What follows belongs to an exercise in optimizing a design on an open flow for small area; a production flow would make more cautious choices. RTL that was checked went through simulation tests only; none was proved equivalent to the original. The series may have gaps, and a smaller design here may also do less where the tests do not look. Only the layout flow was run in runs 3 and 4; the RTL was not checked for function there. The clock port is modelled as an ideal driver; clocking choices that lean on that would not hold on a real chip.

==> design/flow/design.v <==
module baud_rate_generator#(
  parameter CLK_FREQ = 50_000_000,
  parameter BAUD_RATE = 1200,
  parameter SAMPLING_RATE = 16,
  parameter MAX_TICKS = (CLK_FREQ + BAUD_RATE*SAMPLING_RATE - 1) / (BAUD_RATE*SAMPLING_RATE),
  parameter COUNT_WIDTH = $clog2(MAX_TICKS)
)(
  input  wire       i_clk,
  input  wire       i_rst_n,
  input  wire [1:0] i_bd_rate,
  output wire       o_tick
);
  localparam [COUNT_WIDTH-1:0] M0 = (CLK_FREQ + 1200*SAMPLING_RATE - 1) / (1200*SAMPLING_RATE);
  localparam [COUNT_WIDTH-1:0] M1 = (CLK_FREQ + 2400*SAMPLING_RATE - 1) / (2400*SAMPLING_RATE);
  localparam [COUNT_WIDTH-1:0] M2 = (CLK_FREQ + 4800*SAMPLING_RATE - 1) / (4800*SAMPLING_RATE);
  localparam [COUNT_WIDTH-1:0] M3 = (CLK_FREQ + 9600*SAMPLING_RATE - 1) / (9600*SAMPLING_RATE);
  reg [COUNT_WIDTH-1:0] max_ticks;
  reg [COUNT_WIDTH-1:0] counter;
  always @(*) begin
    case (i_bd_rate)
      2'b00:   max_ticks = M0;
      2'b01:   max_ticks = M1;
      2'b10:   max_ticks = M2;
      default: max_ticks = M3;
    endcase
  end
  assign o_tick = (counter == max_ticks);
  always @(posedge i_clk, negedge i_rst_n) begin
    if(!i_rst_n)
      counter <= 0;
    else if(o_tick)
      counter <= 0;
    else
      counter <= counter + 1'b1;
  end
endmodule
module fifo#(
  parameter WIDTH = 8,
  parameter DEPTH = 8
)(
  input wire              i_clk,
  input wire              i_rst_n,
  input wire  [WIDTH-1:0] i_wr_data,
  input wire              i_wr,
  input wire              i_rd,
  output wire [WIDTH-1:0] o_rd_data,
  output wire             o_full,
  output wire             o_empty
);
  localparam AW = $clog2(DEPTH);
  reg [WIDTH-1:0] mem [0:DEPTH-1];
  reg [AW:0] wr_ptr, rd_ptr;
  assign o_full  = (wr_ptr[AW] != rd_ptr[AW]) && (wr_ptr[AW-1:0] == rd_ptr[AW-1:0]);
  assign o_empty = (rd_ptr == wr_ptr);
  wire do_wr = i_wr && (!o_full || i_rd);
  wire do_rd = i_rd && (!o_empty || i_wr);
  always @(posedge i_clk) begin
    if(do_wr)
      mem[wr_ptr[AW-1:0]] <= i_wr_data;
  end
  always @(posedge i_clk, negedge i_rst_n) begin
    if(!i_rst_n)
      wr_ptr <= 'b0;
    else if(do_wr)
      wr_ptr <= wr_ptr + 1'b1;
  end
  always @(posedge i_clk, negedge i_rst_n) begin
    if(!i_rst_n)
      rd_ptr <= 'b0;
    else if(do_rd)
      rd_ptr <= rd_ptr + 1'b1;
  end
  assign o_rd_data = mem[rd_ptr[AW-1:0]];
endmodule
module rx#(
  parameter DBITS = 8,
  parameter SBITS = 2,
  parameter SAMPLING_RATE = 16
)(
  input  wire             i_clk,
  input  wire             i_rst_n,
  input  wire             i_rx,
  input  wire             i_s_tick,
  input  wire             i_d_num,
  input  wire             i_s_num,
  input  wire [1:0]       i_par,
  output wire [2:0]       o_err,         
  output wire             o_rx_done,
  output wire [DBITS-1:0] o_rx_data
);
  localparam [2:0]  IDLE  = 3'b000,
                    START = 3'b001,
                    DATA  = 3'b010,
                    PRTY  = 3'b011,
                    STOP  = 3'b100;
  reg stop_err, start_err, parity_err;
  reg stop_check, start_check, parity_check;
  reg [2:0] state_reg, state_next;
  reg [4:0] s_reg, s_next;
  reg [$clog2(DBITS)-1:0] n_reg, n_next;
  reg [DBITS-1:0] b_reg, b_next;
  reg rx_done;
  wire s_end  = (s_reg[3:0] == 4'd7);
  wire sb_end = s_end & (s_reg[4] != i_s_num);
  wire [4:0] s_inc = {(state_reg == STOP) & (s_reg[4] ^ (&s_reg[3:0])), s_reg[3:0] + 4'd1};
  wire n_last = (n_reg == (i_d_num ? DBITS-1 : DBITS-2));
  assign o_err = {stop_err, parity_err, start_err};
  always @(posedge i_clk, negedge i_rst_n) begin
    if(!i_rst_n)
      start_err <= 1'b0;
    else if(start_check)
      start_err <= i_rx;
  end
  always @(posedge i_clk, negedge i_rst_n) begin
    if(!i_rst_n)
      stop_err <= 1'b0;
    else if(stop_check)
      stop_err <= ~i_rx;
  end
  always @(posedge i_clk, negedge i_rst_n) begin
    if(!i_rst_n)
      parity_err <= 1'b0;
    else if(parity_check)
      parity_err <= ^(b_reg[DBITS-1:1]) ^ (i_d_num & b_reg[0]) ^ i_rx ^ ~i_par[0];
  end
  always @(posedge i_clk, negedge i_rst_n) begin
    if(!i_rst_n) begin
      state_reg <= IDLE;
      b_reg[DBITS-1] <= 1'b0;
    end
    else begin
      state_reg <= state_next;
      b_reg[DBITS-1] <= b_next[DBITS-1];
    end
  end
  always @(posedge i_clk) begin
    s_reg <= s_next;
    n_reg <= n_next;
    b_reg[DBITS-2:0] <= b_next[DBITS-2:0];
  end
  always @(*) begin
    state_next = state_reg;
    s_next = s_reg;
    n_next = n_reg;
    b_next = b_reg;
    rx_done = 1'b0;
    start_check = 1'b0;
    parity_check = 1'b0;
    stop_check = 1'b0;
    case (state_reg)
      IDLE: begin
        s_next = 0;
        if(!i_rx)
          state_next = START;
      end
      START: begin
        if(i_s_tick) begin
          s_next = s_inc;
          if(s_end) begin
            state_next = DATA;
            start_check = 1'b1;
            n_next = 0;
          end
        end
      end
      DATA: begin
        if(i_s_tick) begin
          s_next = s_inc;
          if(s_end) begin
            b_next = {i_rx, b_reg[DBITS-1:1]};
            if(n_last) begin
              state_next = ^(i_par)? PRTY : STOP;
            end
            else begin
              n_next = n_reg + 1'b1;
            end
          end
        end
      end
      PRTY: begin
        if(i_s_tick) begin
          s_next = s_inc;
          if(s_end) begin
            parity_check = 1'b1;
            state_next = STOP;
          end
        end
      end
      STOP: begin
        if(i_s_tick) begin
          s_next = s_inc;
          if(sb_end) begin
            state_next = IDLE;
            stop_check = 1'b1;
            rx_done = 1'b1;
          end
        end
      end
      default: begin
        state_next = IDLE;
      end
    endcase
  end
  assign o_rx_data = i_d_num? b_reg : {1'b0, b_reg[DBITS-1:1]};
  assign o_rx_done = rx_done;
endmodule
module tx#(
  parameter DBITS = 8,
  parameter SBITS = 2,
  parameter SAMPLING_RATE = 16
)(
  input  wire             i_clk,
  input  wire             i_rst_n,
  input  wire             i_tx_start,
  input  wire [DBITS-1:0] i_tx_data,
  input  wire             i_s_tick,
  input  wire             i_d_num,         
  input  wire             i_s_num,         
  input  wire [1:0]       i_par,           
  output wire             o_tx_done,
  output wire             o_tx
);
  localparam [2:0]  IDLE  = 3'b000,
                    START = 3'b001,
                    DATA  = 3'b010,
                    PRTY  = 3'b011,
                    STOP  = 3'b100;
  reg pbit;
  reg [2:0] state_reg, state_next;
  reg [$clog2(SAMPLING_RATE*2)-1:0] s_reg, s_next;
  reg [$clog2(DBITS)-1:0] n_reg, n_next;
  reg n_wrap, n_wrap_next;
  reg tx_reg, tx_next;
  reg tx_done;
  wire s_last  = &s_reg[3:0];
  wire sb_last = s_last & (s_reg[4] == i_s_num);
  wire [4:0] s_inc = {(state_reg == STOP) & (s_reg[4] ^ s_last), s_reg[3:0] + 4'd1};
  wire n_last  = (n_reg == (i_d_num ? DBITS-1 : DBITS-2));
  wire dbit    = ~n_wrap & i_tx_data[n_reg];
  always @(*) begin
    pbit = ^(i_tx_data[DBITS-2:0]) ^ (i_d_num & i_tx_data[DBITS-1]) ^ ~i_par[0];
  end
  always @(posedge i_clk, negedge i_rst_n) begin
    if(!i_rst_n) begin
      state_reg <= IDLE;
      tx_reg <= 1'b1;
    end
    else begin
      state_reg <= state_next;
      tx_reg <= tx_next;
    end
  end
  always @(posedge i_clk) begin
    s_reg <= s_next;
    n_reg <= n_next;
    n_wrap <= n_wrap_next;
  end
  always @(*) begin
    state_next = state_reg;
    s_next = s_reg;
    n_next = n_reg;
    n_wrap_next = n_wrap;
    tx_next = 1'b1;
    tx_done = 1'b0;
    case(state_reg)
      IDLE: begin
        tx_next = 1'b1;
        s_next = 0;
        if(i_tx_start)
          state_next = START;
      end
      START: begin
        tx_next = 1'b0;
        if(i_s_tick) begin
          s_next = s_inc;
          if(s_last) begin
            state_next = DATA;
            n_next = 0;
            n_wrap_next = 1'b0;
          end
        end
      end
      DATA: begin
        tx_next = dbit;
        if(i_s_tick) begin
          s_next = s_inc;
          if(s_last) begin
            if(n_last) begin
              state_next = ^(i_par)? PRTY : STOP;
            end
            else begin
              n_next = n_reg + 1'b1;
              if(&n_reg)
                n_wrap_next = 1'b1;
            end
          end
        end
      end
      PRTY: begin
        tx_next = pbit;
        if(i_s_tick) begin
          s_next = s_inc;
          if(s_last) begin
            state_next = STOP;
          end
        end
      end
      STOP: begin
        tx_next = 1'b1;
        if(i_s_tick) begin
          s_next = s_inc;
          if(sb_last) begin
            tx_done = 1'b1;
            state_next = IDLE;
          end
        end
      end
      default: begin
        state_next = IDLE;
      end
    endcase
  end
  assign o_tx = tx_reg;
  assign o_tx_done = tx_done;
endmodule
module uart#(
  parameter CLK_FREQ = 50_000_000,
  parameter BAUD_RATE = 1200,
  parameter SAMPLING_RATE = 16,
  parameter DBITS = 8,
  parameter SBITS = 2,
  parameter FIFO_DEPTH = 8
)(
  input  wire             i_clk,
  input  wire             i_rst_n,
  input  wire             i_wr_uart,
  input  wire             i_rd_uart,
  input  wire [DBITS-1:0] i_wr_data,
  input  wire [1:0]       i_bd_rate,
  input  wire             i_d_num,
  input  wire             i_s_num,
  input  wire [1:0]       i_par,
  input  wire             i_rx,
  output wire             o_tx,
  output wire             o_rx_empty,
  output wire             o_tx_full,
  output wire             o_rx_full,
  output wire [2:0]       o_err,
  output wire [DBITS-1:0] o_rd_data
);
  wire s_tick;
  wire [DBITS-1:0] tx_fifo_rd_data;
  wire [DBITS-1:0] rx_fifo_wr_data;
  wire tx_fifo_empty, tx_fifo_not_empty;
  wire tx_fifo_rd;
  wire rx_fifo_wr;
  assign tx_fifo_not_empty = ~tx_fifo_empty;
  baud_rate_generator#(
    .CLK_FREQ(CLK_FREQ),
    .BAUD_RATE(BAUD_RATE),
    .SAMPLING_RATE(SAMPLING_RATE)
  ) baud_rate_generator_u(
    .i_clk(i_clk),
    .i_rst_n(i_rst_n),
    .i_bd_rate(i_bd_rate),
    .o_tick(s_tick)
  );
  fifo#(
    .WIDTH(DBITS),
    .DEPTH(FIFO_DEPTH)
  ) tx_fifo(
    .i_clk(i_clk),
    .i_rst_n(i_rst_n),
    .i_wr_data(i_wr_data),
    .i_wr(i_wr_uart),
    .i_rd(tx_fifo_rd),
    .o_rd_data(tx_fifo_rd_data),
    .o_full(o_tx_full),
    .o_empty(tx_fifo_empty)
  );
  tx#(
    .DBITS(DBITS),
    .SBITS(SBITS),
    .SAMPLING_RATE(SAMPLING_RATE)
  ) tx_u(
    .i_clk(i_clk),
    .i_rst_n(i_rst_n),
    .i_tx_start(tx_fifo_not_empty),
    .i_tx_data(tx_fifo_rd_data),
    .i_s_tick(s_tick),
    .i_d_num(i_d_num),
    .i_s_num(i_s_num),
    .i_par(i_par),
    .o_tx_done(tx_fifo_rd),
    .o_tx(o_tx)
  );
  fifo#(
    .WIDTH(DBITS),
    .DEPTH(FIFO_DEPTH)
  ) rx_fifo(
    .i_clk(i_clk),
    .i_rst_n(i_rst_n),
    .i_wr_data(rx_fifo_wr_data),
    .i_wr(rx_fifo_wr),
    .i_rd(i_rd_uart),
    .o_rd_data(o_rd_data),
    .o_full(o_rx_full),
    .o_empty(o_rx_empty)
  );
  rx#(
    .DBITS(DBITS),
    .SBITS(SBITS),
    .SAMPLING_RATE(SAMPLING_RATE)
  ) rx_u(
    .i_clk(i_clk),
    .i_rst_n(i_rst_n),
    .i_rx(i_rx),
    .i_s_tick(s_tick),
    .i_d_num(i_d_num),
    .i_s_num(i_s_num),
    .i_par(i_par),
    .o_err(o_err),
    .o_rx_done(rx_fifo_wr),
    .o_rx_data(rx_fifo_wr_data)
  );
endmodule
==> design/flow/run.sh <==
#!/bin/bash
# synth_recipe.tcl (not shown) runs the flow's synth.tcl, then flattens the netlist and writes it again
# the make line also repeats each setting of config.mk as NAME=value (left out here)
make -C /OpenROAD-flow-scripts/flow DESIGN_CONFIG=/design/flow/config.mk WORK_HOME=/design/flow/orfs CLKGATE_MAP_FILE= SYNTH_SCRIPT=/design/flow/synth_recipe.tcl finish
==> design/flow/config.mk <==
export PLATFORM = sky130hd
export DESIGN_NAME = uart
export DESIGN_NICKNAME = uart
export VERILOG_FILES = /design/flow/design.v
export SDC_FILE = /design/flow/constraint.sdc
export NUM_CORES = 4
export LEC_CHECK = 0
export CAP_MARGIN = 20
export CORE_MARGIN = 2
export CORE_UTILIZATION = 40
export SLEW_MARGIN = 20
==> design/flow/constraint.sdc <==
create_clock -name core_clock -period 20.0 [get_ports {i_clk}]
set_input_delay 4.0000 -clock core_clock [delete_from_list [all_inputs] [get_ports {i_clk}]]
set_output_delay 4.0000 -clock core_clock [all_outputs]
set_load 0.01 [all_outputs]
Run 1, register map, names as in the netlist:
Other sequential cells in the stronger gray, the rest of the logic in the fainter gray.
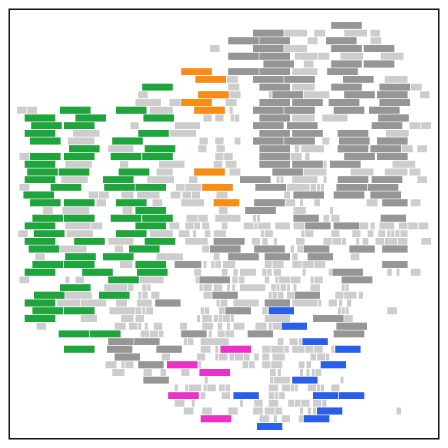
Blue shows `baud_rate_generator_u.counter`, flops 12. Green shows `tx_fifo.mem`, flops 64, where left middle. Orange shows `rx_u.b_reg`, flops 8, where top middle. Magenta shows `tx_u.s_reg`, flops 5, where bottom middle.
Another 102 sequential cells are not colored.

Run 1, critical path on the layout:
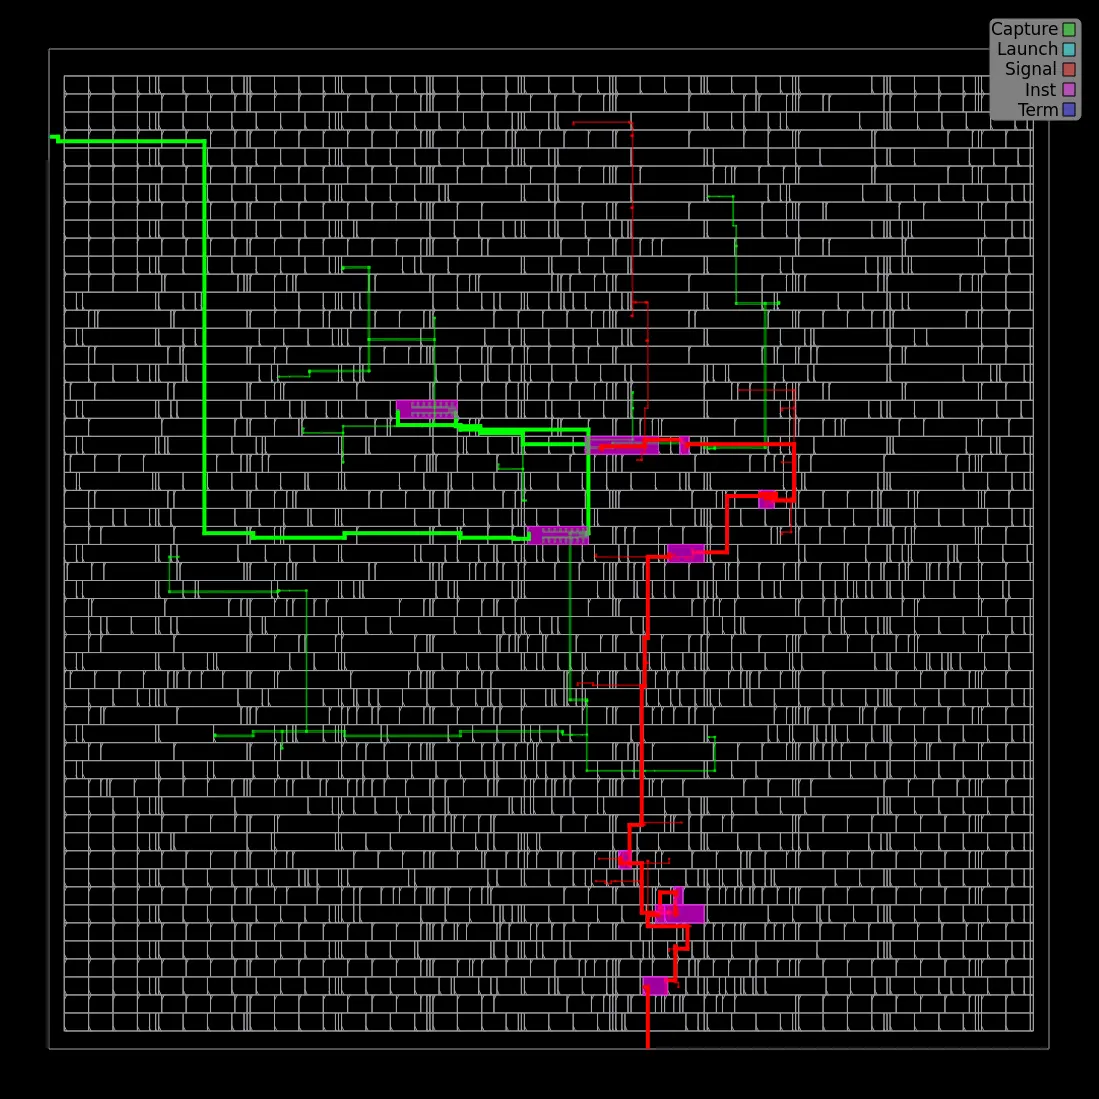
setup tns final: 0 ps
Layout Cells excl Fill: 863
final cell utilization of the core: 46.3%

Run 1, the clock tree on the layout:
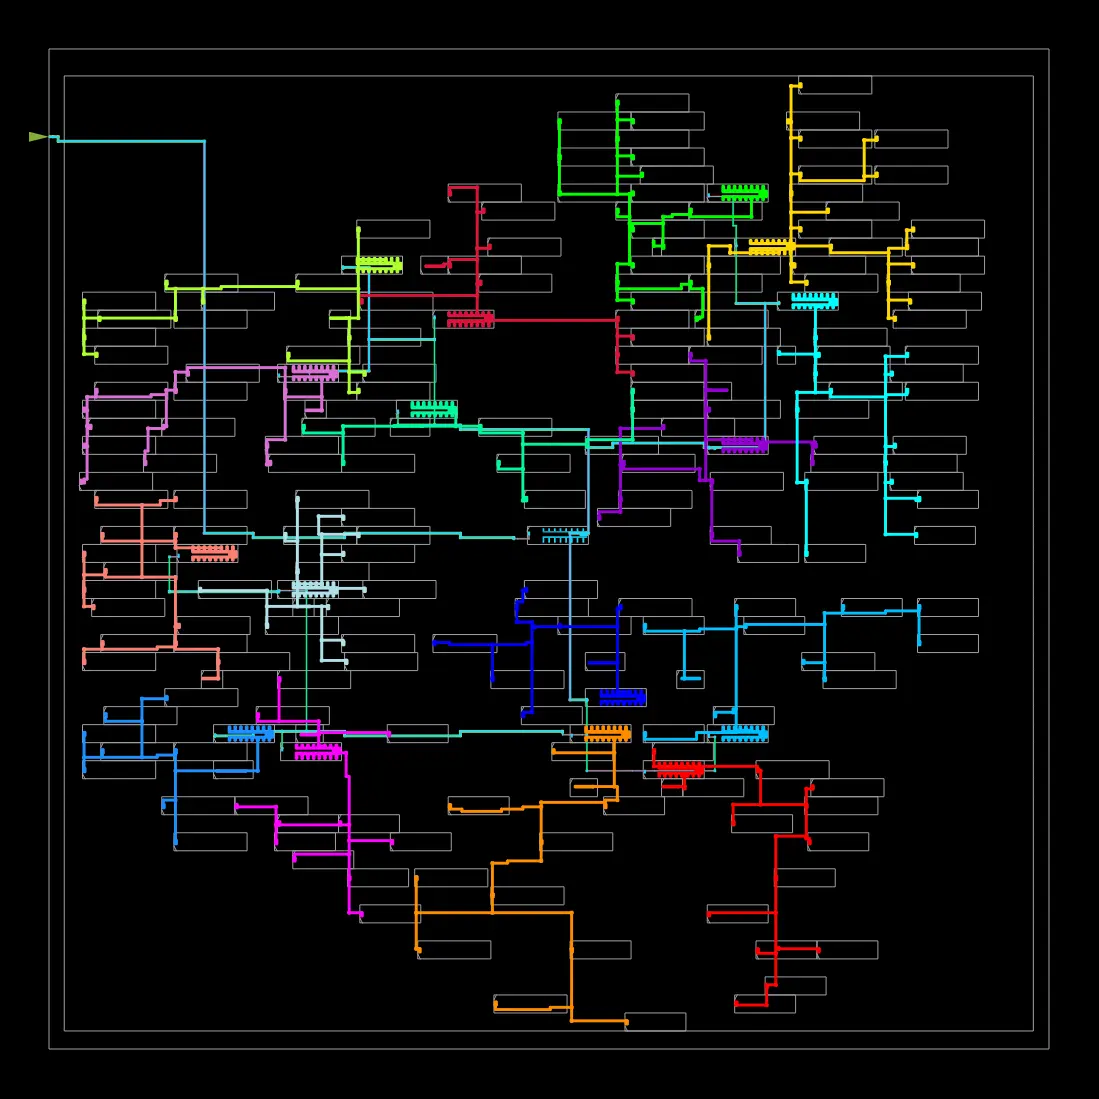
H-tree Lvls: 4
clk sinks: 191
CTS buffer count: 17
root buf cell: clkbuf_16
seq_cells: 191

Run 1, zoomed window:
Bar = 10 um. Window x 18 to 58, y 93 to 133 um. Cells in gray, sequential cells in the stronger gray; small squares are vias.
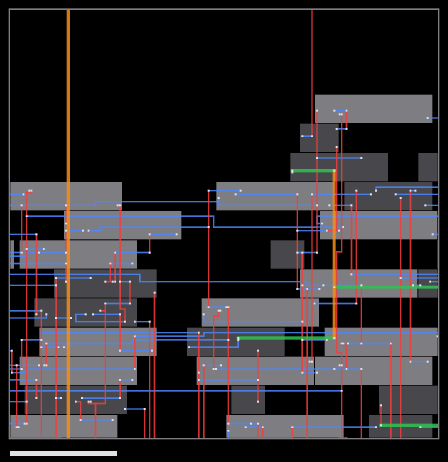
Green shows M3. Red shows M2. Blue shows M1. Orange shows M4.
Netlist names of flops here include `tx_fifo.mem` (15). Sequential cells in the window: 15. Most frequent: edfxtp_1 (15), mux4_1 (3), clkbuf_16 (3). 26 logic cells have their middle in the window.

-- run 1: worst min-delay path: cells and delay by family, from the launching register on --
| kind | cells | cell delay (ps) |
|---|---|---|
| DFF | 1 | 340 |
| and+or+nand+nor | 1 | 50 |
| AOI/OAI and AO/OA | 1 | 60 |
-- run 1: cells in the mapped netlist, types with 5 or more instances --
cell / count
nand2_1: 21
edfxtp_1: 152
xnor2_1: 44
dfrtp_1: 38
mux2_2: 23
nand4_1: 5
mux4_2: 22
mux2i_1: 7
nor2_1: 47
nand3_1: 13
inv_1: 17
a21oi_1: 5
mux4_1: 11
and2_1: 5
nor4_1: 6
nor3_1: 6
o21ai_0: 6
and3_1: 7
xor2_1: 15
clkbuf_1: 7
ha_1: 10
-- run 1: kinds of logic (layout without fill, tap and decap cells) --
logic type      after synthesis  in the layout
flops                       191            191
simple gates                143            143
compound gates               31             31
buf+inv                      42             86
fa+ha+maj                    12             12
mux                          64             64
xor+xnor                     61             61
-- run 1: path summary, 6_finish.rpt --
check / depth (start not counted) / to
min in group asynchronous: 1 / baud_rate_generator_u.counter[10]
max: 8 / rx_fifo.mem[2][5]
min reg2reg: 2 / rx_u.stop_err
min: 2 / rx_u.stop_err
max reg2reg: 5 / rx_fifo.mem[2][5]
max in group asynchronous: 1 / tx_u.state_reg[1]
-- run 1: cell type report --
| type | instances | area, um^2 |
|---|---|---|
| Fill cell | 1834 | 11300 |
| Inverter | 17 | 63.8 |
| Tap cell | 275 | 344 |
| Clock inverter | 15 | 160 |
| Multi-Input combinational cell | 311 | 2880 |
| Timing Repair Buffer | 37 | 350 |
| Clock buffer | 17 | 425 |
| Sequential cell | 191 | 5540 |
-- run 1: metal layers --
| layer | global-route usage, % | routed length [um] |
|---|---|---|
| met5 | 0 | 0 |
| met4 | 4.02 | 137 |
| met3 | 3.46 | 464 |
| met2 | 24.0 | 7680 |
| met1 | 19.2 | 7040 |
-- run 1: through the flow --
| step | setup slack (ps) | hold slack [ps] |
|---|---|---|
| floorplan | 13690 | 449 |
| global placement | 12720 | 463 |
| detailed placement | 12500 | 471 |
| CTS | 12960 | 489 |
| global route | 12860 | 505 |
| finish | 13290 | 483 |
==> run notes, run 1 <==
- Remaining DRCs: 0
- Worst setup EP type: flop
- Max cap viols: 0
- Placer congestion estimate: 0.795
- DRT iter0 DRCs: 270
- Largest net degree at the start of global routing: 40
- Final #Nets: 604
- Most frequent cells in the layout: 152 x edfxtp_1, 47 x nor2_1, 44 x xnor2_1
- Cts hold-fix bufs: 0
- IO Pins: 34
- Total wire length: 15.3 mm
- Hold crit path type: reg2reg
- R2r setup slk: 16,900 ps
- Vias in the first global route: 4,548
- XOR/XNOR Fraction of Synth Area: 6.43%
- Clock Latency Late Sink: 430 ps
- Die width: 151 um
- Syn Inst Count: 544
- Fin crit period: 6710 ps
- Worst Path Max Fanout: 8
- Via count: 4,406
- CP delay by family, top: simple AND/OR/NAND/NOR gates
- Postcts setup bufs: 0
- Critical Path Start: i_bd_rate[0]
- Die ar.: 0.0228 mm^2
- Main synth FF type: edfxtp_1
- Critical path buffers and inverters: 2
- WP data arrival: 6770 ps
- Maximum clock rate: 149 MHz
- RSZ-0062 raised after global routing: false
- First-pass GRT wire length: 24.8 mm
- Layout cells sized above 1: 17.9%
- Synth Area in Adders: 1.68%
- Post-synth EDFFs: 152
- Mux share of post-synthesis cell area: 13.1%
- Synth cell types: 64
- Cell Chain, Critical Path: clkdlybuf4s50_1 > inv_1 > nor2_1 > o41ai_2 > nand3_1 > nor4b_2 > nand2b_1 > nor2_1
- Synth Area in Compound Gates: 2.88%
- I/O Buffers: 33
- GRT Resource Usage Total: 14.5%
- Initial antenna violation count: 0
- Placed wire-length estimate: 10.7 mm
- Top cell by count, worst path: nor2_1
- Top post-synthesis cells by area: edfxtp_1 53%, dfrtp_1 11%, mux4_2 5.7%, xnor2_1 4.5%, mux4_1 3.3%
- Reg clk slew, reported paths: 70 ps
- Status: timing/DRC/antenna clean
- Post-synth top area cell: edfxtp_1
- CTS tree: yes
- Reg-to-reg startpoint: baud_rate_generator_u.counter[6]
- Slowest cell on the critical path: nor2_1
- Initial core utilization: 41.0%
- Die height: 151 um
- Worst-Margin Slew: 1050 ps
- Synth top area share: 52.8%
- Clock skew: 12.2 ps
- Yosys reg bits: 191
- Post-synthesis net count: 573
- Gates resized, CTS repair: 0
- TritonRoute pass-1 iters: 4
- Number of diodes: 0
- DP Cell Count: 830
- Final hold viol count: 0
- Post-Synth Simple-Gate Area: 8.79%
- Synth Area per Inst: 15.9 um^2
- Post-route cell area: 0.00977 mm^2
- Via-to-Cell Ratio: 5.11
- Max-slew headroom: 30.1%
- YS warnings: 4
- Row count: 53
- Final setup fails: 0
- Max stage delay on crit path: 580 ps
- Req. time, crit path: 20,060 ps
- DR WL/cell: 17.8 um
- Asr flop ratio synth: 20.4%
- Syn Std Cell Area: 0.00864 mm^2
- Placement Cell Area: 0.00915 mm^2
==> inputs of run 2 (changes only) <==
--- a/design/flow/config.mk
+++ b/design/flow/config.mk
@@ -5,7 +5,8 @@
 export SDC_FILE = /design/flow/constraint.sdc
 export NUM_CORES = 4
 export LEC_CHECK = 0
+export ABC_AREA = 1
 export CAP_MARGIN = 20
 export CORE_MARGIN = 2
-export CORE_UTILIZATION = 40
+export CORE_UTILIZATION = 70
 export SLEW_MARGIN = 20
==> run notes, run 2 <==
- Status: timing/DRC/antenna clean
- Fin crit period: 6910 ps (+201 ps)
- Syn Std Cell Area: 0.00934 mm^2 (+8.2%)
- Slowest cell on the critical path: inv_1
- Worst r2r path cells: 7 (+2)
- Via count: 6,888 (+56%)
- Hold crit path type: reg2reg
- ANT nets after route: 0
- YS warnings: 4 (unchanged)
- Core Region: 0.0131 mm^2
- Layout Cells excl Fill: 1,217 (+41%)
- Top cells by count, synth: 235 x nand2_1, 152 x edfxtp_1, 146 x nor2_1, 121 x inv_1, 68 x nand3_1
- Post-route cell area: 0.0103 mm^2 (+5.8%)
- H-tree Lvls: 4 (unchanged)
- Gates resized, CTS repair: 0 (unchanged)
- Yosys reg bits: 191 (unchanged)
- Asr flop ratio synth: 20.4% (unchanged)
- Area delta synth->final: 10.6%
- Most numerous cell in the Yosys netlist: nand2_1
- I/O Buffers: 33 (unchanged)
- TritonRoute pass-1 iters: 7 (+3)
- Most frequent cells in the layout: 235 x nand2_1, 152 x edfxtp_1, 146 x nor2_1
- Placer congestion estimate: 0.871 (+9.5%)
- Setup tns final: 0 ps (unchanged)
- Initial core utilization: 71.1% (+30 points)
- CTS tree: yes
- Synth Area per Inst: 9.30 um^2 (-41%)
- Final Max Tran Viols: 0
- Worst-Margin Slew: 1000 ps (-43.1 ps)
- Main synth FF type: edfxtp_1
- Req. time, crit path: 16,000 ps (-4060 ps)
- Layout cells sized above 1: 5.76% (-12 points)
- IO Pins: 34 (unchanged)
- Placement Cell Area: 0.00976 mm^2 (+6.6%)
- Maximum clock rate: 145 MHz (-2.9%)
- Worst Setup Slack, final: 13,090 ps (-201 ps)
- Clock Latency Late Sink: 430 ps (about the same)
- RSZ-0062 raised after global routing: false
- Max-slew headroom: 32.5% (+2.3 points)
- CTS buffer count: 17 (unchanged)
- Postcts setup bufs: 0 (unchanged)
- Root buf cell: clkbuf_16
- Clk sinks: 191 (unchanged)
- GRT Resource Usage Total: 29.8% (+15 points)
- Pre-CTS setup slack: 13,000 ps (+492 ps)
- Die height: 120 um (-21%)
- DP Cell Count: 1,185 (+43%)
- Hold Path Sink: rx_u.parity_err
- Reg clk slew, reported paths: 60 ps (about the same)
- Number of diodes: 0 (unchanged)
- Cell Chain, Critical Path: buf_4 > inv_1 > o21ai_0 > o22ai_1 > nor2_1 > a31oi_1 > clkdlybuf4s50_1
- Worst Path Max Fanout: 36 (+28)
- Commonest non-fill, non-tap cell in the layout: nand2_1
- Post-synth top area cell: edfxtp_1
- Fillers: 852 (-54%)
- Clock skew: 9.12 ps (-3.04 ps)
- Synth top area share: 48.8% (-4.0 points)
- Max cap viols: 0 (unchanged)
- Top post-synthesis cells by area: edfxtp_1 49%, dfrtp_1 10%, nand2_1 9.4%, nor2_1 5.9%, inv_1 4.9%
- Row count: 42 (-21%)
- Worst setup EP type: output port
- Seq/Total Area, Yosys: 59.3%
- Syn Inst Count: 1,005 (+85%)
- Post-synthesis net count: 1,034 (+80%)
- Initial antenna violation count: 0 (unchanged)
- Final #Nets: 1,057 (+75%)
- DR WL/cell: 16.6 um (-6.3%)
- HP Start: rx_u.parity_err
- Multi-input logic area: 0.00316 mm^2 (+9.7%)
- Synth cell types: 45 (-30%)
- Crit path launch type: flop
- Die width: 120 um (-21%)
- Max stage delay on crit path: 660 ps (+80 ps)
- Via-to-Cell Ratio: 5.66 (+11%)
- WS Path Type: reg2out
- Largest net degree at the start of global routing: 40 (unchanged)
- Final hold viol count: 0 (unchanged)
- Final setup fails: 0 (unchanged)
- Hold slack final: 512 ps (+28.5 ps)
- Placed wire-length estimate: 13.8 mm (+29%)
- Cts hold-fix bufs: 0 (unchanged)
- Remaining DRCs: 0 (unchanged)
- First-pass GRT wire length: 32.6 mm (+31%)
- Final cell utilization of the core: 78.6% (+32 points)
- Period utilization: 34.6%
- Die ar.: 0.0143 mm^2 (-37%)
- WP data arrival: 2910 ps (-3860 ps)
- Clock buffer depth: 2
- RR Endpoint: rx_fifo.mem[0][1]
- Hold Path Stages: 2 (unchanged)
- R2r setup slk: 17,200 ps (+300 ps)
- Post-synth EDFFs: 152 (unchanged)
- Vias in the first global route: 6,670 (+47%)
- DRT iter0 DRCs: 698 (+160%)
- Total wire length: 20.2 mm (+32%)
- Register area: 0.00554 mm^2 (unchanged)
- Gr ovfl total: 0
- Reg-to-reg startpoint: rx_fifo.rd_ptr[1]
run 2: cell count changes after synthesis, moves of 8 or more:
cell / previous run / this run
nand2_1: 21 / 235
inv_1: 17 / 121
nor2_1: 47 / 146
o21ai_0: 6 / 65
nand3_1: 13 / 68
xnor2_1: 44 / 19
mux2_2: 23 / 0
mux4_2: 22 / 0
mux4_1: 11 / 0
a21oi_1: 5 / 15
o22ai_1: 0 / 10
clkbuf_1: 7 / 16
buf_2: 4 / 12
o21ai_1: 0 / 8
run 2: layout make-up:
cell class | instances | share of cell area (%)
Inverter | 127 | 4.66
Sequential cell | 191 | 53.6
Timing Repair Buffer | 37 | 3.44
Clock inverter | 13 | 1.33
Tap cell | 176 | 2.13
Multi-Input combinational cell | 654 | 30.6
Clock buffer | 19 | 4.19
run 2: how the worst max path moves through the flow:
stage | start | to | slack, ps | depth (start not counted)
after floorplan | i_bd_rate[0] | rx_fifo.mem[0][0] | 14110 | 12
after global placement | i_bd_rate[0] | rx_fifo.mem[2][4] | 13110 | 12
after detailed placement | i_bd_rate[0] | rx_fifo.mem[2][0] | 13000 | 12
after CTS | rx_fifo.rd_ptr[0] | o_rd_data[0] | 13090 | 7
after global routing | rx_fifo.rd_ptr[0] | o_rd_data[0] | 12870 | 7
final | rx_fifo.rd_ptr[0] | o_rd_data[0] | 13090 | 7
run 2: logic make-up (layout without fill, tap and decap cells):
| kind of cell | after synthesis | in the layout | share of synthesized area, % |
|---|---|---|---|
| fa+ha+maj | 10 | 10 | 1.34 |
| flops | 191 | 191 | 59.3 |
| xor+xnor | 35 | 35 | 3.28 |
| buf+inv | 160 | 196 | 6.84 |
| simple gates | 492 | 492 | 22.3 |
| compound gates | 117 | 117 | 6.90 |
run 2: per-layer routing:
| metal | wire length, um | share of wire, % | GRT usage [%] | up-vias |
|---|---|---|---|---|
| met4 | 523 | 2.6 | 12.4 | 0 |
| met5 | 0 | 0 | 0 | - |
| met2 | 9860 | 49 | 48.6 | 284 |
| li1 | - | - | - | 3350 |
| met3 | 1340 | 6.6 | 4.90 | 48 |
| met1 | 8530 | 42 | 40.4 | 3206 |
run 2: critical path: cells and delay by family, from the launching register on:
family,cells,cell delay [ps]
buffers and inverters,3,1450
AO/OA/AOI/OAI,3,570
flip-flops,1,360
AND/OR/NAND/NOR,1,70
Run 2, zoomed window:
Bar = 10 um. Window x 10 to 50, y 70 to 110 um. Cells in gray, sequential cells in the stronger gray; small squares are vias.
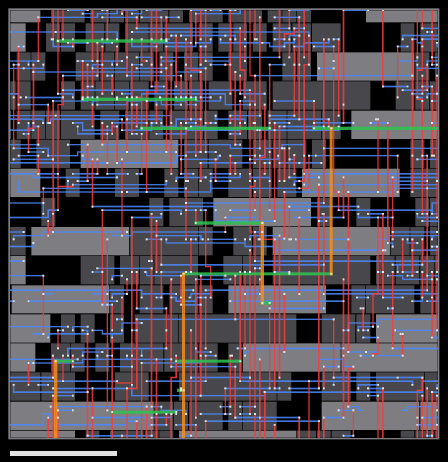
Orange shows M4. Blue shows M1. Red shows M2. Green shows M3.
Netlist names of flops here include `baud_rate_generator_u.counter` (5), `tx_u.s_reg` (4), `tx_fifo.rd_ptr` (3). Sequential cells in the window: 14. Most frequent: nand2_1 (28), nor2_1 (23), inv_1 (17). 149 logic cells have their middle in the window.

Run 2, cells colored by class:
Bar = 20 um. Fill, decap, tap and diode cells in gray.
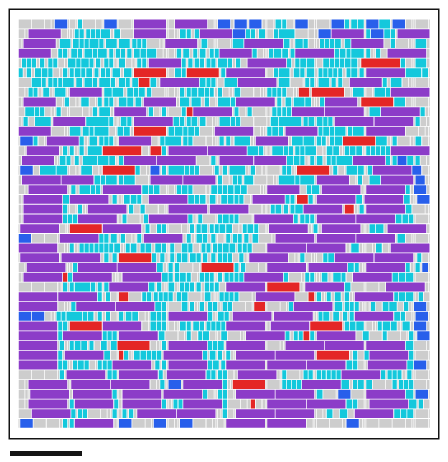
Blue shows remaining buffers and delay cells, cells 37, share of their area 3.5%. Red shows clock drivers and dummy loads, cells 32, share of their area 5.6%. Purple shows registers, cells 191, share of their area 55%. Cyan shows remaining logic cells, cells 781, share of their area 36%.

Run 2, the clock tree on the layout:
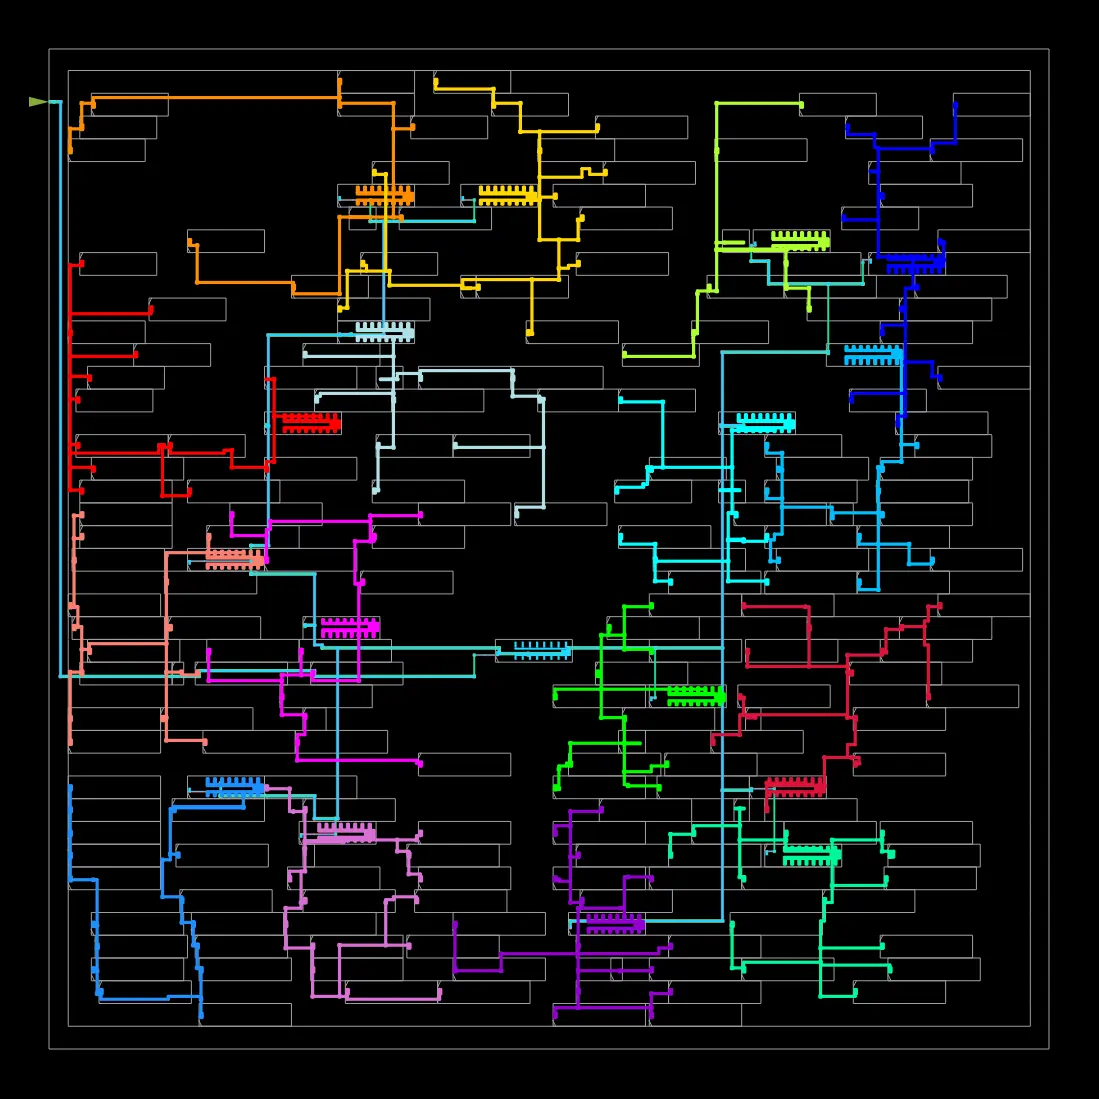

==> inputs of run 3 (changes only) <==
--- a/design/flow/design.v
+++ b/design/flow/design.v
@@ -10,28 +10,29 @@
   input  wire [1:0] i_bd_rate,
   output wire       o_tick
 );
-  localparam [COUNT_WIDTH-1:0] M0 = (CLK_FREQ + 1200*SAMPLING_RATE - 1) / (1200*SAMPLING_RATE);
-  localparam [COUNT_WIDTH-1:0] M1 = (CLK_FREQ + 2400*SAMPLING_RATE - 1) / (2400*SAMPLING_RATE);
-  localparam [COUNT_WIDTH-1:0] M2 = (CLK_FREQ + 4800*SAMPLING_RATE - 1) / (4800*SAMPLING_RATE);
-  localparam [COUNT_WIDTH-1:0] M3 = (CLK_FREQ + 9600*SAMPLING_RATE - 1) / (9600*SAMPLING_RATE);
-  reg [COUNT_WIDTH-1:0] max_ticks;
-  reg [COUNT_WIDTH-1:0] counter;
+  localparam [11:0] S0 = 12'h2d2,    
+                    S1 = 12'h532,    
+                    S2 = 12'h70b,    
+                    S3 = 12'ha31;    
+  reg [11:0] max_state;
+  reg [11:0] counter;
   always @(*) begin
     case (i_bd_rate)
-      2'b00:   max_ticks = M0;
-      2'b01:   max_ticks = M1;
-      2'b10:   max_ticks = M2;
-      default: max_ticks = M3;
+      2'b00:   max_state = S0;
+      2'b01:   max_state = S1;
+      2'b10:   max_state = S2;
+      default: max_state = S3;
     endcase
   end
-  assign o_tick = (counter == max_ticks);
+  assign o_tick = (counter == max_state);
+  wire fb = counter[11] ^ counter[5] ^ counter[3] ^ counter[0] ^ ~|counter[10:0];
   always @(posedge i_clk, negedge i_rst_n) begin
     if(!i_rst_n)
-      counter <= 0;
+      counter <= 12'd0;
     else if(o_tick)
-      counter <= 0;
+      counter <= 12'd0;
     else
-      counter <= counter + 1'b1;
+      counter <= {counter[10:0], fb};
   end
 endmodule
 module fifo#(
==> design/flow/flow/run.sh (new file) <==
#!/bin/bash
export BUFFER_PORTS_ARGS="-buffer_cell sky130_fd_sc_hd__buf_1"
export CTS_ARGS="-sink_clustering_enable -repair_clock_nets -dont_use_dummy_load -buf_list {sky130_fd_sc_hd__clkbuf_2 sky130_fd_sc_hd__clkbuf_4 sky130_fd_sc_hd__clkbuf_8}"
bash standard.sh > standard.log 2>&1
==> design/flow/standard.sh (new file) <==
#!/bin/bash
# synth_recipe.tcl (not shown) runs the flow's synth.tcl, then flattens the netlist and writes it again
# the make line also repeats each setting of config.mk as NAME=value (left out here)
make -C /OpenROAD-flow-scripts/flow DESIGN_CONFIG=/design/flow/config.mk WORK_HOME=/design/flow/orfs CLKGATE_MAP_FILE= SYNTH_SCRIPT=/design/flow/synth_recipe.tcl "${@:-finish}"
--- a/design/flow/config.mk
+++ b/design/flow/config.mk
@@ -5,7 +5,6 @@
 export SDC_FILE = /design/flow/constraint.sdc
 export NUM_CORES = 4
 export LEC_CHECK = 0
-export ABC_AREA = 1
 export CAP_MARGIN = 20
 export CORE_MARGIN = 2
 export CORE_UTILIZATION = 70
removed: design/flow/run.sh
==> run notes, run 3 <==
- Remaining DRCs: 0 (unchanged)
- Via count: 4,525 (-34%)
- Cell Chain, Critical Path: buf_1 > inv_1 > ha_1 > or3_4 > a2111oi_4 > nand3_2 > o31ai_4 > nand2_4 > nor4b_2
- Placed wire-length estimate: 10.6 mm (-24%)
- Synth Area per Inst: 15.7 um^2 (+69%)
- Maximum clock rate: 135 MHz (-6.5%)
- Top post-synthesis cells by area: edfxtp_1 53%, dfrtp_1 11%, mux4_2 7.6%, xnor2_1 4.3%, mux2_2 3.9%
- CP delay by family, top: simple AND/OR/NAND/NOR gates
- Crit path launch type: primary input
- Post-route cell area: 0.00908 mm^2 (-12%)
- Placer congestion estimate: 0.875 (+0.46%)
- Synth top area share: 53.0% (+4.1 points)
- Final cell utilization of the core: 75.6% (-3.0 points)
- Die height: 115 um (-3.8%)
- DP Cell Count: 708 (-40%)
- Initial core utilization: 71.7% (+0.61 points)
- Most frequent cells in the layout: 152 x edfxtp_1, 42 x xnor2_1, 40 x nor2_1
- Syn Inst Count: 549 (-45%)
- First-pass GRT wire length: 24.6 mm (-24%)
- Area delta synth->final: 5.45%
- Cts hold-fix bufs: 0 (unchanged)
- Clk sinks: 191 (unchanged)
- WS Path Type: in2reg
- Main synth FF type: edfxtp_1
- Gr ovfl total: 0 (unchanged)
- Post-synthesis net count: 582 (-44%)
- Max-slew headroom: 31.6% (-0.87 points)
- Postcts setup bufs: 0 (unchanged)
- Post-synth top area cell: edfxtp_1
- Syn Std Cell Area: 0.00862 mm^2 (-7.8%)
- Number of diodes: 0 (unchanged)
- Top cells by count, synth: 152 x edfxtp_1, 42 x xnor2_1, 40 x nor2_1, 38 x dfrtp_1, 30 x mux2_2
- CTS buffer count: 17 (unchanged)
- Via-to-Cell Ratio: 6.24 (+10%)
- ANT nets after route: 0 (unchanged)
- Register area: 0.00554 mm^2 (unchanged)
- Die ar.: 0.0132 mm^2 (-7.5%)
- Synth cell types: 60 (+33%)
- Initial antenna violation count: 0 (unchanged)
- Row count: 40 (-4.8%)
- Largest net degree at the start of global routing: 40 (unchanged)
- Hold crit path type: reg2reg
- Total wire length: 15.0 mm (-26%)
- Worst Setup Slack, final: 12,610 ps (-477 ps)
- Max stage delay on crit path: 880 ps (+220 ps)
- Multi-input logic area: 0.00291 mm^2 (-7.9%)
- Status: timing/DRC/antenna clean
- Slowest cell on the critical path: nor4b_2
- Pre-CTS setup slack: 12,160 ps (-832 ps)
- Critical path buffers and inverters: 2 (-1)
- TritonRoute pass-1 iters: 4 (-3)
- DR WL/cell: 20.7 um (+24%)
- Commonest non-fill, non-tap cell in the layout: edfxtp_1
- H-tree Lvls: 4 (unchanged)
- Clock Latency Late Sink: 470 ps (+40 ps)
- Final Max Tran Viols: 0 (unchanged)
- Fillers: 738 (-13%)
- Hold slack final: 485 ps (-27.0 ps)
- Final #Nets: 613 (-42%)
- Clock skew: 28.8 ps (+19.7 ps)
- Vias in the first global route: 4,655 (-30%)
- GRT Resource Usage Total: 25.1% (-4.8 points)
- Post-synth EDFFs: 152 (unchanged)
- Period utilization: 36.9% (+2.4 points)
- Worst-Margin Slew: 1020 ps (+15.8 ps)
- R2r setup slk: 16,380 ps (-820 ps)
- Worst setup EP type: flop
- Seq/Total Area, Yosys: 64.3% (+5.0 points)
- Final hold viol count: 0 (unchanged)
- Worst Path Max Fanout: 19 (-47%)
- Asr flop ratio synth: 20.4% (unchanged)
- YS warnings: 4 (unchanged)
- Most numerous cell in the Yosys netlist: edfxtp_1
- DRT iter0 DRCs: 304 (-56%)
- Final setup fails: 0 (unchanged)
- CTS tree: yes
- Placement Cell Area: 0.00884 mm^2 (-9.4%)
- Yosys reg bits: 191 (unchanged)
- Setup tns final: 0 ps (unchanged)
- RSZ-0062 raised after global routing: false
- Max cap viols: 0 (unchanged)
- Reg clk slew, reported paths: 70 ps (about the same)
- WP data arrival: 7460 ps (+4550 ps)
- I/O Buffers: 33 (unchanged)
- Layout cells sized above 1: 17.1% (+11 points)
- Clock buffer depth: 2 (unchanged)
- Req. time, crit path: 20,070 ps (+4070 ps)
- Die width: 115 um (-3.8%)
- Gates resized, CTS repair: 0 (unchanged)
- Core Region: 0.0120 mm^2 (-8.6%)
- IO Pins: 34 (unchanged)
## run 3: logic make-up after synthesis
group	count (synthesis)	synth area share, %
adders and majority gates	16	2.27
AOI/OAI and AO/OA	35	3.56
and+or+nand+nor	142	9.25
DFF	191	64.3
muxes	65	12.2
xor gates and xnor gates	59	6.40
buffers and inverters	41	1.98
## run 3: path summary, 6_finish.rpt
check                                                  from                                 to  depth (start not counted)
setup / recovery                               i_bd_rate[0]                  tx_fifo.mem[4][5]                          9
hold / removal             baud_rate_generator_u.counter[2]   baud_rate_generator_u.counter[3]                          0
setup reg to reg           baud_rate_generator_u.counter[8]                  tx_fifo.mem[4][5]                          6
max in group asynchronous                           i_rst_n  baud_rate_generator_u.counter[10]                          1
hold reg to reg            baud_rate_generator_u.counter[2]   baud_rate_generator_u.counter[3]                          0
min in group asynchronous                           i_rst_n                  tx_fifo.wr_ptr[3]                          1
## run 3: final cells by class
type,count,share of cell area (%)
clock buffer,17,2.58
multi-input combinational,317,32.1
inverter,17,0.702
timing repair buffer,36,1.63
sequential,191,61.0
tap,147,2.02
## run 3: routing by layer
| metal | global-route usage, % | up-vias | share of wire (%) |
|---|---|---|---|
| li1 | - | 2116 | - |
| met1 | 33.7 | 2292 | 42 |
| met2 | 41.5 | 93 | 52 |
| met3 | 4.80 | 24 | 3.1 |
| met4 | 9.40 | 0 | 2.3 |
| met5 | 0 | - | 0 |
## run 3: worst reg2reg max path, cell delays in order, from the launching register on
cell	delay [ps]
dfrtp_1	420
or3_4	400
a2111oi_4	500
nand3_2	410
o31ai_4	450
nand2_4	160
nor4b_2	880
Run 3, the clock tree on the layout:
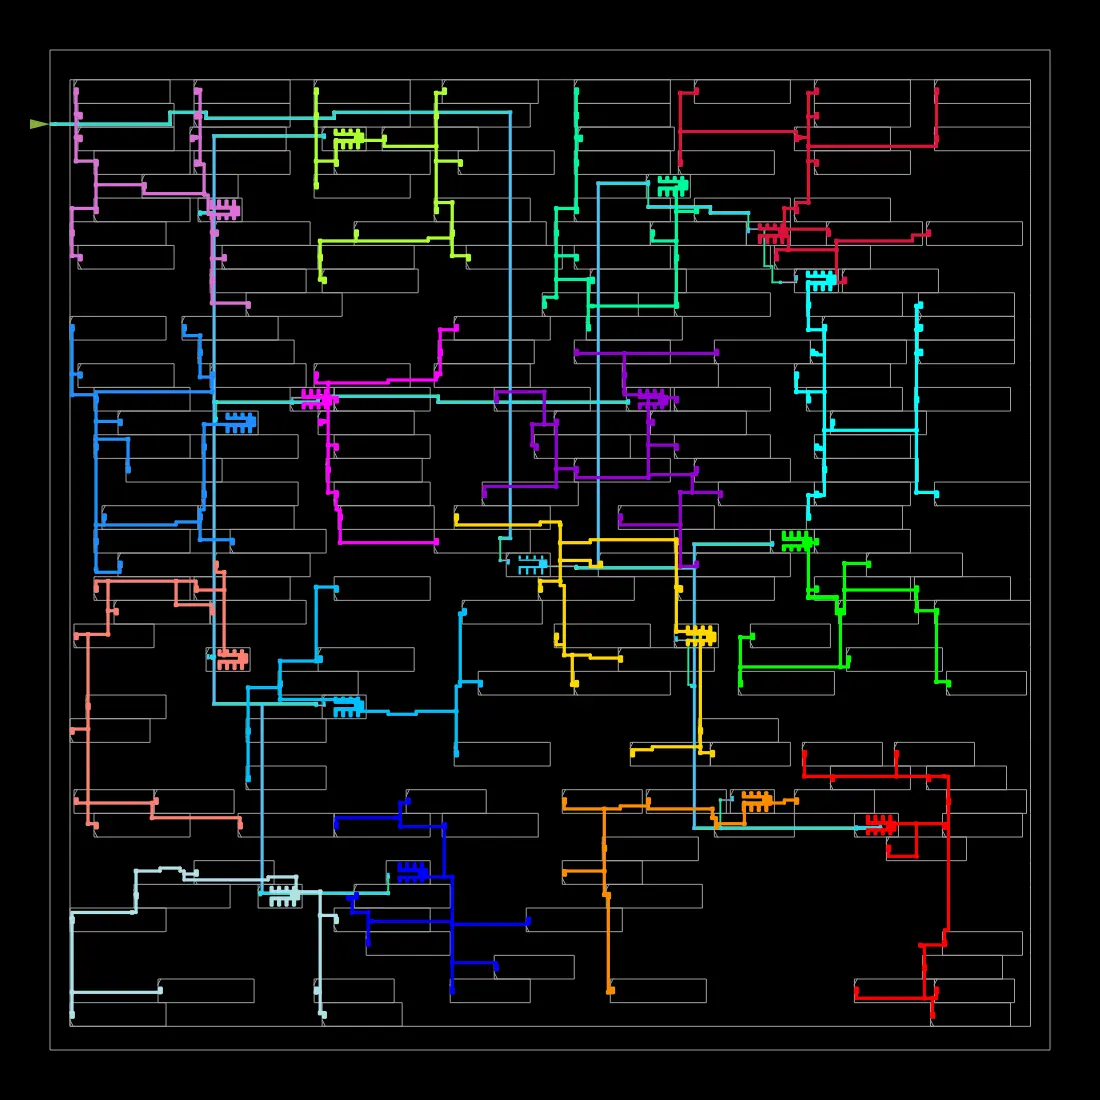
root buf cell: clkbuf_8

Run 3, critical path on the layout:
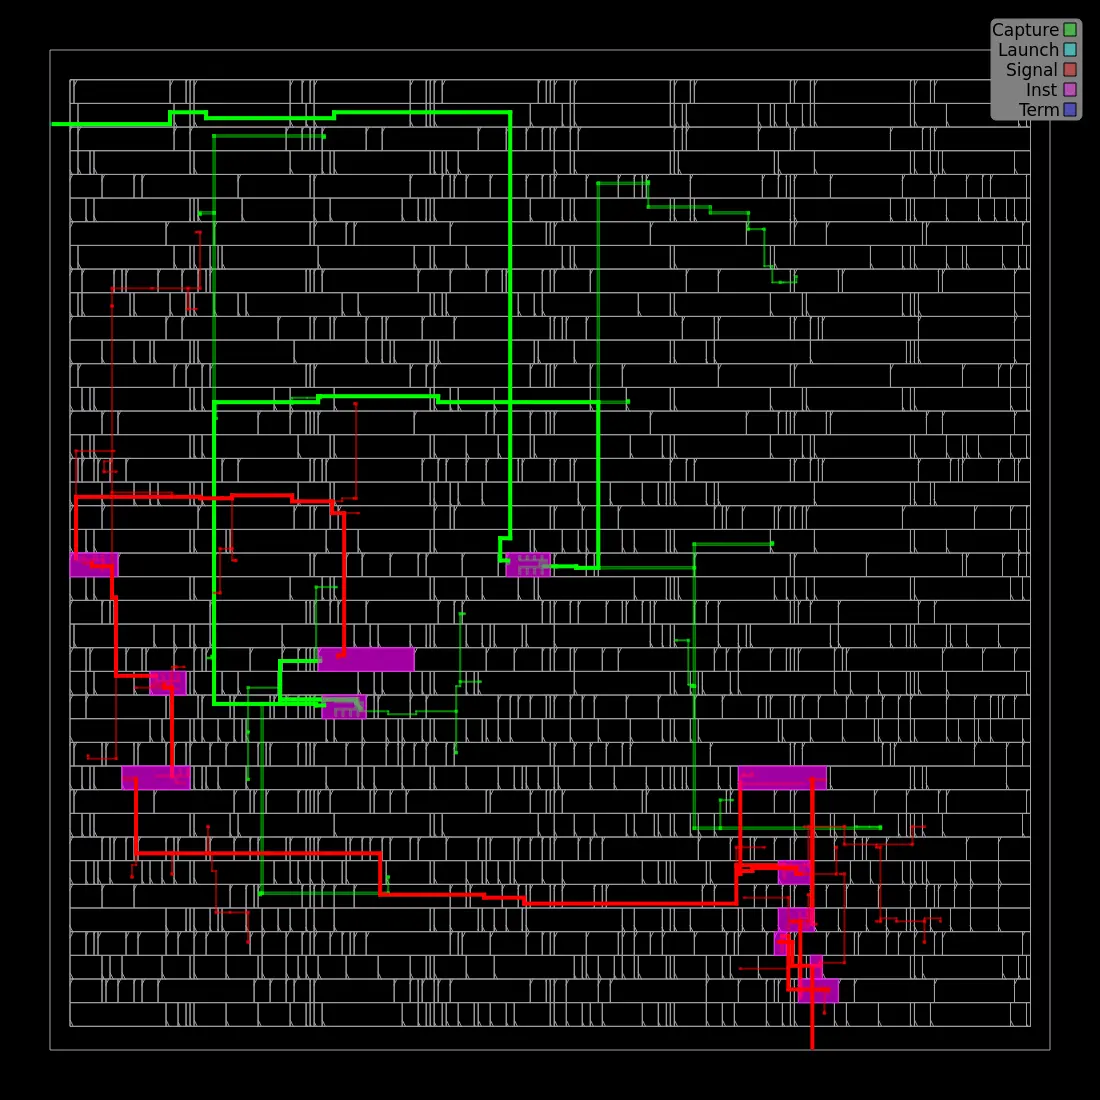
fin crit period: 7390 ps
Layout Cells excl Fill: 725

Run 3, cells colored by class:
Bar = 20 um. Fill, decap, tap and diode cells in gray.
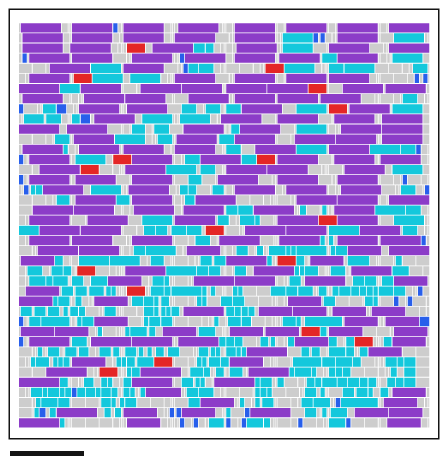
Blue shows remaining buffers and delay cells, cells 36, share of their area 1.7%. Cyan shows remaining logic cells, cells 334, share of their area 33%. Red shows clock-net drivers, cells 17, share of their area 2.6%. Purple shows registers, cells 191, share of their area 62%.

==> inputs of run 4 (changes only) <==
--- a/design/flow/design.v
+++ b/design/flow/design.v
@@ -71,7 +71,14 @@
     else if(do_rd)
       rd_ptr <= rd_ptr + 1'b1;
   end
-  assign o_rd_data = mem[rd_ptr[AW-1:0]];
+  reg [WIDTH-1:0] rd_data;
+  integer i;
+  always @(*) begin
+    rd_data = {WIDTH{1'b0}};
+    for (i = 0; i < DEPTH; i = i + 1)
+      rd_data = rd_data | (mem[i] & {WIDTH{rd_ptr[AW-1:0] == i}});
+  end
+  assign o_rd_data = rd_data;
 endmodule
 module rx#(
   parameter DBITS = 8,
@@ -237,7 +244,14 @@
   wire sb_last = s_last & (s_reg[4] == i_s_num);
   wire [4:0] s_inc = {(state_reg == STOP) & (s_reg[4] ^ s_last), s_reg[3:0] + 4'd1};
   wire n_last  = (n_reg == (i_d_num ? DBITS-1 : DBITS-2));
-  wire dbit    = ~n_wrap & i_tx_data[n_reg];
+  reg dbit;
+  integer i;
+  always @(*) begin
+    dbit = 1'b0;
+    for (i = 0; i < DBITS; i = i + 1)
+      dbit = dbit | (i_tx_data[i] & (n_reg == i));
+    dbit = dbit & ~n_wrap;
+  end
   always @(*) begin
     pbit = ^(i_tx_data[DBITS-2:0]) ^ (i_d_num & i_tx_data[DBITS-1]) ^ ~i_par[0];
   end
==> design/flow/flow/run.sh (replaced) <==
#!/bin/bash
# The standard layout, changed in three ways that leave the design and
# its registers as the standard synthesis makes them:
#  - synthesis maps the logic with an area-oriented ABC script
#    (flow/abc_area.script) instead of ORFS's speed script; everything else
#    in synthesis (synth_recipe.tcl and ORFS's synth.tcl) is unchanged;
#  - each port gets a buf_1 instead of ORFS's default port buffer;
#  - the clock tree uses clkbuf_8 buffers and no dummy balancing loads.
set -euo pipefail
HERE=$PWD
rm -rf "$HERE/orfs_scripts"
cp -r "$FLOW_HOME/scripts" "$HERE/orfs_scripts"
cp "$HERE/flow/abc_area.script" "$HERE/orfs_scripts/abc_speed.script"
bash standard.sh SCRIPTS_DIR="$HERE/orfs_scripts" synth > "$HERE/synth.log" 2>&1
export BUFFER_PORTS_ARGS="-buffer_cell sky130_fd_sc_hd__buf_1"
export CTS_ARGS="-sink_clustering_enable -repair_clock_nets -dont_use_dummy_load -buf_list {sky130_fd_sc_hd__clkbuf_8}"
bash standard.sh > "$HERE/standard.log" 2>&1
==> design/flow/flow/abc_area.script (new file) <==
strash
&get -n
&deepsyn -T 30 -S 1
&put
dch -f
&get -n
&nf -R 1000
&put
topo
==> run notes, run 4 <==
- HP Start: baud_rate_generator_u.counter[2]
- Post-synth top area cell: edfxtp_1
- Period utilization: 38.6% (+1.7 points)
- Initial antenna violation count: 0 (unchanged)
- XOR/XNOR Fraction of Synth Area: 4.89% (-1.5 points)
- Status: timing/DRC/antenna clean
- CTS buffer count: 17 (unchanged)
- Main synth FF type: edfxtp_1
- Largest family of logic cells by synthesized area: simple AND/OR/NAND/NOR gates
- Initial core utilization: 71.2% (-0.55 points)
- Post-Synth Simple-Gate Area: 9.89% (+0.64 points)
- Cts hold-fix bufs: 0 (unchanged)
- Seq/Total Area, Yosys: 68.8% (+4.5 points)
- Die height: 111 um (-3.2%)
- GRT Resource Usage Total: 28.3% (+3.3 points)
- Clock buffer depth: 2 (unchanged)
- Critical Path Start: i_bd_rate[1]
- Final Max Tran Viols: 0 (unchanged)
- Postcts setup bufs: 0 (unchanged)
- RSZ-0062 raised after global routing: false
- Most frequent cells in the layout: 152 x edfxtp_1, 38 x dfrtp_1, 34 x a222oi_1, 34 x nor2_1, 32 x buf_1
- Top cells by count, synth: 152 x edfxtp_1, 38 x dfrtp_1, 34 x a222oi_1, 34 x nor2_1
- DRT iter0 DRCs: 671 (+120%)
- I/O Buffers: 33 (unchanged)
- Worst Path Max Fanout: 15 (-4)
- Gates resized, CTS repair: 0 (unchanged)
- Synth Area per Inst: 14.7 um^2 (-6.3%)
- Reg clk slew, reported paths: 80 ps (about the same)
- Placer congestion estimate: 0.968 (+11%)
- Final setup fails: 0 (unchanged)
- Top post-synthesis cells by area: edfxtp_1 57%, dfrtp_1 12%, ha_1 4.3%, a222oi_1 4.2%, xnor2_1 2.7%
- Synth Area in Adders: 4.35% (+2.1 points)
- Post-synth EDFFs: 152 (unchanged)
- Fillers: 704 (-4.6%)
- YS warnings: 4 (unchanged)
- Max stage delay on crit path: 780 ps (-100 ps)
- Maximum clock rate: 129 MHz (-4.4%)
- Placed wire-length estimate: 11.5 mm (+8.6%)
- Largest net degree at the start of global routing: 40 (unchanged)
- Remaining DRCs: 0 (unchanged)
- Top cell by count, worst path: nor3_1
- Synth Area in Compound Gates: 9.10% (+5.5 points)
- Area delta synth->final: 6.88%
- Fin crit period: 7730 ps (+341 ps)
- ANT nets after route: 0 (unchanged)
- Gr ovfl total: 0 (unchanged)
- Clock skew: 30.3 ps (+1.44 ps)
- Via-to-Cell Ratio: 6.65 (+6.5%)
- Worst-Margin Slew: 961 ps (-56.6 ps)
- Core Region: 0.0113 mm^2 (-5.7%)
- Worst setup EP type: flop
- Total wire length: 16.3 mm (+8.4%)
- Root buf cell: clkbuf_8
- Slowest cell on the critical path: nor3_1
- Final hold viol count: 0 (unchanged)
- WS Path Type: in2reg
- Synth top area share: 56.6% (+3.7 points)
- Asr flop ratio synth: 20.4% (unchanged)
- Clock Latency Late Sink: 470 ps (about the same)
- Clk sinks: 191 (unchanged)
- H-tree Lvls: 4 (unchanged)
- Syn Inst Count: 548 (-0.18%)
- Number of diodes: 0 (unchanged)
- Die width: 111 um (-3.2%)
- Final #Nets: 645 (+5.2%)
- Setup tns final: 0 ps (unchanged)
- CTS tree: yes
- Max-slew headroom: 35.4% (+3.8 points)
- Cell Chain, Critical Path: buf_1 > clkinv_1 > ha_1 > a21oi_1 > o21ai_0 > nor3_1 > o221ai_1 > a2111oi_0 > a21boi_0 > buf_4 > nand4_1 > nor3_1 > o21ai_0 > clkinv_1 > nand2_1 > nor3_1
- IO Pins: 34 (unchanged)
- Vias in the first global route: 4,931 (+5.9%)
- Row count: 39 (-2.5%)
- Hold crit path type: reg2reg
- TritonRoute pass-1 iters: 8 (+4)
- Mux share of post-synthesis cell area: 1.79% (-10 points)
- Crit path launch type: primary input
- Syn Std Cell Area: 0.00806 mm^2 (-6.5%)
- First-pass GRT wire length: 26.4 mm (+7.2%)
- DR WL/cell: 22.0 um (+6.4%)
- Reg-to-reg startpoint: baud_rate_generator_u.counter[9]
- Post-synthesis net count: 595 (+2.2%)
- Most numerous cell in the Yosys netlist: edfxtp_1
- Yosys reg bits: 191 (unchanged)
- Req. time, crit path: 20,090 ps (+20 ps)
- Max cap viols: 0 (unchanged)
- Via count: 4,912 (+8.6%)
- Die ar.: 0.0124 mm^2 (-6.3%)
- Synth cell types: 43 (-28%)
- WP data arrival: 7820 ps (+360 ps)
- Layout cells sized above 1: 4.53% (-13 points)
-- run 4: cell families (layout without fill, tap and decap cells) --
family,count (synthesis),count (layout)
flops,191,191
xor+xnor,45,45
fa+ha+maj,28,28
buf+inv,23,71
compound gates,94,94
mux,13,13
simple gates,154,154
-- run 4: stage by stage --
stage                     util, %  instance area, um^2  hold slack [ps]  instances  worst slack (ps)
after floorplan                 -                 8060              453        548             11970
after global placement       73.7                 8340              406        721             11920
after detailed placement     73.7                 8340              433        721             11610
after CTS                    75.8                 8580              451        738             12100
after global routing         76.1                 8610              465        739             11790
final                        76.1                 8610              437        739             12270
-- run 4: worst max-delay path: cells and delay by family --
family | cells | cell delay (ps)
adder cells (fa/ha/maj) | 1 | 210
AND/OR/NAND/NOR | 5 | 1640
AO/OA/AOI/OAI | 6 | 1330
buffers and inverters | 4 | 640
-- run 4: worst paths after layout --
check | depth (start not counted) | end | slack [ps]
worst min register to register | 0 | baud_rate_generator_u.counter[3] | 440
worst min-delay path | 0 | baud_rate_generator_u.counter[3] | 440
worst max register to register | 13 | tx_fifo.mem[4][4] | 15900
worst max-delay path | 16 | tx_fifo.mem[4][4] | 12270
min in group asynchronous | 1 | tx_fifo.wr_ptr[1] | 3650
max in group asynchronous | 1 | rx_fifo.wr_ptr[3] | 15770
-- run 4: routing by layer --
metal / track usage, % / routed length, um / vias to the layer above
li1: - / - / 2209
met1: 38.2 / 6500 / 2433
met2: 45.7 / 8210 / 234
met3: 5.30 / 1060 / 36
met4: 12.7 / 507 / 0
met5: 0 / 0 / -
-- run 4: area by class of cell --
type / instances / area [um^2] / area share (%)
flip-flops and latches: 191 / 5540 / 64.3
multi-input cells: 334 / 2450 / 28.4
clock buffers: 17 / 234 / 2.72
well taps: 143 / 179 / 2.08
repair buffers: 35 / 138 / 1.60
inverters: 19 / 71.3 / 0.828
Run 4, logic cells by family:
Bar = 20 um.
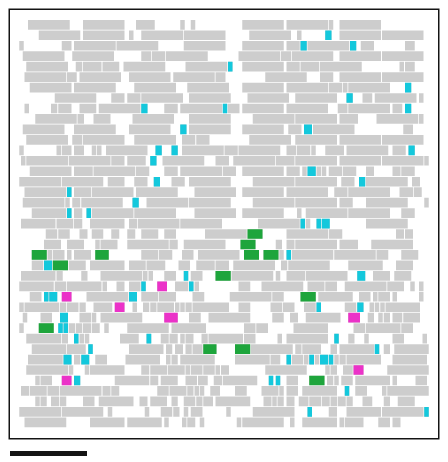
Cyan shows nand cells, cells 56, most used nand2_1, where all over the die. Magenta shows non-inverting ao/oa cells, cells 7, most used o21a_1. Green shows mux cells, cells 13, most used mux2_1.
multi-input logic portion of the cell area: 28.4%
commonest non-fill, non-tap cell in the layout: edfxtp_1
Layout Cells excl Fill: 739

Run 4, cells colored by class:
Bar = 20 um. Fill, decap, tap and diode cells in gray.
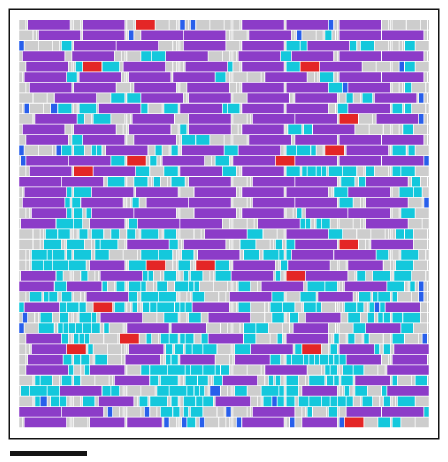
Red shows clock-net drivers, cells 17, share of their area 2.8%. Purple shows registers, cells 191, share of their area 66%. Blue shows remaining buffers and delay cells, cells 35, share of their area 1.6%. Cyan shows remaining logic cells, cells 353, share of their area 30%.
final cell utilization of the core: 76.1%
Seq area share: 64.3%

Run 4, zoomed window:
Bar = 10 um. Window x 8 to 48, y 63 to 103 um. Cells in gray, sequential cells in the stronger gray; small squares are vias.
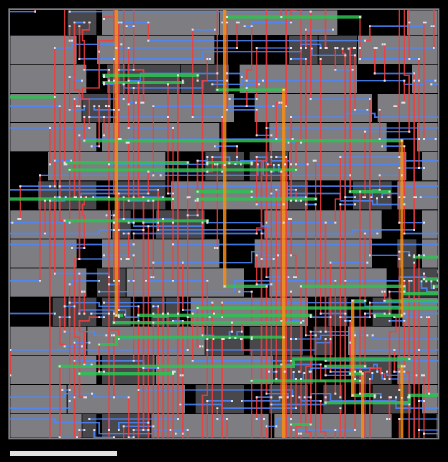
Red shows M2. Orange shows M4. Blue shows M1. Green shows M3.
Sequential cells in the window: 35. Most frequent: edfxtp_1 (35), a222oi_1 (11). 73 logic cells have their middle in the window. Netlist names of flops here include `tx_fifo.mem` (35).

==> inputs of run 5 (changes only) <==
--- a/design/flow/design.v
+++ b/design/flow/design.v
@@ -10,10 +10,11 @@
   input  wire [1:0] i_bd_rate,
   output wire       o_tick
 );
-  localparam [11:0] S0 = 12'h2d2,    
-                    S1 = 12'h532,    
-                    S2 = 12'h70b,    
-                    S3 = 12'ha31;    
+  localparam [11:0] Z  = 12'h440;    
+  localparam [11:0] S0 = 12'h700,    
+                    S1 = 12'h748,    
+                    S2 = 12'h402,    
+                    S3 = 12'h708;    
   reg [11:0] max_state;
   reg [11:0] counter;
   always @(*) begin
@@ -25,12 +26,12 @@
     endcase
   end
   assign o_tick = (counter == max_state);
-  wire fb = counter[11] ^ counter[5] ^ counter[3] ^ counter[0] ^ ~|counter[10:0];
+  wire fb = counter[11] ^ counter[8] ^ counter[6] ^ counter[5] ^ ~|counter[10:0];
   always @(posedge i_clk, negedge i_rst_n) begin
     if(!i_rst_n)
-      counter <= 12'd0;
+      counter <= Z;
     else if(o_tick)
-      counter <= 12'd0;
+      counter <= Z;
     else
       counter <= {counter[10:0], fb};
   end
==> run notes, run 5 <==
- CTS tree: yes
- Max cap viols: 0 (unchanged)
- Critical path buffers and inverters: 3 (-1)
- Crit path launch type: primary input
- Final hold viol count: 0 (unchanged)
- Slowest cell on the critical path: nor3_1
- Placer congestion estimate: 0.901 (-6.9%)
- Final cell utilization of the core: 77.4% (+1.4 points)
- Worst Setup Slack, final: 13,050 ps (+775 ps)
- Seq/Total Area, Yosys: 69.9% (+1.1 points)
- GRT Resource Usage Total: 28.0% (-0.35 points)
- HP Start: baud_rate_generator_u.counter[4]
- CTS buffer count: 17 (unchanged)
- Via-to-Cell Ratio: 6.64 (about the same)
- RSZ-0062 raised after global routing: false
- Status: timing/DRC/antenna clean
- Number of diodes: 0 (unchanged)
- Main synth FF type: edfxtp_1
- Clock Latency Late Sink: 450 ps (-20 ps)
- Reg clk slew, reported paths: 80 ps (about the same)
- Commonest non-fill, non-tap cell in the layout: edfxtp_1
- Hold Path Sink: baud_rate_generator_u.counter[5]
- Syn Std Cell Area: 0.00793 mm^2 (-1.6%)
- Most numerous cell in the Yosys netlist: edfxtp_1
- Die ar.: 0.0122 mm^2 (-1.5%)
- Yosys reg bits: 191 (unchanged)
- Clock skew: 21.3 ps (-9.00 ps)
- WS Path Type: in2reg
- WP data arrival: 7020 ps (-800 ps)
- Cell Chain, Critical Path: buf_1 > clkinv_1 > o22ai_1 > a32o_1 > nand4_1 > nor2_1 > buf_4 > nand4b_1 > nand2b_1 > a211oi_1 > nand2b_1 > nor3_1
- Multi-input logic area: 0.00230 mm^2 (-6.1%)
- TritonRoute pass-1 iters: 7 (-1)
- YS warnings: 4 (unchanged)
- Layout cells sized above 1: 4.83% (+0.30 points)
- Worst r2r path cells: 10 (-3)
- Initial antenna violation count: 0 (unchanged)
- Final Max Tran Viols: 0 (unchanged)
- Most frequent cells in the layout: 152 x edfxtp_1, 36 x dfrtp_1, 34 x a222oi_1
- Pre-CTS setup slack: 12,550 ps (+939 ps)
- Initial core utilization: 72.5% (+1.4 points)
- Gates resized, CTS repair: 0 (unchanged)
- DRT iter0 DRCs: 689 (+2.7%)
- Synth cell types: 45 (+4.7%)
- Synth top area share: 57.5% (+0.90 points)
- Req. time, crit path: 20,070 ps (-20 ps)
- Reg-to-reg startpoint: baud_rate_generator_u.counter[5]
- Worst Path Max Fanout: 11 (-4)
- IO Pins: 34 (unchanged)
- Hold Path Stages: 0 (unchanged)
- Final #Nets: 624 (-3.3%)
- ANT nets after route: 0 (unchanged)
- Worst setup EP type: flop
- Top cells by count, synth: 152 x edfxtp_1, 36 x dfrtp_1, 34 x a222oi_1, 31 x nor2_1, 27 x xnor2_1
- I/O Buffers: 33 (unchanged)
- Largest net degree at the start of global routing: 40 (unchanged)
- Placed wire-length estimate: 11.4 mm (-0.31%)
- Top cell by count, worst path: nand2b_1
## run 5: cell count changes after synthesis, sizes merged, moves of 3 or more
cell,change
a31oi,-3
buf,+3
ha,-5
nand3,+3
nor2,-3
nor2b,-6
nor3b,-3
or2,+4
xor2,-4
## run 5: worst max-delay path by stage
stage | to | slack (ps) | startpoint
6_report | rx_fifo.mem[0][7] | 13050 | i_bd_rate[0]
5_1_grt | rx_fifo.mem[0][3] | 12640 | i_bd_rate[0]
4_1_cts | rx_fifo.mem[1][2] | 13030 | i_bd_rate[0]
3_5_place_dp | rx_fifo.mem[0][5] | 12550 | i_bd_rate[0]
3_3_place_gp | rx_fifo.mem[0][0] | 12750 | i_bd_rate[0]
2_1_floorplan | rx_fifo.mem[1][0] | 13080 | i_bd_rate[0]
## run 5: logic make-up after synthesis
kind of cell,Yosys count,share of synthesized area [%]
buffers and inverters,27,1.42
muxes,12,1.69
adders and majority gates,23,3.63
and+or+nand+nor,149,9.72
xor gates and xnor gates,43,4.75
DFF,191,69.9
AOI/OAI and AO/OA,90,8.90
## run 5: worst reg2reg max path, cell delays in order (launching register included)
cell and delay (ps):
dfrtp_1 420, or3_1 390, nor3_1 240, nand4_1 170, nor2_1 110, buf_4 190
nand4b_1 190, nand2b_1 240, a211oi_1 550, nand2b_1 310, nor3_1 810
## run 5: layer usage
layer / share of wire (%) / vias up / GRT usage [%]
met3: 8.3 / 38 / 7.30
met4: 2.9 / 0 / 10.6
met1: 39 / 2336 / 36.2
met2: 50 / 254 / 46.1
met5: 0 / - / 0
li1: - / 2156 / -
## run 5: area by class of cell
class | count | area share, %
clock buffer | 17 | 2.76
inverter | 20 | 0.887
multi-input combinational | 317 | 27.2
timing repair buffer | 35 | 1.65
tap | 140 | 2.07
sequential | 191 | 65.5
Run 5, logic cells by family:
Bar = 20 um.
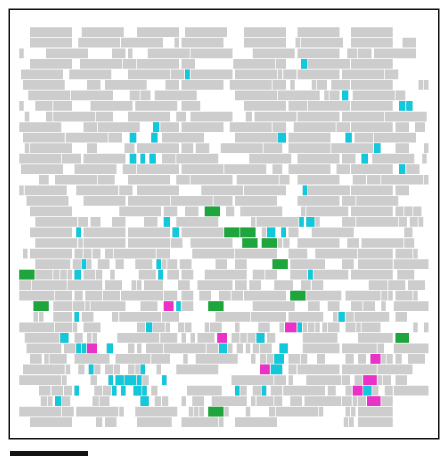
Cyan shows nand cells, cells 60, most used nand2_1. Magenta shows non-inverting ao/oa cells, cells 9, most used o21a_1. Green shows mux cells, cells 12, most used mux2_1.
Layout Cells excl Fill: 720
multi-input logic portion of the cell area: 27.2%

Run 5, the clock tree on the layout:
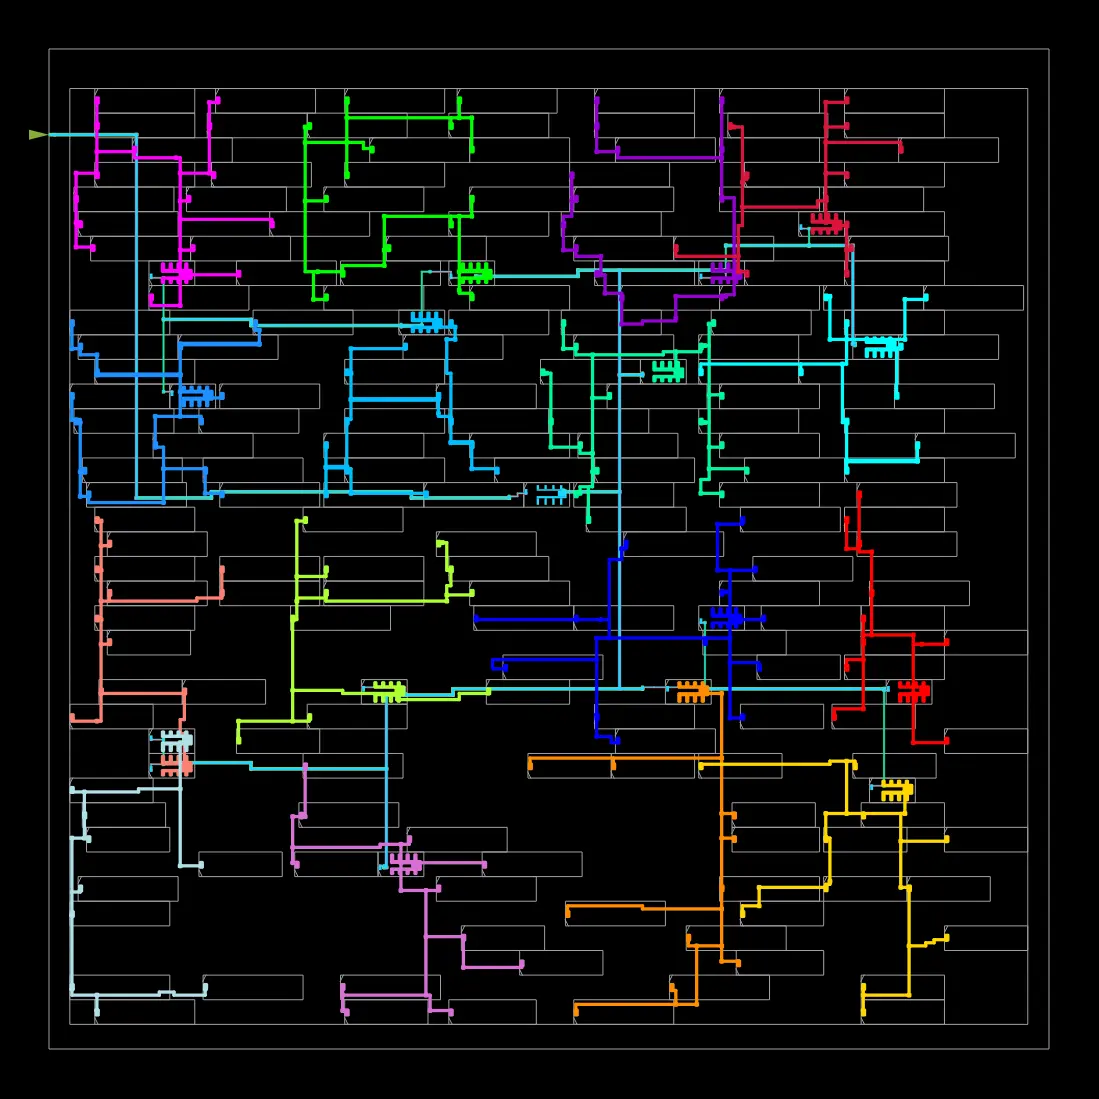

Run 5, zoomed window:
Bar = 10 um. Window x 8 to 48, y 63 to 103 um. Cells in gray, sequential cells in the stronger gray; small squares are vias.
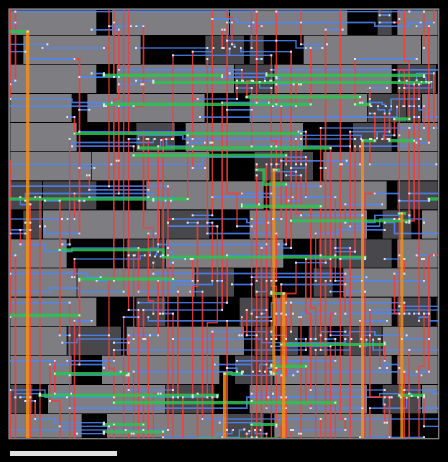
Green shows M3. Blue shows M1. Orange shows M4. Red shows M2.
71 logic cells have their middle in the window. Netlist names of flops here include `tx_fifo.mem` (35). Sequential cells in the window: 35. Most frequent: edfxtp_1 (35), a222oi_1 (11).

==> inputs of run 6 (changes only) <==
--- a/design/flow/design.v
+++ b/design/flow/design.v
@@ -109,10 +109,12 @@
   reg [$clog2(DBITS)-1:0] n_reg, n_next;
   reg [DBITS-1:0] b_reg, b_next;
   reg rx_done;
-  wire s_end  = (s_reg[3:0] == 4'd7);
+  wire [3:0] s_step = {s_reg[2:0], s_reg[3] ^ s_reg[2] ^ ~|s_reg[2:0]};
+  wire s_end  = (s_reg[3:0] == 4'd13);                           
   wire sb_end = s_end & (s_reg[4] != i_s_num);
-  wire [4:0] s_inc = {(state_reg == STOP) & (s_reg[4] ^ (&s_reg[3:0])), s_reg[3:0] + 4'd1};
-  wire n_last = (n_reg == (i_d_num ? DBITS-1 : DBITS-2));
+  wire [4:0] s_inc = {(state_reg == STOP) & (s_reg[4] ^ (s_reg[3:0] == 4'd8)), s_step};   
+  wire [2:0] n_step = {n_reg[1:0], n_reg[2] ^ n_reg[1] ^ ~|n_reg[1:0]};
+  wire n_last = (n_reg == (i_d_num ? 3'd4 : 3'd6));            
   assign o_err = {stop_err, parity_err, start_err};
   always @(posedge i_clk, negedge i_rst_n) begin
     if(!i_rst_n)
@@ -181,7 +183,7 @@
               state_next = ^(i_par)? PRTY : STOP;
             end
             else begin
-              n_next = n_reg + 1'b1;
+              n_next = n_step;
             end
           end
         end
@@ -236,22 +238,30 @@
                     STOP  = 3'b100;
   reg pbit;
   reg [2:0] state_reg, state_next;
-  reg [$clog2(SAMPLING_RATE*2)-1:0] s_reg, s_next;
-  reg [$clog2(DBITS)-1:0] n_reg, n_next;
+  reg [4:0] s_reg, s_next;
+  reg [2:0] n_reg, n_next;
   reg n_wrap, n_wrap_next;
   reg tx_reg, tx_next;
   reg tx_done;
-  wire s_last  = &s_reg[3:0];
-  wire sb_last = s_last & (s_reg[4] == i_s_num);
-  wire [4:0] s_inc = {(state_reg == STOP) & (s_reg[4] ^ s_last), s_reg[3:0] + 4'd1};
-  wire n_last  = (n_reg == (i_d_num ? DBITS-1 : DBITS-2));
   reg dbit;
-  integer i;
+  wire [3:0] s_step  = {s_reg[2:0], s_reg[3] ^ s_reg[2] ^ ~|s_reg[2:0]};
+  wire       s_last  = (s_reg[3:0] == 4'd8);                    
+  wire       sb_last = s_last & (s_reg[4] == i_s_num);
+  wire [4:0] s_inc   = {(state_reg == STOP) & (s_reg[4] ^ s_last), s_step};
+  wire [2:0] n_step  = {n_reg[1:0], n_reg[2] ^ n_reg[1] ^ ~|n_reg[1:0]};
+  wire       n_7     = (n_reg == 3'd4);                         
+  wire       n_last  = i_d_num ? n_7 : (n_reg == 3'd6);         
   always @(*) begin
-    dbit = 1'b0;
-    for (i = 0; i < DBITS; i = i + 1)
-      dbit = dbit | (i_tx_data[i] & (n_reg == i));
-    dbit = dbit & ~n_wrap;
+    case (n_reg)
+      3'd0:    dbit = i_tx_data[0];
+      3'd1:    dbit = i_tx_data[1];
+      3'd2:    dbit = i_tx_data[2];
+      3'd5:    dbit = i_tx_data[3];
+      3'd3:    dbit = i_tx_data[4];
+      3'd7:    dbit = i_tx_data[5];
+      3'd6:    dbit = i_tx_data[6];
+      default: dbit = i_tx_data[7];
+    endcase
   end
   always @(*) begin
     pbit = ^(i_tx_data[DBITS-2:0]) ^ (i_d_num & i_tx_data[DBITS-1]) ^ ~i_par[0];
@@ -297,7 +307,7 @@
         end
       end
       DATA: begin
-        tx_next = dbit;
+        tx_next = dbit & ~n_wrap;
         if(i_s_tick) begin
           s_next = s_inc;
           if(s_last) begin
@@ -305,8 +315,8 @@
               state_next = ^(i_par)? PRTY : STOP;
             end
             else begin
-              n_next = n_reg + 1'b1;
-              if(&n_reg)
+              n_next = n_step;
+              if(n_7)
                 n_wrap_next = 1'b1;
             end
           end
==> run notes, run 6 <==
- Status: timing/DRC/antenna clean
- Synth top area share: 58.2% (+0.64 points)
- Root buf cell: clkbuf_8
- DP Cell Count: 695
- Initial antenna violation count: 0 (unchanged)
- HP Start: baud_rate_generator_u.counter[4]
- WP data arrival: 7760 ps (+740 ps)
- Worst-Margin Slew: 881 ps
- Fin crit period: 7690 ps
- Row count: 38
- Synth cell types: 42 (-6.7%)
- Total wire length: 15.9 mm
- H-tree Lvls: 4
- Commonest non-fill, non-tap cell in the layout: edfxtp_1
- Crit path launch type: primary input
- Asr flop ratio synth: 20.4%
- Reg clk slew, reported paths: 80 ps (about the same)
- Vias in the first global route: 4,571
- RR Endpoint: rx_fifo.mem[2][3]
- Placer congestion estimate: 0.881 (-2.2%)
- Worst Path Max Fanout: 10 (-1)
- Cts hold-fix bufs: 0
- Clock buffer depth: 2
- Remaining DRCs: 0
- Maximum clock rate: 130 MHz
- Layout Cells excl Fill: 712 (-1.1%)
- Final #Nets: 610 (-2.2%)
- Die ar.: 0.0121 mm^2 (-1.1%)
- Main synth FF type: edfxtp_1
- Gr ovfl total: 0
- Final hold viol count: 0 (unchanged)
- Placed wire-length estimate: 11.2 mm (-1.9%)
- Syn Inst Count: 529
- Worst r2r path cells: 9 (-1)
- Max cap viols: 0 (unchanged)
- Top cells by count, synth: 152 x edfxtp_1, 36 x dfrtp_1, 34 x nor2_1, 32 x a222oi_1, 25 x xnor2_1
- YS warnings: 4 (unchanged)
- GRT Resource Usage Total: 28.5% (+0.50 points)
- TritonRoute pass-1 iters: 8 (+1)
- Synth Area per Inst: 14.8 um^2
- Area delta synth->final: 6.65%
- RSZ-0062 raised after global routing: false
- I/O Buffers: 33 (unchanged)
- Final Max Tran Viols: 0 (unchanged)
- Postcts setup bufs: 0
- Largest net degree at the start of global routing: 40 (unchanged)
- Die height: 110 um
- DRT iter0 DRCs: 510 (-26%)
- Top post-synthesis cells by area: edfxtp_1 58%, dfrtp_1 11%, a222oi_1 4.1%, xnor2_1 2.8%, ha_1 2.7%
- Hold Path Stages: 0 (unchanged)
- Via-to-Cell Ratio: 6.56 (-1.2%)
- Core Region: 0.0109 mm^2
- Clk sinks: 191
- Number of diodes: 0 (unchanged)
- Hold Path Sink: baud_rate_generator_u.counter[5]
- Reg-to-reg startpoint: baud_rate_generator_u.counter[5]
- Max-slew headroom: 40.6%
- DR WL/cell: 22.3 um
- ANT nets after route: 0 (unchanged)
- WS Path Type: in2reg
- Post-synth EDFFs: 152
- Layout cells sized above 1: 4.55% (-0.28 points)
- First-pass GRT wire length: 24.3 mm
- Placement Cell Area: 0.00811 mm^2
- Yosys reg bits: 191 (unchanged)
- Initial core utilization: 72.0% (-0.49 points)
- Final setup fails: 0
- Die width: 110 um
- Setup tns final: 0 ps
- Hold crit path type: reg2reg
- Seq/Total Area, Yosys: 70.7% (+0.78 points)
- Gates resized, CTS repair: 0 (unchanged)
- Worst setup EP type: flop
- Final cell utilization of the core: 76.8% (-0.60 points)
- Most numerous cell in the Yosys netlist: edfxtp_1
- Req. time, crit path: 20,070 ps (about the same)
- Period utilization: 38.4%
- Most frequent cells in the layout: 152 x edfxtp_1, 36 x dfrtp_1, 34 x nor2_1
- Syn Std Cell Area: 0.00784 mm^2 (-1.1%)
- Post-route cell area: 0.00837 mm^2
- Via count: 4,673
- Post-synthesis net count: 565
- R2r setup slk: 15,490 ps
- Clock skew: 24.0 ps (+2.74 ps)
- Post-synth top area cell: edfxtp_1
- Clock Latency Late Sink: 440 ps (about the same)
- IO Pins: 34 (unchanged)
- CTS buffer count: 17 (unchanged)
- CTS tree: yes
[run 6: cell count changes in the layout (fill, tap and decap cells not counted), sizes merged, moves of 3 or more]
cell / before / now
nand3: 20 / 13
nor3b: 5 / 1
and4: 3 / 0
and3: 3 / 10
nand2b: 8 / 11
nor2: 31 / 34
ha: 23 / 17
nor2b: 12 / 15
[run 6: how the worst max path moves through the flow]
stage / startpoint / end
6_report: i_bd_rate[0] / rx_fifo.mem[2][3]
3_3_place_gp: i_bd_rate[0] / rx_fifo.mem[0][1]
2_1_floorplan: i_bd_rate[0] / rx_fifo.mem[0][0]
4_1_cts: i_bd_rate[0] / rx_fifo.mem[0][5]
3_5_place_dp: i_bd_rate[0] / rx_fifo.mem[0][5]
5_1_grt: i_bd_rate[0] / rx_fifo.mem[2][5]
[run 6: logic make-up (layout without fill, tap and decap cells)]
group | Yosys count | count (layout) | share of synthesized area [%]
AO/OA/AOI/OAI | 91 | 91 | 8.89
XOR/XNOR | 41 | 41 | 4.58
adder cells (fa/ha/maj) | 18 | 18 | 2.84
buffers and inverters | 26 | 69 | 1.39
flip-flops | 191 | 191 | 70.7
multiplexers | 15 | 15 | 2.11
AND/OR/NAND/NOR | 147 | 147 | 9.52
[run 6: critical path, cell delays in order]
cell	delay, ps
buf_1	90
clkinv_1	80
o21ai_0	170
nor4bb_1	270
o2111ai_1	210
a21oi_1	710
nand4b_1	410
nor3_1	520
o31ai_1	270
or2_0	380
nor2_1	630
[run 6: metal layers]
layer | vias up | wire length (um) | GRT usage [%]
met5 | - | 0 | 0
met4 | 0 | 281 | 10.8
met3 | 22 | 1240 | 6.94
met2 | 226 | 8260 | 47.9
met1 | 2305 | 6080 | 35.9
li1 | 2120 | - | -
[run 6: cell type report]
class,count,area (um^2)
Tap cell,140,175
Multi-Input combinational cell,312,2220
Fill cell,662,2520
Inverter,19,71.3
Clock buffer,17,234
Timing Repair Buffer,33,125
Sequential cell,191,5540
[run 6: stage by stage]
step | hold slack, ps | worst slack [ps]
after floorplan | 421 | 12860
after global routing | 383 | 11920
after CTS | 370 | 12100
after detailed placement | 362 | 11650
after global placement | 349 | 12010
final | 369 | 12310
Run 6, the clock tree on the layout:
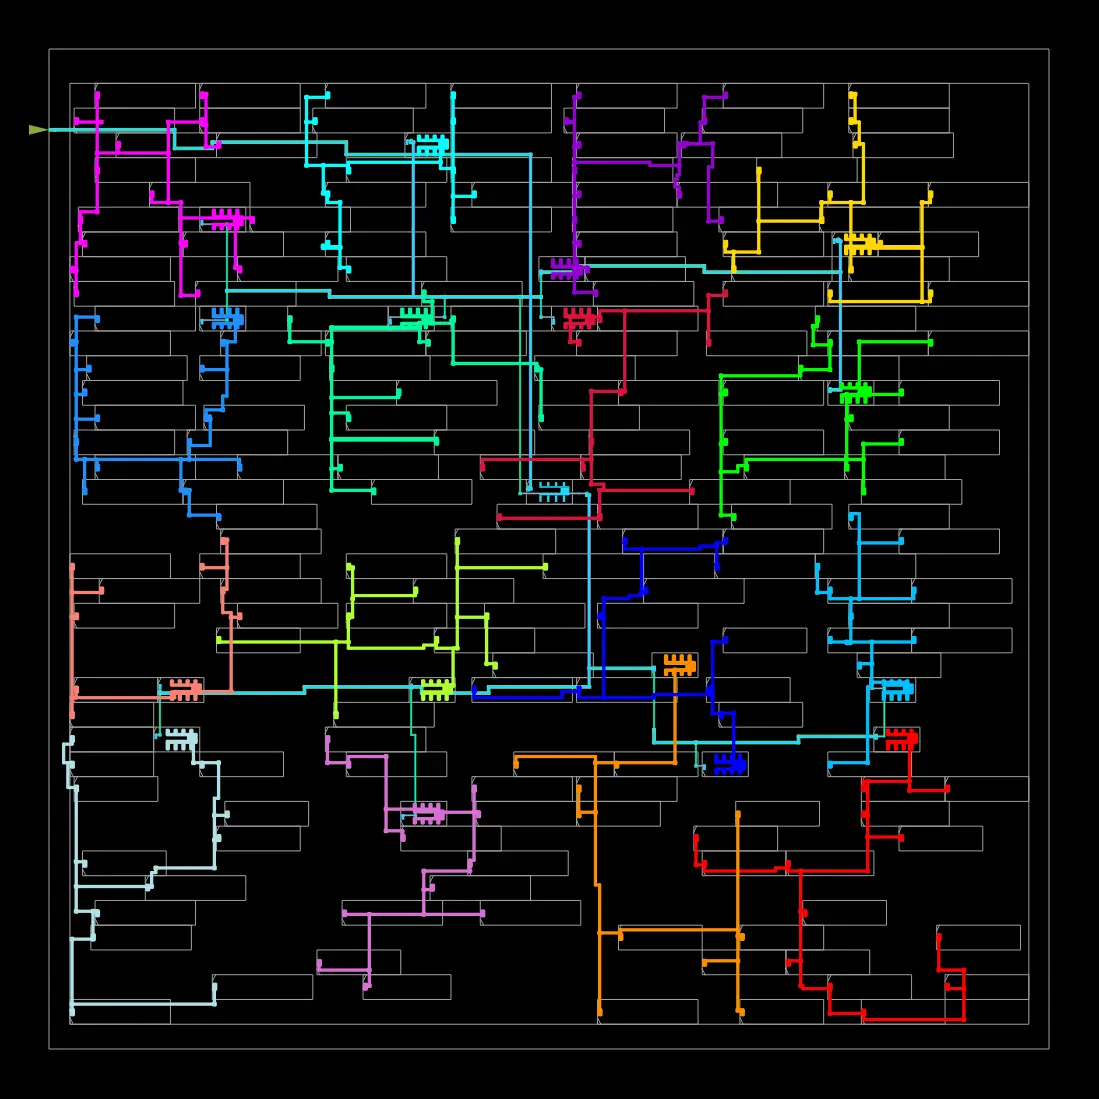

Run 6, zoomed window:
Bar = 10 um. Window x 7 to 47, y 62 to 102 um. Cells in gray, sequential cells in the stronger gray; small squares are vias.
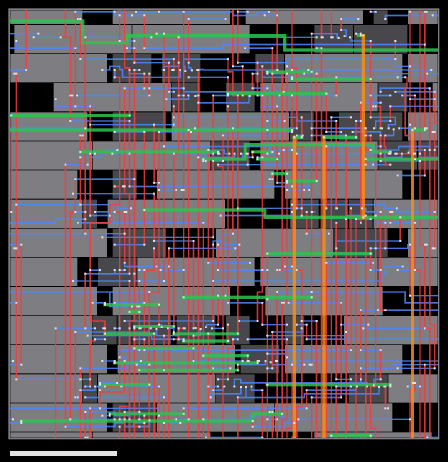
Red shows M2. Orange shows M4. Green shows M3. Blue shows M1.
71 logic cells have their middle in the window. Sequential cells in the window: 36. Most frequent: edfxtp_1 (36), a222oi_1 (10), a22oi_1 (7). Netlist names of flops here include `tx_fifo.mem` (36).

Run 6, register map, names as in the netlist:
Other sequential cells in the stronger gray, the rest of the logic in the fainter gray.
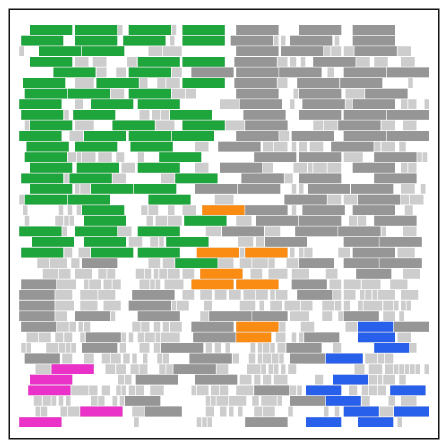
Orange shows `rx_u.b_reg`, flops 8. Green shows `tx_fifo.mem`, flops 64. Magenta shows `tx_u.s_reg`, flops 5, where bottom left. Blue shows `baud_rate_generator_u.counter`, flops 12, where bottom right.
Another 102 sequential cells are not colored.

==> inputs of run 7 (changes only) <==
--- a/design/flow/flow/run.sh
+++ b/design/flow/flow/run.sh
@@ -13,5 +13,5 @@
 cp "$HERE/flow/abc_area.script" "$HERE/orfs_scripts/abc_speed.script"
 bash standard.sh SCRIPTS_DIR="$HERE/orfs_scripts" synth > "$HERE/synth.log" 2>&1
 export BUFFER_PORTS_ARGS="-buffer_cell sky130_fd_sc_hd__buf_1"
-export CTS_ARGS="-sink_clustering_enable -repair_clock_nets -dont_use_dummy_load -buf_list {sky130_fd_sc_hd__clkbuf_8}"
+export CTS_ARGS="-sink_clustering_enable -repair_clock_nets -dont_use_dummy_load -buf_list {sky130_fd_sc_hd__clkbuf_8} -sink_clustering_size 24 -sink_clustering_max_diameter 80 -sink_clustering_levels 1"
 bash standard.sh > "$HERE/standard.log" 2>&1
==> run notes, run 7 <==
- RSZ-0062 raised after global routing: false
- Most frequent cells in the layout: 152 x edfxtp_1, 36 x dfrtp_1, 34 x nor2_1
- Final setup fails: 0 (unchanged)
- Hold Path Stages: 0 (unchanged)
- DR WL/cell: 22.3 um (unchanged)
- R2r setup slk: 15,490 ps (about the same)
- Post-synthesis net count: 565 (unchanged)
- Synth cell types: 42 (unchanged)
- CTS buffer count: 17 (unchanged)
- Post-synth top area cell: edfxtp_1
- Main synth FF type: edfxtp_1
- Clock skew: 24.0 ps (unchanged)
- Reg clk slew, reported paths: 80 ps (about the same)
- Syn Std Cell Area: 0.00784 mm^2 (unchanged)
- Hold Path Sink: baud_rate_generator_u.counter[5]
- Final Max Tran Viols: 0 (unchanged)
- Period utilization: 38.4% (unchanged)
- Worst setup EP type: flop
- Post-synth EDFFs: 152 (unchanged)
- Hold slack final: 369 ps (unchanged)
- Remaining DRCs: 0 (unchanged)
- Largest net degree at the start of global routing: 40 (unchanged)
- DRT iter0 DRCs: 510 (unchanged)
- Final #Nets: 610 (unchanged)
- ANT nets after route: 0 (unchanged)
- Max cap viols: 0 (unchanged)
- YS warnings: 4 (unchanged)
- Total wire length: 15.9 mm (unchanged)
- Clk sinks: 191 (unchanged)
- Die width: 110 um (unchanged)
- Top post-synthesis cells by area: edfxtp_1 58%, dfrtp_1 11%, a222oi_1 4.1%, xnor2_1 2.8%, ha_1 2.7%
- Initial core utilization: 72.0% (unchanged)
- Critical path buffers and inverters: 2 (unchanged)
- Clock Latency Late Sink: 440 ps (about the same)
- CP delay by family, top: simple AND/OR/NAND/NOR gates
- Crit path launch type: primary input
- Status: timing/DRC/antenna clean
- WP data arrival: 7760 ps (about the same)
- Asr flop ratio synth: 20.4% (unchanged)
- Worst Path Max Fanout: 10 (unchanged)
- IO Pins: 34 (unchanged)
- Seq/Total Area, Yosys: 70.7% (unchanged)
- WS Path Type: in2reg
- Req. time, crit path: 20,070 ps (about the same)
- Synth Area per Inst: 14.8 um^2 (unchanged)
- Synth top area share: 58.2% (unchanged)
- GRT Resource Usage Total: 28.5% (unchanged)
- Fillers: 662 (unchanged)
- Cts hold-fix bufs: 0 (unchanged)
- Yosys reg bits: 191 (unchanged)
- Gr ovfl total: 0 (unchanged)
- Layout cells sized above 1: 4.55% (unchanged)
- Die height: 110 um (unchanged)
- H-tree Lvls: 4 (unchanged)
- Row count: 38 (unchanged)
- Area delta synth->final: 6.65% (unchanged)
- Slowest cell on the critical path: a21oi_1
- I/O Buffers: 33 (unchanged)
- Top cells by count, synth: 152 x edfxtp_1, 36 x dfrtp_1, 34 x nor2_1, 32 x a222oi_1, 25 x xnor2_1
- Worst-Margin Slew: 881 ps (unchanged)
- CTS tree: yes
- Final hold viol count: 0 (unchanged)
- First-pass GRT wire length: 24.3 mm (unchanged)
- HP Start: baud_rate_generator_u.counter[4]
- Setup tns final: 0 ps (unchanged)
- Postcts setup bufs: 0 (unchanged)
- Via count: 4,673 (unchanged)
- Gates resized, CTS repair: 0 (unchanged)
- Placer congestion estimate: 0.881 (unchanged)
- Placed wire-length estimate: 11.2 mm (unchanged)
- TritonRoute pass-1 iters: 8 (unchanged)
- Max-slew headroom: 40.6% (unchanged)
- Placement Cell Area: 0.00811 mm^2 (unchanged)
- Cell Chain, Critical Path: buf_1 > clkinv_1 > o21ai_0 > nor4bb_1 > o2111ai_1 > a21oi_1 > nand4b_1 > nor3_1 > o31ai_1 > or2_0 > nor2_1
- Core Region: 0.0109 mm^2 (unchanged)
- Root buf cell: clkbuf_8
- Die ar.: 0.0121 mm^2 (unchanged)
- Initial antenna violation count: 0 (unchanged)
- Max stage delay on crit path: 710 ps (about the same)
- Hold crit path type: reg2reg
- Number of diodes: 0 (unchanged)
- Vias in the first global route: 4,571 (unchanged)
- Syn Inst Count: 529 (unchanged)
- Worst r2r path cells: 9 (unchanged)
- Clock buffer depth: 2 (unchanged)
- Most numerous cell in the Yosys netlist: edfxtp_1
- RR Endpoint: rx_fifo.mem[2][3]
- Commonest non-fill, non-tap cell in the layout: edfxtp_1
- Via-to-Cell Ratio: 6.56 (unchanged)
- Post-route cell area: 0.00837 mm^2 (unchanged)
- Reg-to-reg startpoint: baud_rate_generator_u.counter[5]
- Maximum clock rate: 130 MHz (unchanged)
run 7: cell counts after synthesis:
No cell type changed its count.
run 7: cell families (layout without fill, tap and decap cells):
family          count (synthesis)  in the layout  share of synthesized area, %
buf+inv                        26             69                          1.39
flops                         191            191                          70.7
xor+xnor                       41             41                          4.58
mux                            15             15                          2.11
fa+ha+maj                      18             18                          2.84
simple gates                  147            147                          9.52
compound gates                 91             91                          8.89
run 7: cell type report:
type	instances	area (um^2)	area share, %
Sequential cell	191	5540	66.3
Inverter	19	71.3	0.853
Tap cell	140	175	2.09
Timing Repair Buffer	33	125	1.50
Multi-Input combinational cell	312	2220	26.5
Clock buffer	17	234	2.80
run 7: how the worst max path moves through the flow:
stage | slack (ps) | from | endpoint | cells past startpoint
finish | 12310 | i_bd_rate[0] | rx_fifo.mem[2][3] | 11
global route | 11920 | i_bd_rate[0] | rx_fifo.mem[2][5] | 11
CTS | 12100 | i_bd_rate[0] | rx_fifo.mem[0][5] | 11
detailed placement | 11650 | i_bd_rate[0] | rx_fifo.mem[0][5] | 11
global placement | 12010 | i_bd_rate[0] | rx_fifo.mem[0][1] | 11
floorplan | 12860 | i_bd_rate[0] | rx_fifo.mem[0][0] | 10
run 7: stage by stage:
step                      instances  worst slack [ps]
after global placement          695             12010
final                           712             12310
after global routing            712             11920
after CTS                       712             12100
after detailed placement        695             11650
after floorplan                 529             12860
run 7: layer usage:
layer / wire length [um] / track usage [%] / vias to the layer above
li1: - / - / 2120
met1: 6080 / 35.9 / 2305
met2: 8260 / 47.9 / 226
met3: 1240 / 6.94 / 22
met4: 281 / 10.8 / 0
met5: 0 / 0 / -
Run 7, critical path on the layout:
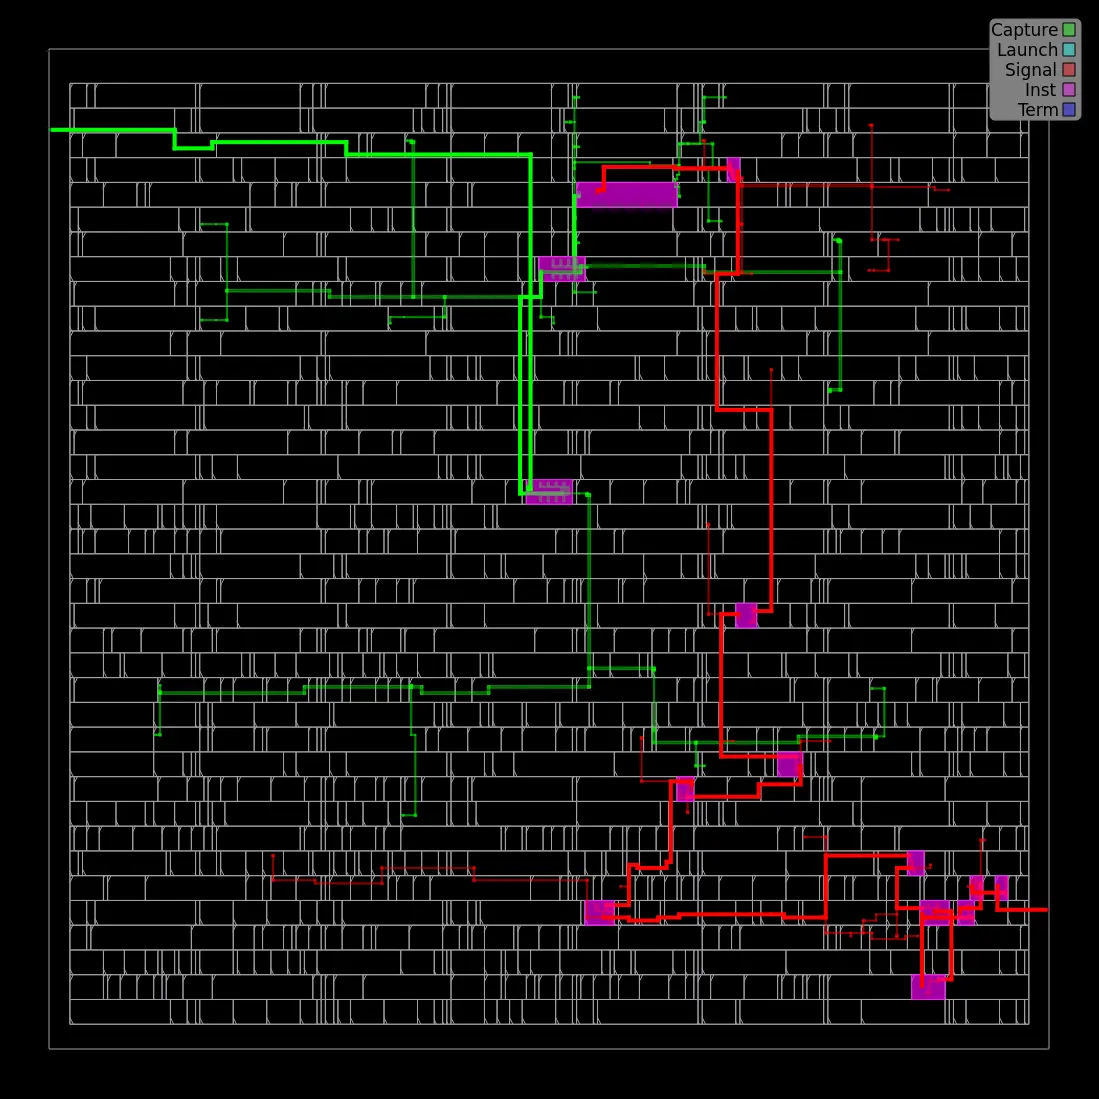
fin crit period: 7690 ps
Worst Setup Slack, final: 12,310 ps

Run 7, logic cells by family:
Bar = 20 um.
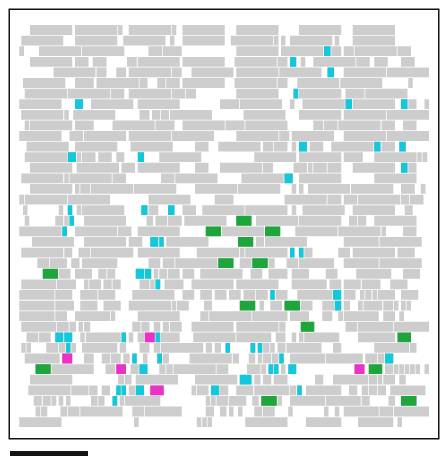
Cyan shows nand cells, cells 52, most used nand2_1, where all over the die. Magenta shows non-inverting ao/oa cells, cells 5, most used o21a_1. Green shows mux cells, cells 15, most used mux2_1.
Layout Cells excl Fill: 712
multi-input logic portion of the cell area: 26.5%

Run 7, cells colored by class:
Bar = 20 um. Fill, decap, tap and diode cells in gray.
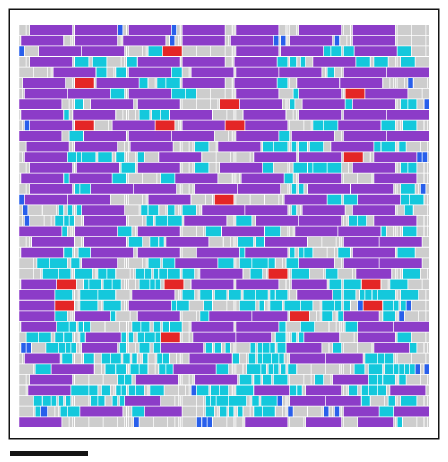
Cyan shows remaining logic cells, cells 331, share of their area 28%. Blue shows remaining buffers and delay cells, cells 33, share of their area 1.5%. Red shows clock-net drivers, cells 17, share of their area 2.9%. Purple shows registers, cells 191, share of their area 68%.
Seq area share: 66.3%
final cell utilization of the core: 76.8%

==> inputs of run 8 (changes only) <==
==> design/flow/flow/run.sh (replaced) <==
#!/bin/bash
# The standard layout, changed in three ways that leave the design and
# its registers as the standard synthesis makes them:
#  - synthesis maps the logic with an area-oriented ABC script
#    (flow/abc_area.script) instead of ORFS's speed script; everything else
#    in synthesis (synth_recipe.tcl and ORFS's synth.tcl) is unchanged;
#  - each port gets a buf_1 instead of ORFS's default port buffer;
#  - the clock tree is built by flow/cts_tree.tcl (run as ORFS's
#    PRE_CTS_TCL hook): one root buffer and 11 leaf buffers over k-means
#    clusters of the flip-flops, instead of TritonCTS's 17-buffer H-tree.
set -euo pipefail
HERE=$PWD
rm -rf "$HERE/orfs_scripts"
cp -r "$FLOW_HOME/scripts" "$HERE/orfs_scripts"
cp "$HERE/flow/abc_area.script" "$HERE/orfs_scripts/abc_speed.script"
bash standard.sh SCRIPTS_DIR="$HERE/orfs_scripts" synth > "$HERE/synth.log" 2>&1
export BUFFER_PORTS_ARGS="-buffer_cell sky130_fd_sc_hd__buf_1"
export PRE_CTS_TCL="$HERE/flow/cts_tree.tcl"
export CTS_ARGS="-dont_use_dummy_load -buf_list {sky130_fd_sc_hd__clkbuf_8}"
bash standard.sh > "$HERE/standard.log" 2>&1
==> design/flow/flow/cts_tree.tcl (new file) <==
# Builds the clock tree by hand: the clock port drives one root buffer, which
# drives NLEAF leaf buffers, each driving one cluster of flip-flops. The
# clusters come from k-means on the flip-flop positions, with sizes kept
# near-equal so every leaf sees a similar load.
proc mytree_build {nleaf rootm leafm} {
  set db [ord::get_db]
  set block [ord::get_db_block]
  set clk [$block findNet i_clk]
  set sinks {}
  foreach it [$clk getITerms] {
    set inst [$it getInst]
    set bb [$inst getBBox]
    lappend sinks [list $it [expr {([$bb xMin] + [$bb xMax]) / 2.0}] [expr {([$bb yMin] + [$bb yMax]) / 2.0}]]
  }
  set n [llength $sinks]
  set cap [expr {int(ceil(double($n) / $nleaf))}]
  # initial centres: sinks sorted by x then split, seeded along a grid
  set sorted [lsort -real -index 1 $sinks]
  set centres {}
  for {set k 0} {$k < $nleaf} {incr k} {
    set s [lindex $sorted [expr {int(($k + 0.5) * $n / $nleaf)}]]
    lappend centres [list [lindex $s 1] [lindex $s 2]]
  }
  for {set iter 0} {$iter < 30} {incr iter} {
    # capacitated assignment: greedily give each sink its nearest centre
    # with room, sinks taken in order of how much they prefer their best
    set prefs {}
    set i 0
    foreach s $sinks {
      set ds {}
      set k 0
      foreach c $centres {
        set dx [expr {[lindex $s 1] - [lindex $c 0]}]
        set dy [expr {[lindex $s 2] - [lindex $c 1]}]
        lappend ds [list $k [expr {abs($dx) + abs($dy)}]]
        incr k
      }
      set ds [lsort -real -index 1 $ds]
      set gap [expr {[lindex $ds 1 1] - [lindex $ds 0 1]}]
      lappend prefs [list $i $gap $ds]
      incr i
    }
    set prefs [lsort -real -decreasing -index 1 $prefs]
    for {set k 0} {$k < $nleaf} {incr k} { set cnt($k) 0 }
    array unset asg
    foreach p $prefs {
      foreach d [lindex $p 2] {
        set k [lindex $d 0]
        if {$cnt($k) < $cap} { set asg([lindex $p 0]) $k; incr cnt($k); break }
      }
    }
    set newc {}
    for {set k 0} {$k < $nleaf} {incr k} { set sx($k) 0.0; set sy($k) 0.0 }
    set i 0
    foreach s $sinks {
      set k $asg($i)
      set sx($k) [expr {$sx($k) + [lindex $s 1]}]
      set sy($k) [expr {$sy($k) + [lindex $s 2]}]
      incr i
    }
    for {set k 0} {$k < $nleaf} {incr k} {
      if {$cnt($k) > 0} {
        lappend newc [list [expr {$sx($k) / $cnt($k)}] [expr {$sy($k) / $cnt($k)}]]
      } else {
        lappend newc [lindex $centres $k]
      }
    }
    set centres $newc
  }
  set rm [$db findMaster $rootm]
  set lm [$db findMaster $leafm]
  # root at the centre of the leaf centres
  set rx 0.0; set ry 0.0
  foreach c $centres { set rx [expr {$rx + [lindex $c 0]}]; set ry [expr {$ry + [lindex $c 1]}] }
  set rx [expr {int($rx / $nleaf)}]; set ry [expr {int($ry / $nleaf)}]
  set root [odb::dbInst_create $block $rm "clkbuf_root"]
  $root setLocation $rx $ry
  $root setPlacementStatus PLACED
  set rnet [odb::dbNet_create $block "clknet_root"]
  $rnet setSigType CLOCK
  [$root findITerm A] connect $clk
  [$root findITerm X] connect $rnet
  for {set k 0} {$k < $nleaf} {incr k} {
    set c [lindex $centres $k]
    set leaf [odb::dbInst_create $block $lm "clkbuf_leaf_$k"]
    $leaf setLocation [expr {int([lindex $c 0])}] [expr {int([lindex $c 1])}]
    $leaf setPlacementStatus PLACED
    set net($k) [odb::dbNet_create $block "clknet_leaf_$k"]
    $net($k) setSigType CLOCK
    [$leaf findITerm A] connect $rnet
    [$leaf findITerm X] connect $net($k)
  }
  set i 0
  foreach s $sinks {
    set it [lindex $s 0]
    $it disconnect
    $it connect $net($asg($i))
    incr i
  }
  for {set k 0} {$k < $nleaf} {incr k} { puts "mytree: leaf $k drives $cnt($k) flip-flops" }
}

set mytree_nleaf 11
mytree_build $mytree_nleaf sky130_fd_sc_hd__clkbuf_8 sky130_fd_sc_hd__clkbuf_8
set_propagated_clock [all_clocks]
estimate_parasitics -placement
for {set k 0} {$k < $mytree_nleaf} {incr k} {
  set slew [get_property [get_pins clkbuf_leaf_$k/X] slew_max]
  puts "mytree: leaf $k output slew $slew ns"
  if {$slew > 0.110} {
    replace_cell [get_cells clkbuf_leaf_$k] sky130_fd_sc_hd__clkbuf_16
    puts "mytree: leaf $k upsized to clkbuf_16"
  }
}
set mytree_nets [list i_clk clknet_root]
for {set k 0} {$k < $mytree_nleaf} {incr k} { lappend mytree_nets clknet_leaf_$k }
set_cts_config -skip_nets $mytree_nets
==> run notes, run 8 <==
- Row count: 38 (unchanged)
- Asr flop ratio synth: 20.4% (unchanged)
- I/O Buffers: 33 (unchanged)
- Number of diodes: 0 (unchanged)
- Req. time, crit path: 20,080 ps (about the same)
- Hold Path Sink: baud_rate_generator_u.counter[5]
- Final hold viol count: 0 (unchanged)
- Area delta synth->final: 5.92%
- Met2 WL: 8.11 mm (-1.9%)
- Yosys reg bits: 191 (unchanged)
- Placed wire-length estimate: 11.2 mm (unchanged)
- RR Endpoint: rx_fifo.mem[2][3]
- Via count: 4,710 (+0.79%)
- Setup tns final: 0 ps (unchanged)
- Fillers: 672 (+1.5%)
- Gr ovfl total: 0 (unchanged)
- Status: timing/DRC/antenna clean
- Postcts setup bufs: 0 (unchanged)
- Remaining DRCs: 0 (unchanged)
- Gates resized, CTS repair: 0 (unchanged)
- Synth Area per Inst: 14.8 um^2 (unchanged)
- Worst setup EP type: flop
- Vias in the first global route: 4,562 (-0.20%)
- ANT nets after route: 0 (unchanged)
- WP data arrival: 7700 ps (-60 ps)
- Critical Path Start: i_bd_rate[0]
- DRT iter0 DRCs: 485 (-4.9%)
- Worst Path Max Fanout: 10 (unchanged)
- DR WL/cell: 22.4 um (+0.64%)
- Crit path launch type: primary input
- Post-synthesis net count: 565 (unchanged)
- Most numerous cell in the Yosys netlist: edfxtp_1
- Syn Inst Count: 529 (unchanged)
- Metal-1 WL: 6.33 mm (+4.2%)
- HP Start: baud_rate_generator_u.counter[4]
- Seq/Total Area, Yosys: 70.7% (unchanged)
- Final #Nets: 605 (-0.82%)
==> run 8: through the flow <==
step	worst slack, ps	util (%)	hold slack, ps	instance area [um^2]
detailed placement	11650	74.5	362	8110
CTS	12090	76.1	379	8280
finish	12380	76.3	378	8310
global placement	12010	74.5	349	8110
global route	11910	76.3	395	8310
floorplan	12860	-	421	7840
==> run 8: layout make-up <==
cell class,instances,area [um^2],share of cell area (%)
well taps,140,175,2.11
multi-input cells,312,2220,26.7
plain buffers,12,176,2.12
flip-flops and latches,191,5540,66.7
repair buffers,33,125,1.51
inverters,19,71.3,0.858
==> run 8: critical path, stage by stage <==
cell and delay, ps:
buf_1 90, clkinv_1 80, o21ai_0 170, nor4bb_1 270, o2111ai_1 210, a21oi_1 710, nand4b_1 410, nor3_1 520
o31ai_1 280, or2_0 380, nor2_1 580
==> run 8: kinds of logic after synthesis <==
logic type                 Yosys count  synth area share (%)
DFF                                191                  70.7
muxes                               15                  2.11
AOI/OAI and AO/OA                   91                  8.89
buffers and inverters               26                  1.39
xor gates and xnor gates            41                  4.58
and+or+nand+nor                    147                  9.52
adders and majority gates           18                  2.84
==> run 8: routing by layer <==
metal	GRT usage, %	up-vias
met5	0	-
met4	8.05	0
met3	2.73	34
met2	47.7	197
met1	35.3	2366
li1	-	2113
Run 8, cells colored by class:
Bar = 20 um. Fill, decap, tap and diode cells in gray.
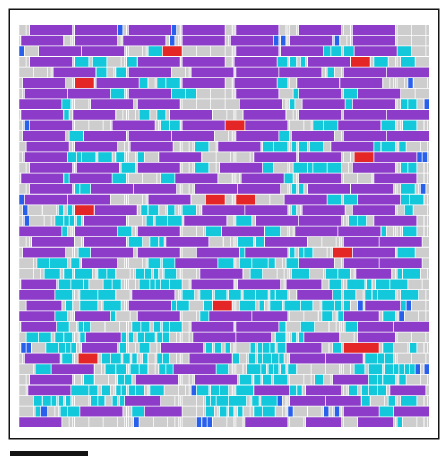
Cyan shows remaining logic cells, cells 331, share of their area 28%. Purple shows registers, cells 191, share of their area 68%. Blue shows remaining buffers and delay cells, cells 33, share of their area 1.5%. Red shows clock-net drivers, cells 12, share of their area 2.2%.
Seq area share: 66.7%
final cell utilization of the core: 76.3%
Core Region: 0.0109 mm^2

Run 8, zoomed window:
Bar = 10 um. Window x 7 to 47, y 62 to 102 um. Cells in gray, sequential cells in the stronger gray; small squares are vias.
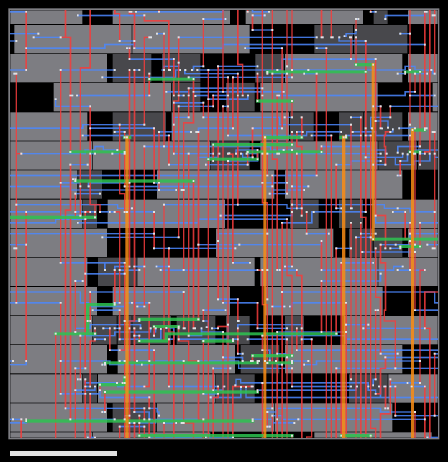
Red shows M2. Blue shows M1. Green shows M3. Orange shows M4.
Most frequent: edfxtp_1 (36), a222oi_1 (10), a22oi_1 (7). Sequential cells in the window: 36. Netlist names of flops here include `tx_fifo.mem` (36). 69 logic cells have their middle in the window.

Run 8, critical path on the layout:
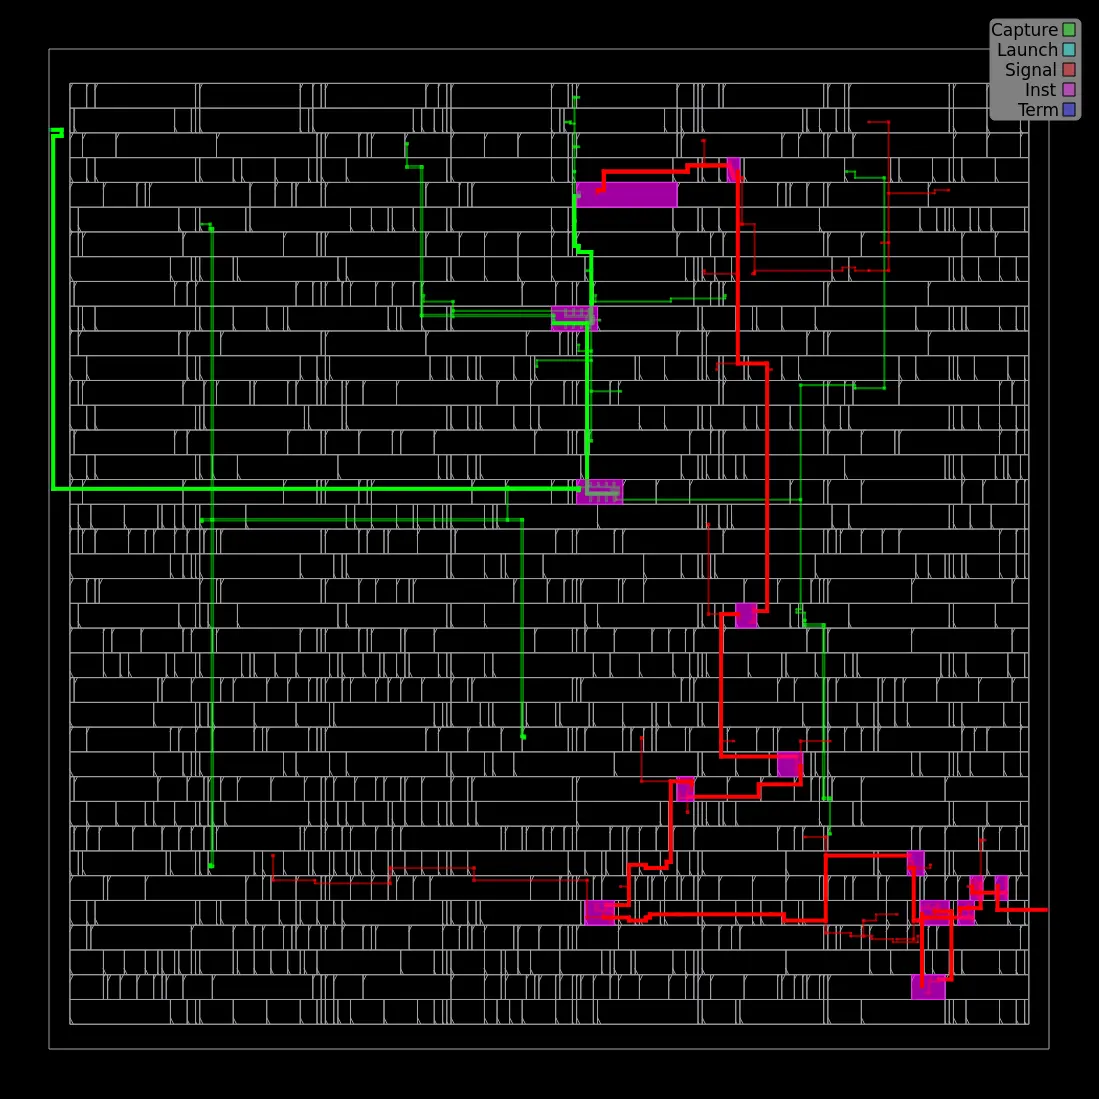
Layout Cells excl Fill: 707
fin crit period: 7620 ps
Worst Setup Slack, final: 12,380 ps


==> screenshots <==
Register map, names as in the netlist.
Other sequential cells in the stronger gray, the rest of the logic in the fainter gray.
shot_01.png
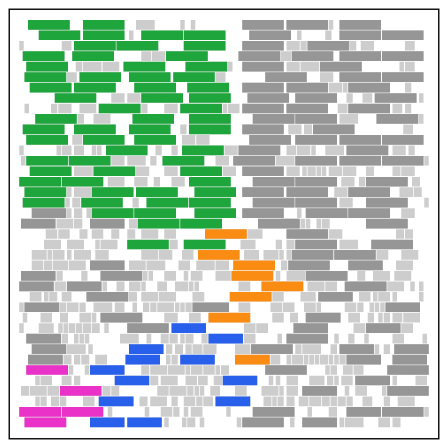
shot_02.png
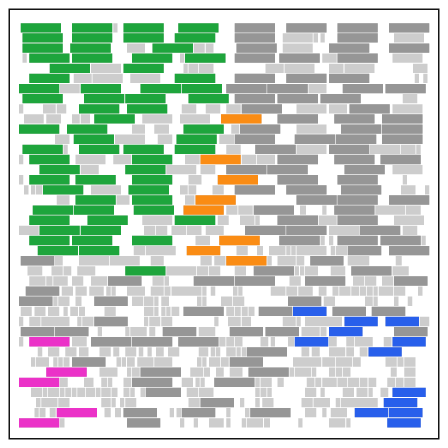
shot_03.png
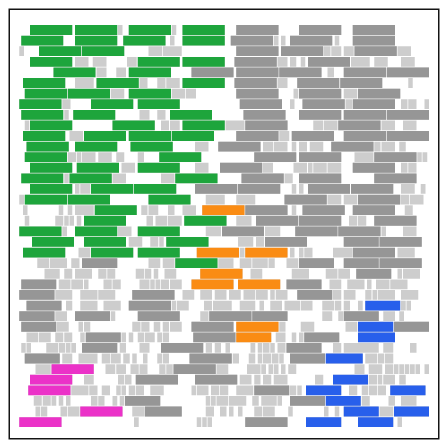
shot_04.png
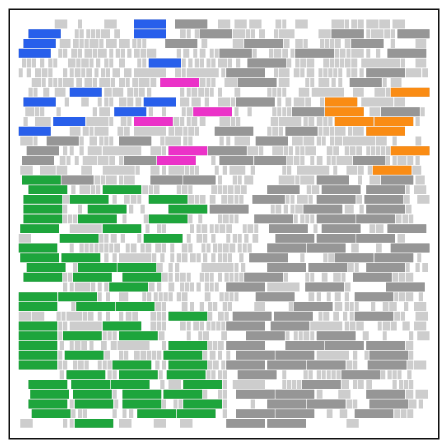
The one with the most cells is shot_04.png.
- run 3 = shot_02.png
- run 2 = shot_04.png
- run 8 = shot_03.png
- run 4 = shot_01.png

Key to shot_04.png:
Orange shows `rx_u.b_reg`, flops 8, where top right. Blue shows `baud_rate_generator_u.counter`, flops 12, where top left. Green shows `tx_fifo.mem`, flops 64. Magenta shows `tx_u.s_reg`, flops 5, where top middle.
Another 102 sequential cells are not colored.


==> notes/layouts.md <==
Pictures saved along the way, in no particular order.

Critical path on the layout.
panel A
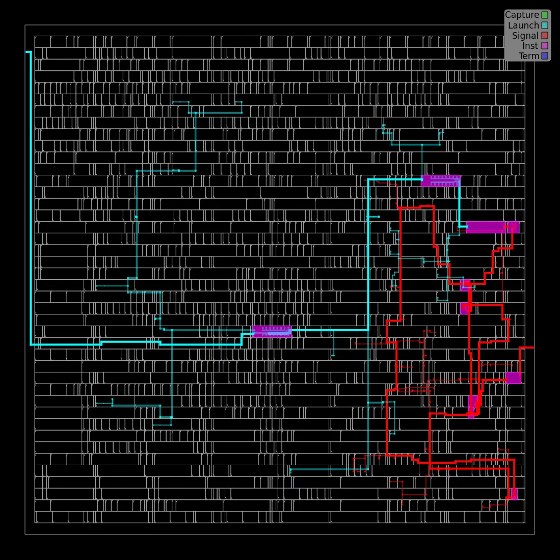
panel B
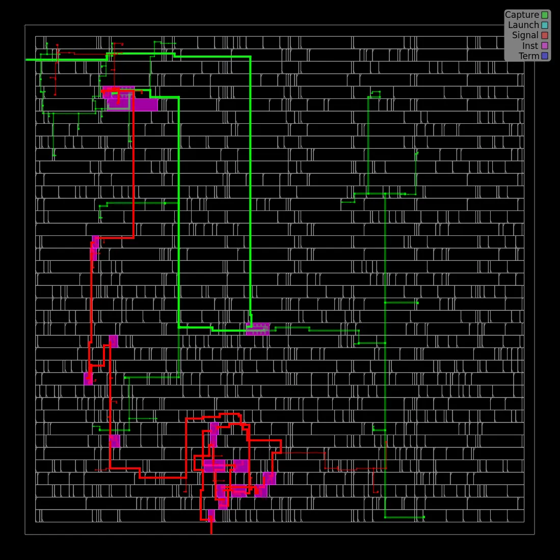
panel C
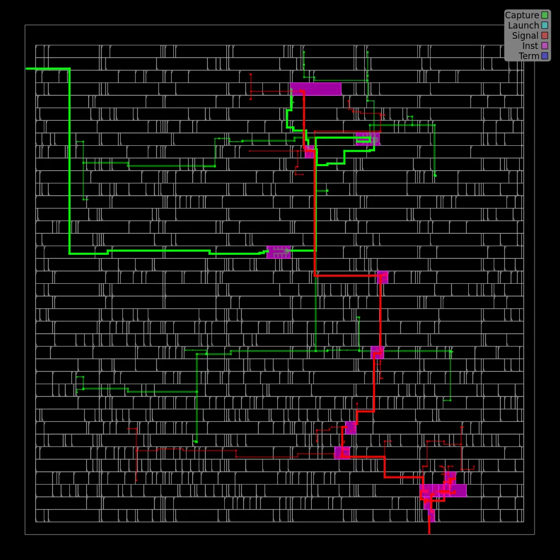
Panel C is run 5.
Panel B is run 4.
Panel A is run 2.
The one with the most cells is panel A.

[static timing again, ports no longer ideal]
The flow's constraints put no driver on any port. The routed layouts listed below were extracted and timed again, unchanged, in two steps.
Step 1: set_driving_cell puts a clkbuf_16 on i_clk and a buf_2 on each other input, an assumption about the parent block.
Step 2 adds t to the input delays and takes it off the output delays; t is the mean of the earliest and latest rising clock arrival at the registers after step 1. Input paths then give back, and output paths get back, about the clock's delay inside the block.
Three values: ideal, step 1, step 2; two values: the first two.
run	t, ns	slack for setup (ns)	worst slew at a driven data input, ns
run 1	0.470	13.290 / 13.310 / 12.840	0.04
run 2	0.472	13.089 / 13.047 / 13.016	0.04
run 3	0.489	12.612 / 12.624 / 12.134	0.03
run 4	0.489	12.271 / 12.288 / 11.798	0.04
run 5	0.469	13.046 / 13.058 / 12.590	0.06
run 6	0.466	12.312 / 12.320 / 11.854	0.03
run 7	0.466	12.312 / 12.320 / 11.854	0.03
run 8	0.470	12.375 / 12.386 / 11.916	0.03
After both steps every run listed still meets setup and hold. For run 3, which loses most, drivers alone change the setup slack by +0.012 ns; drivers and shift together by -0.478 ns.
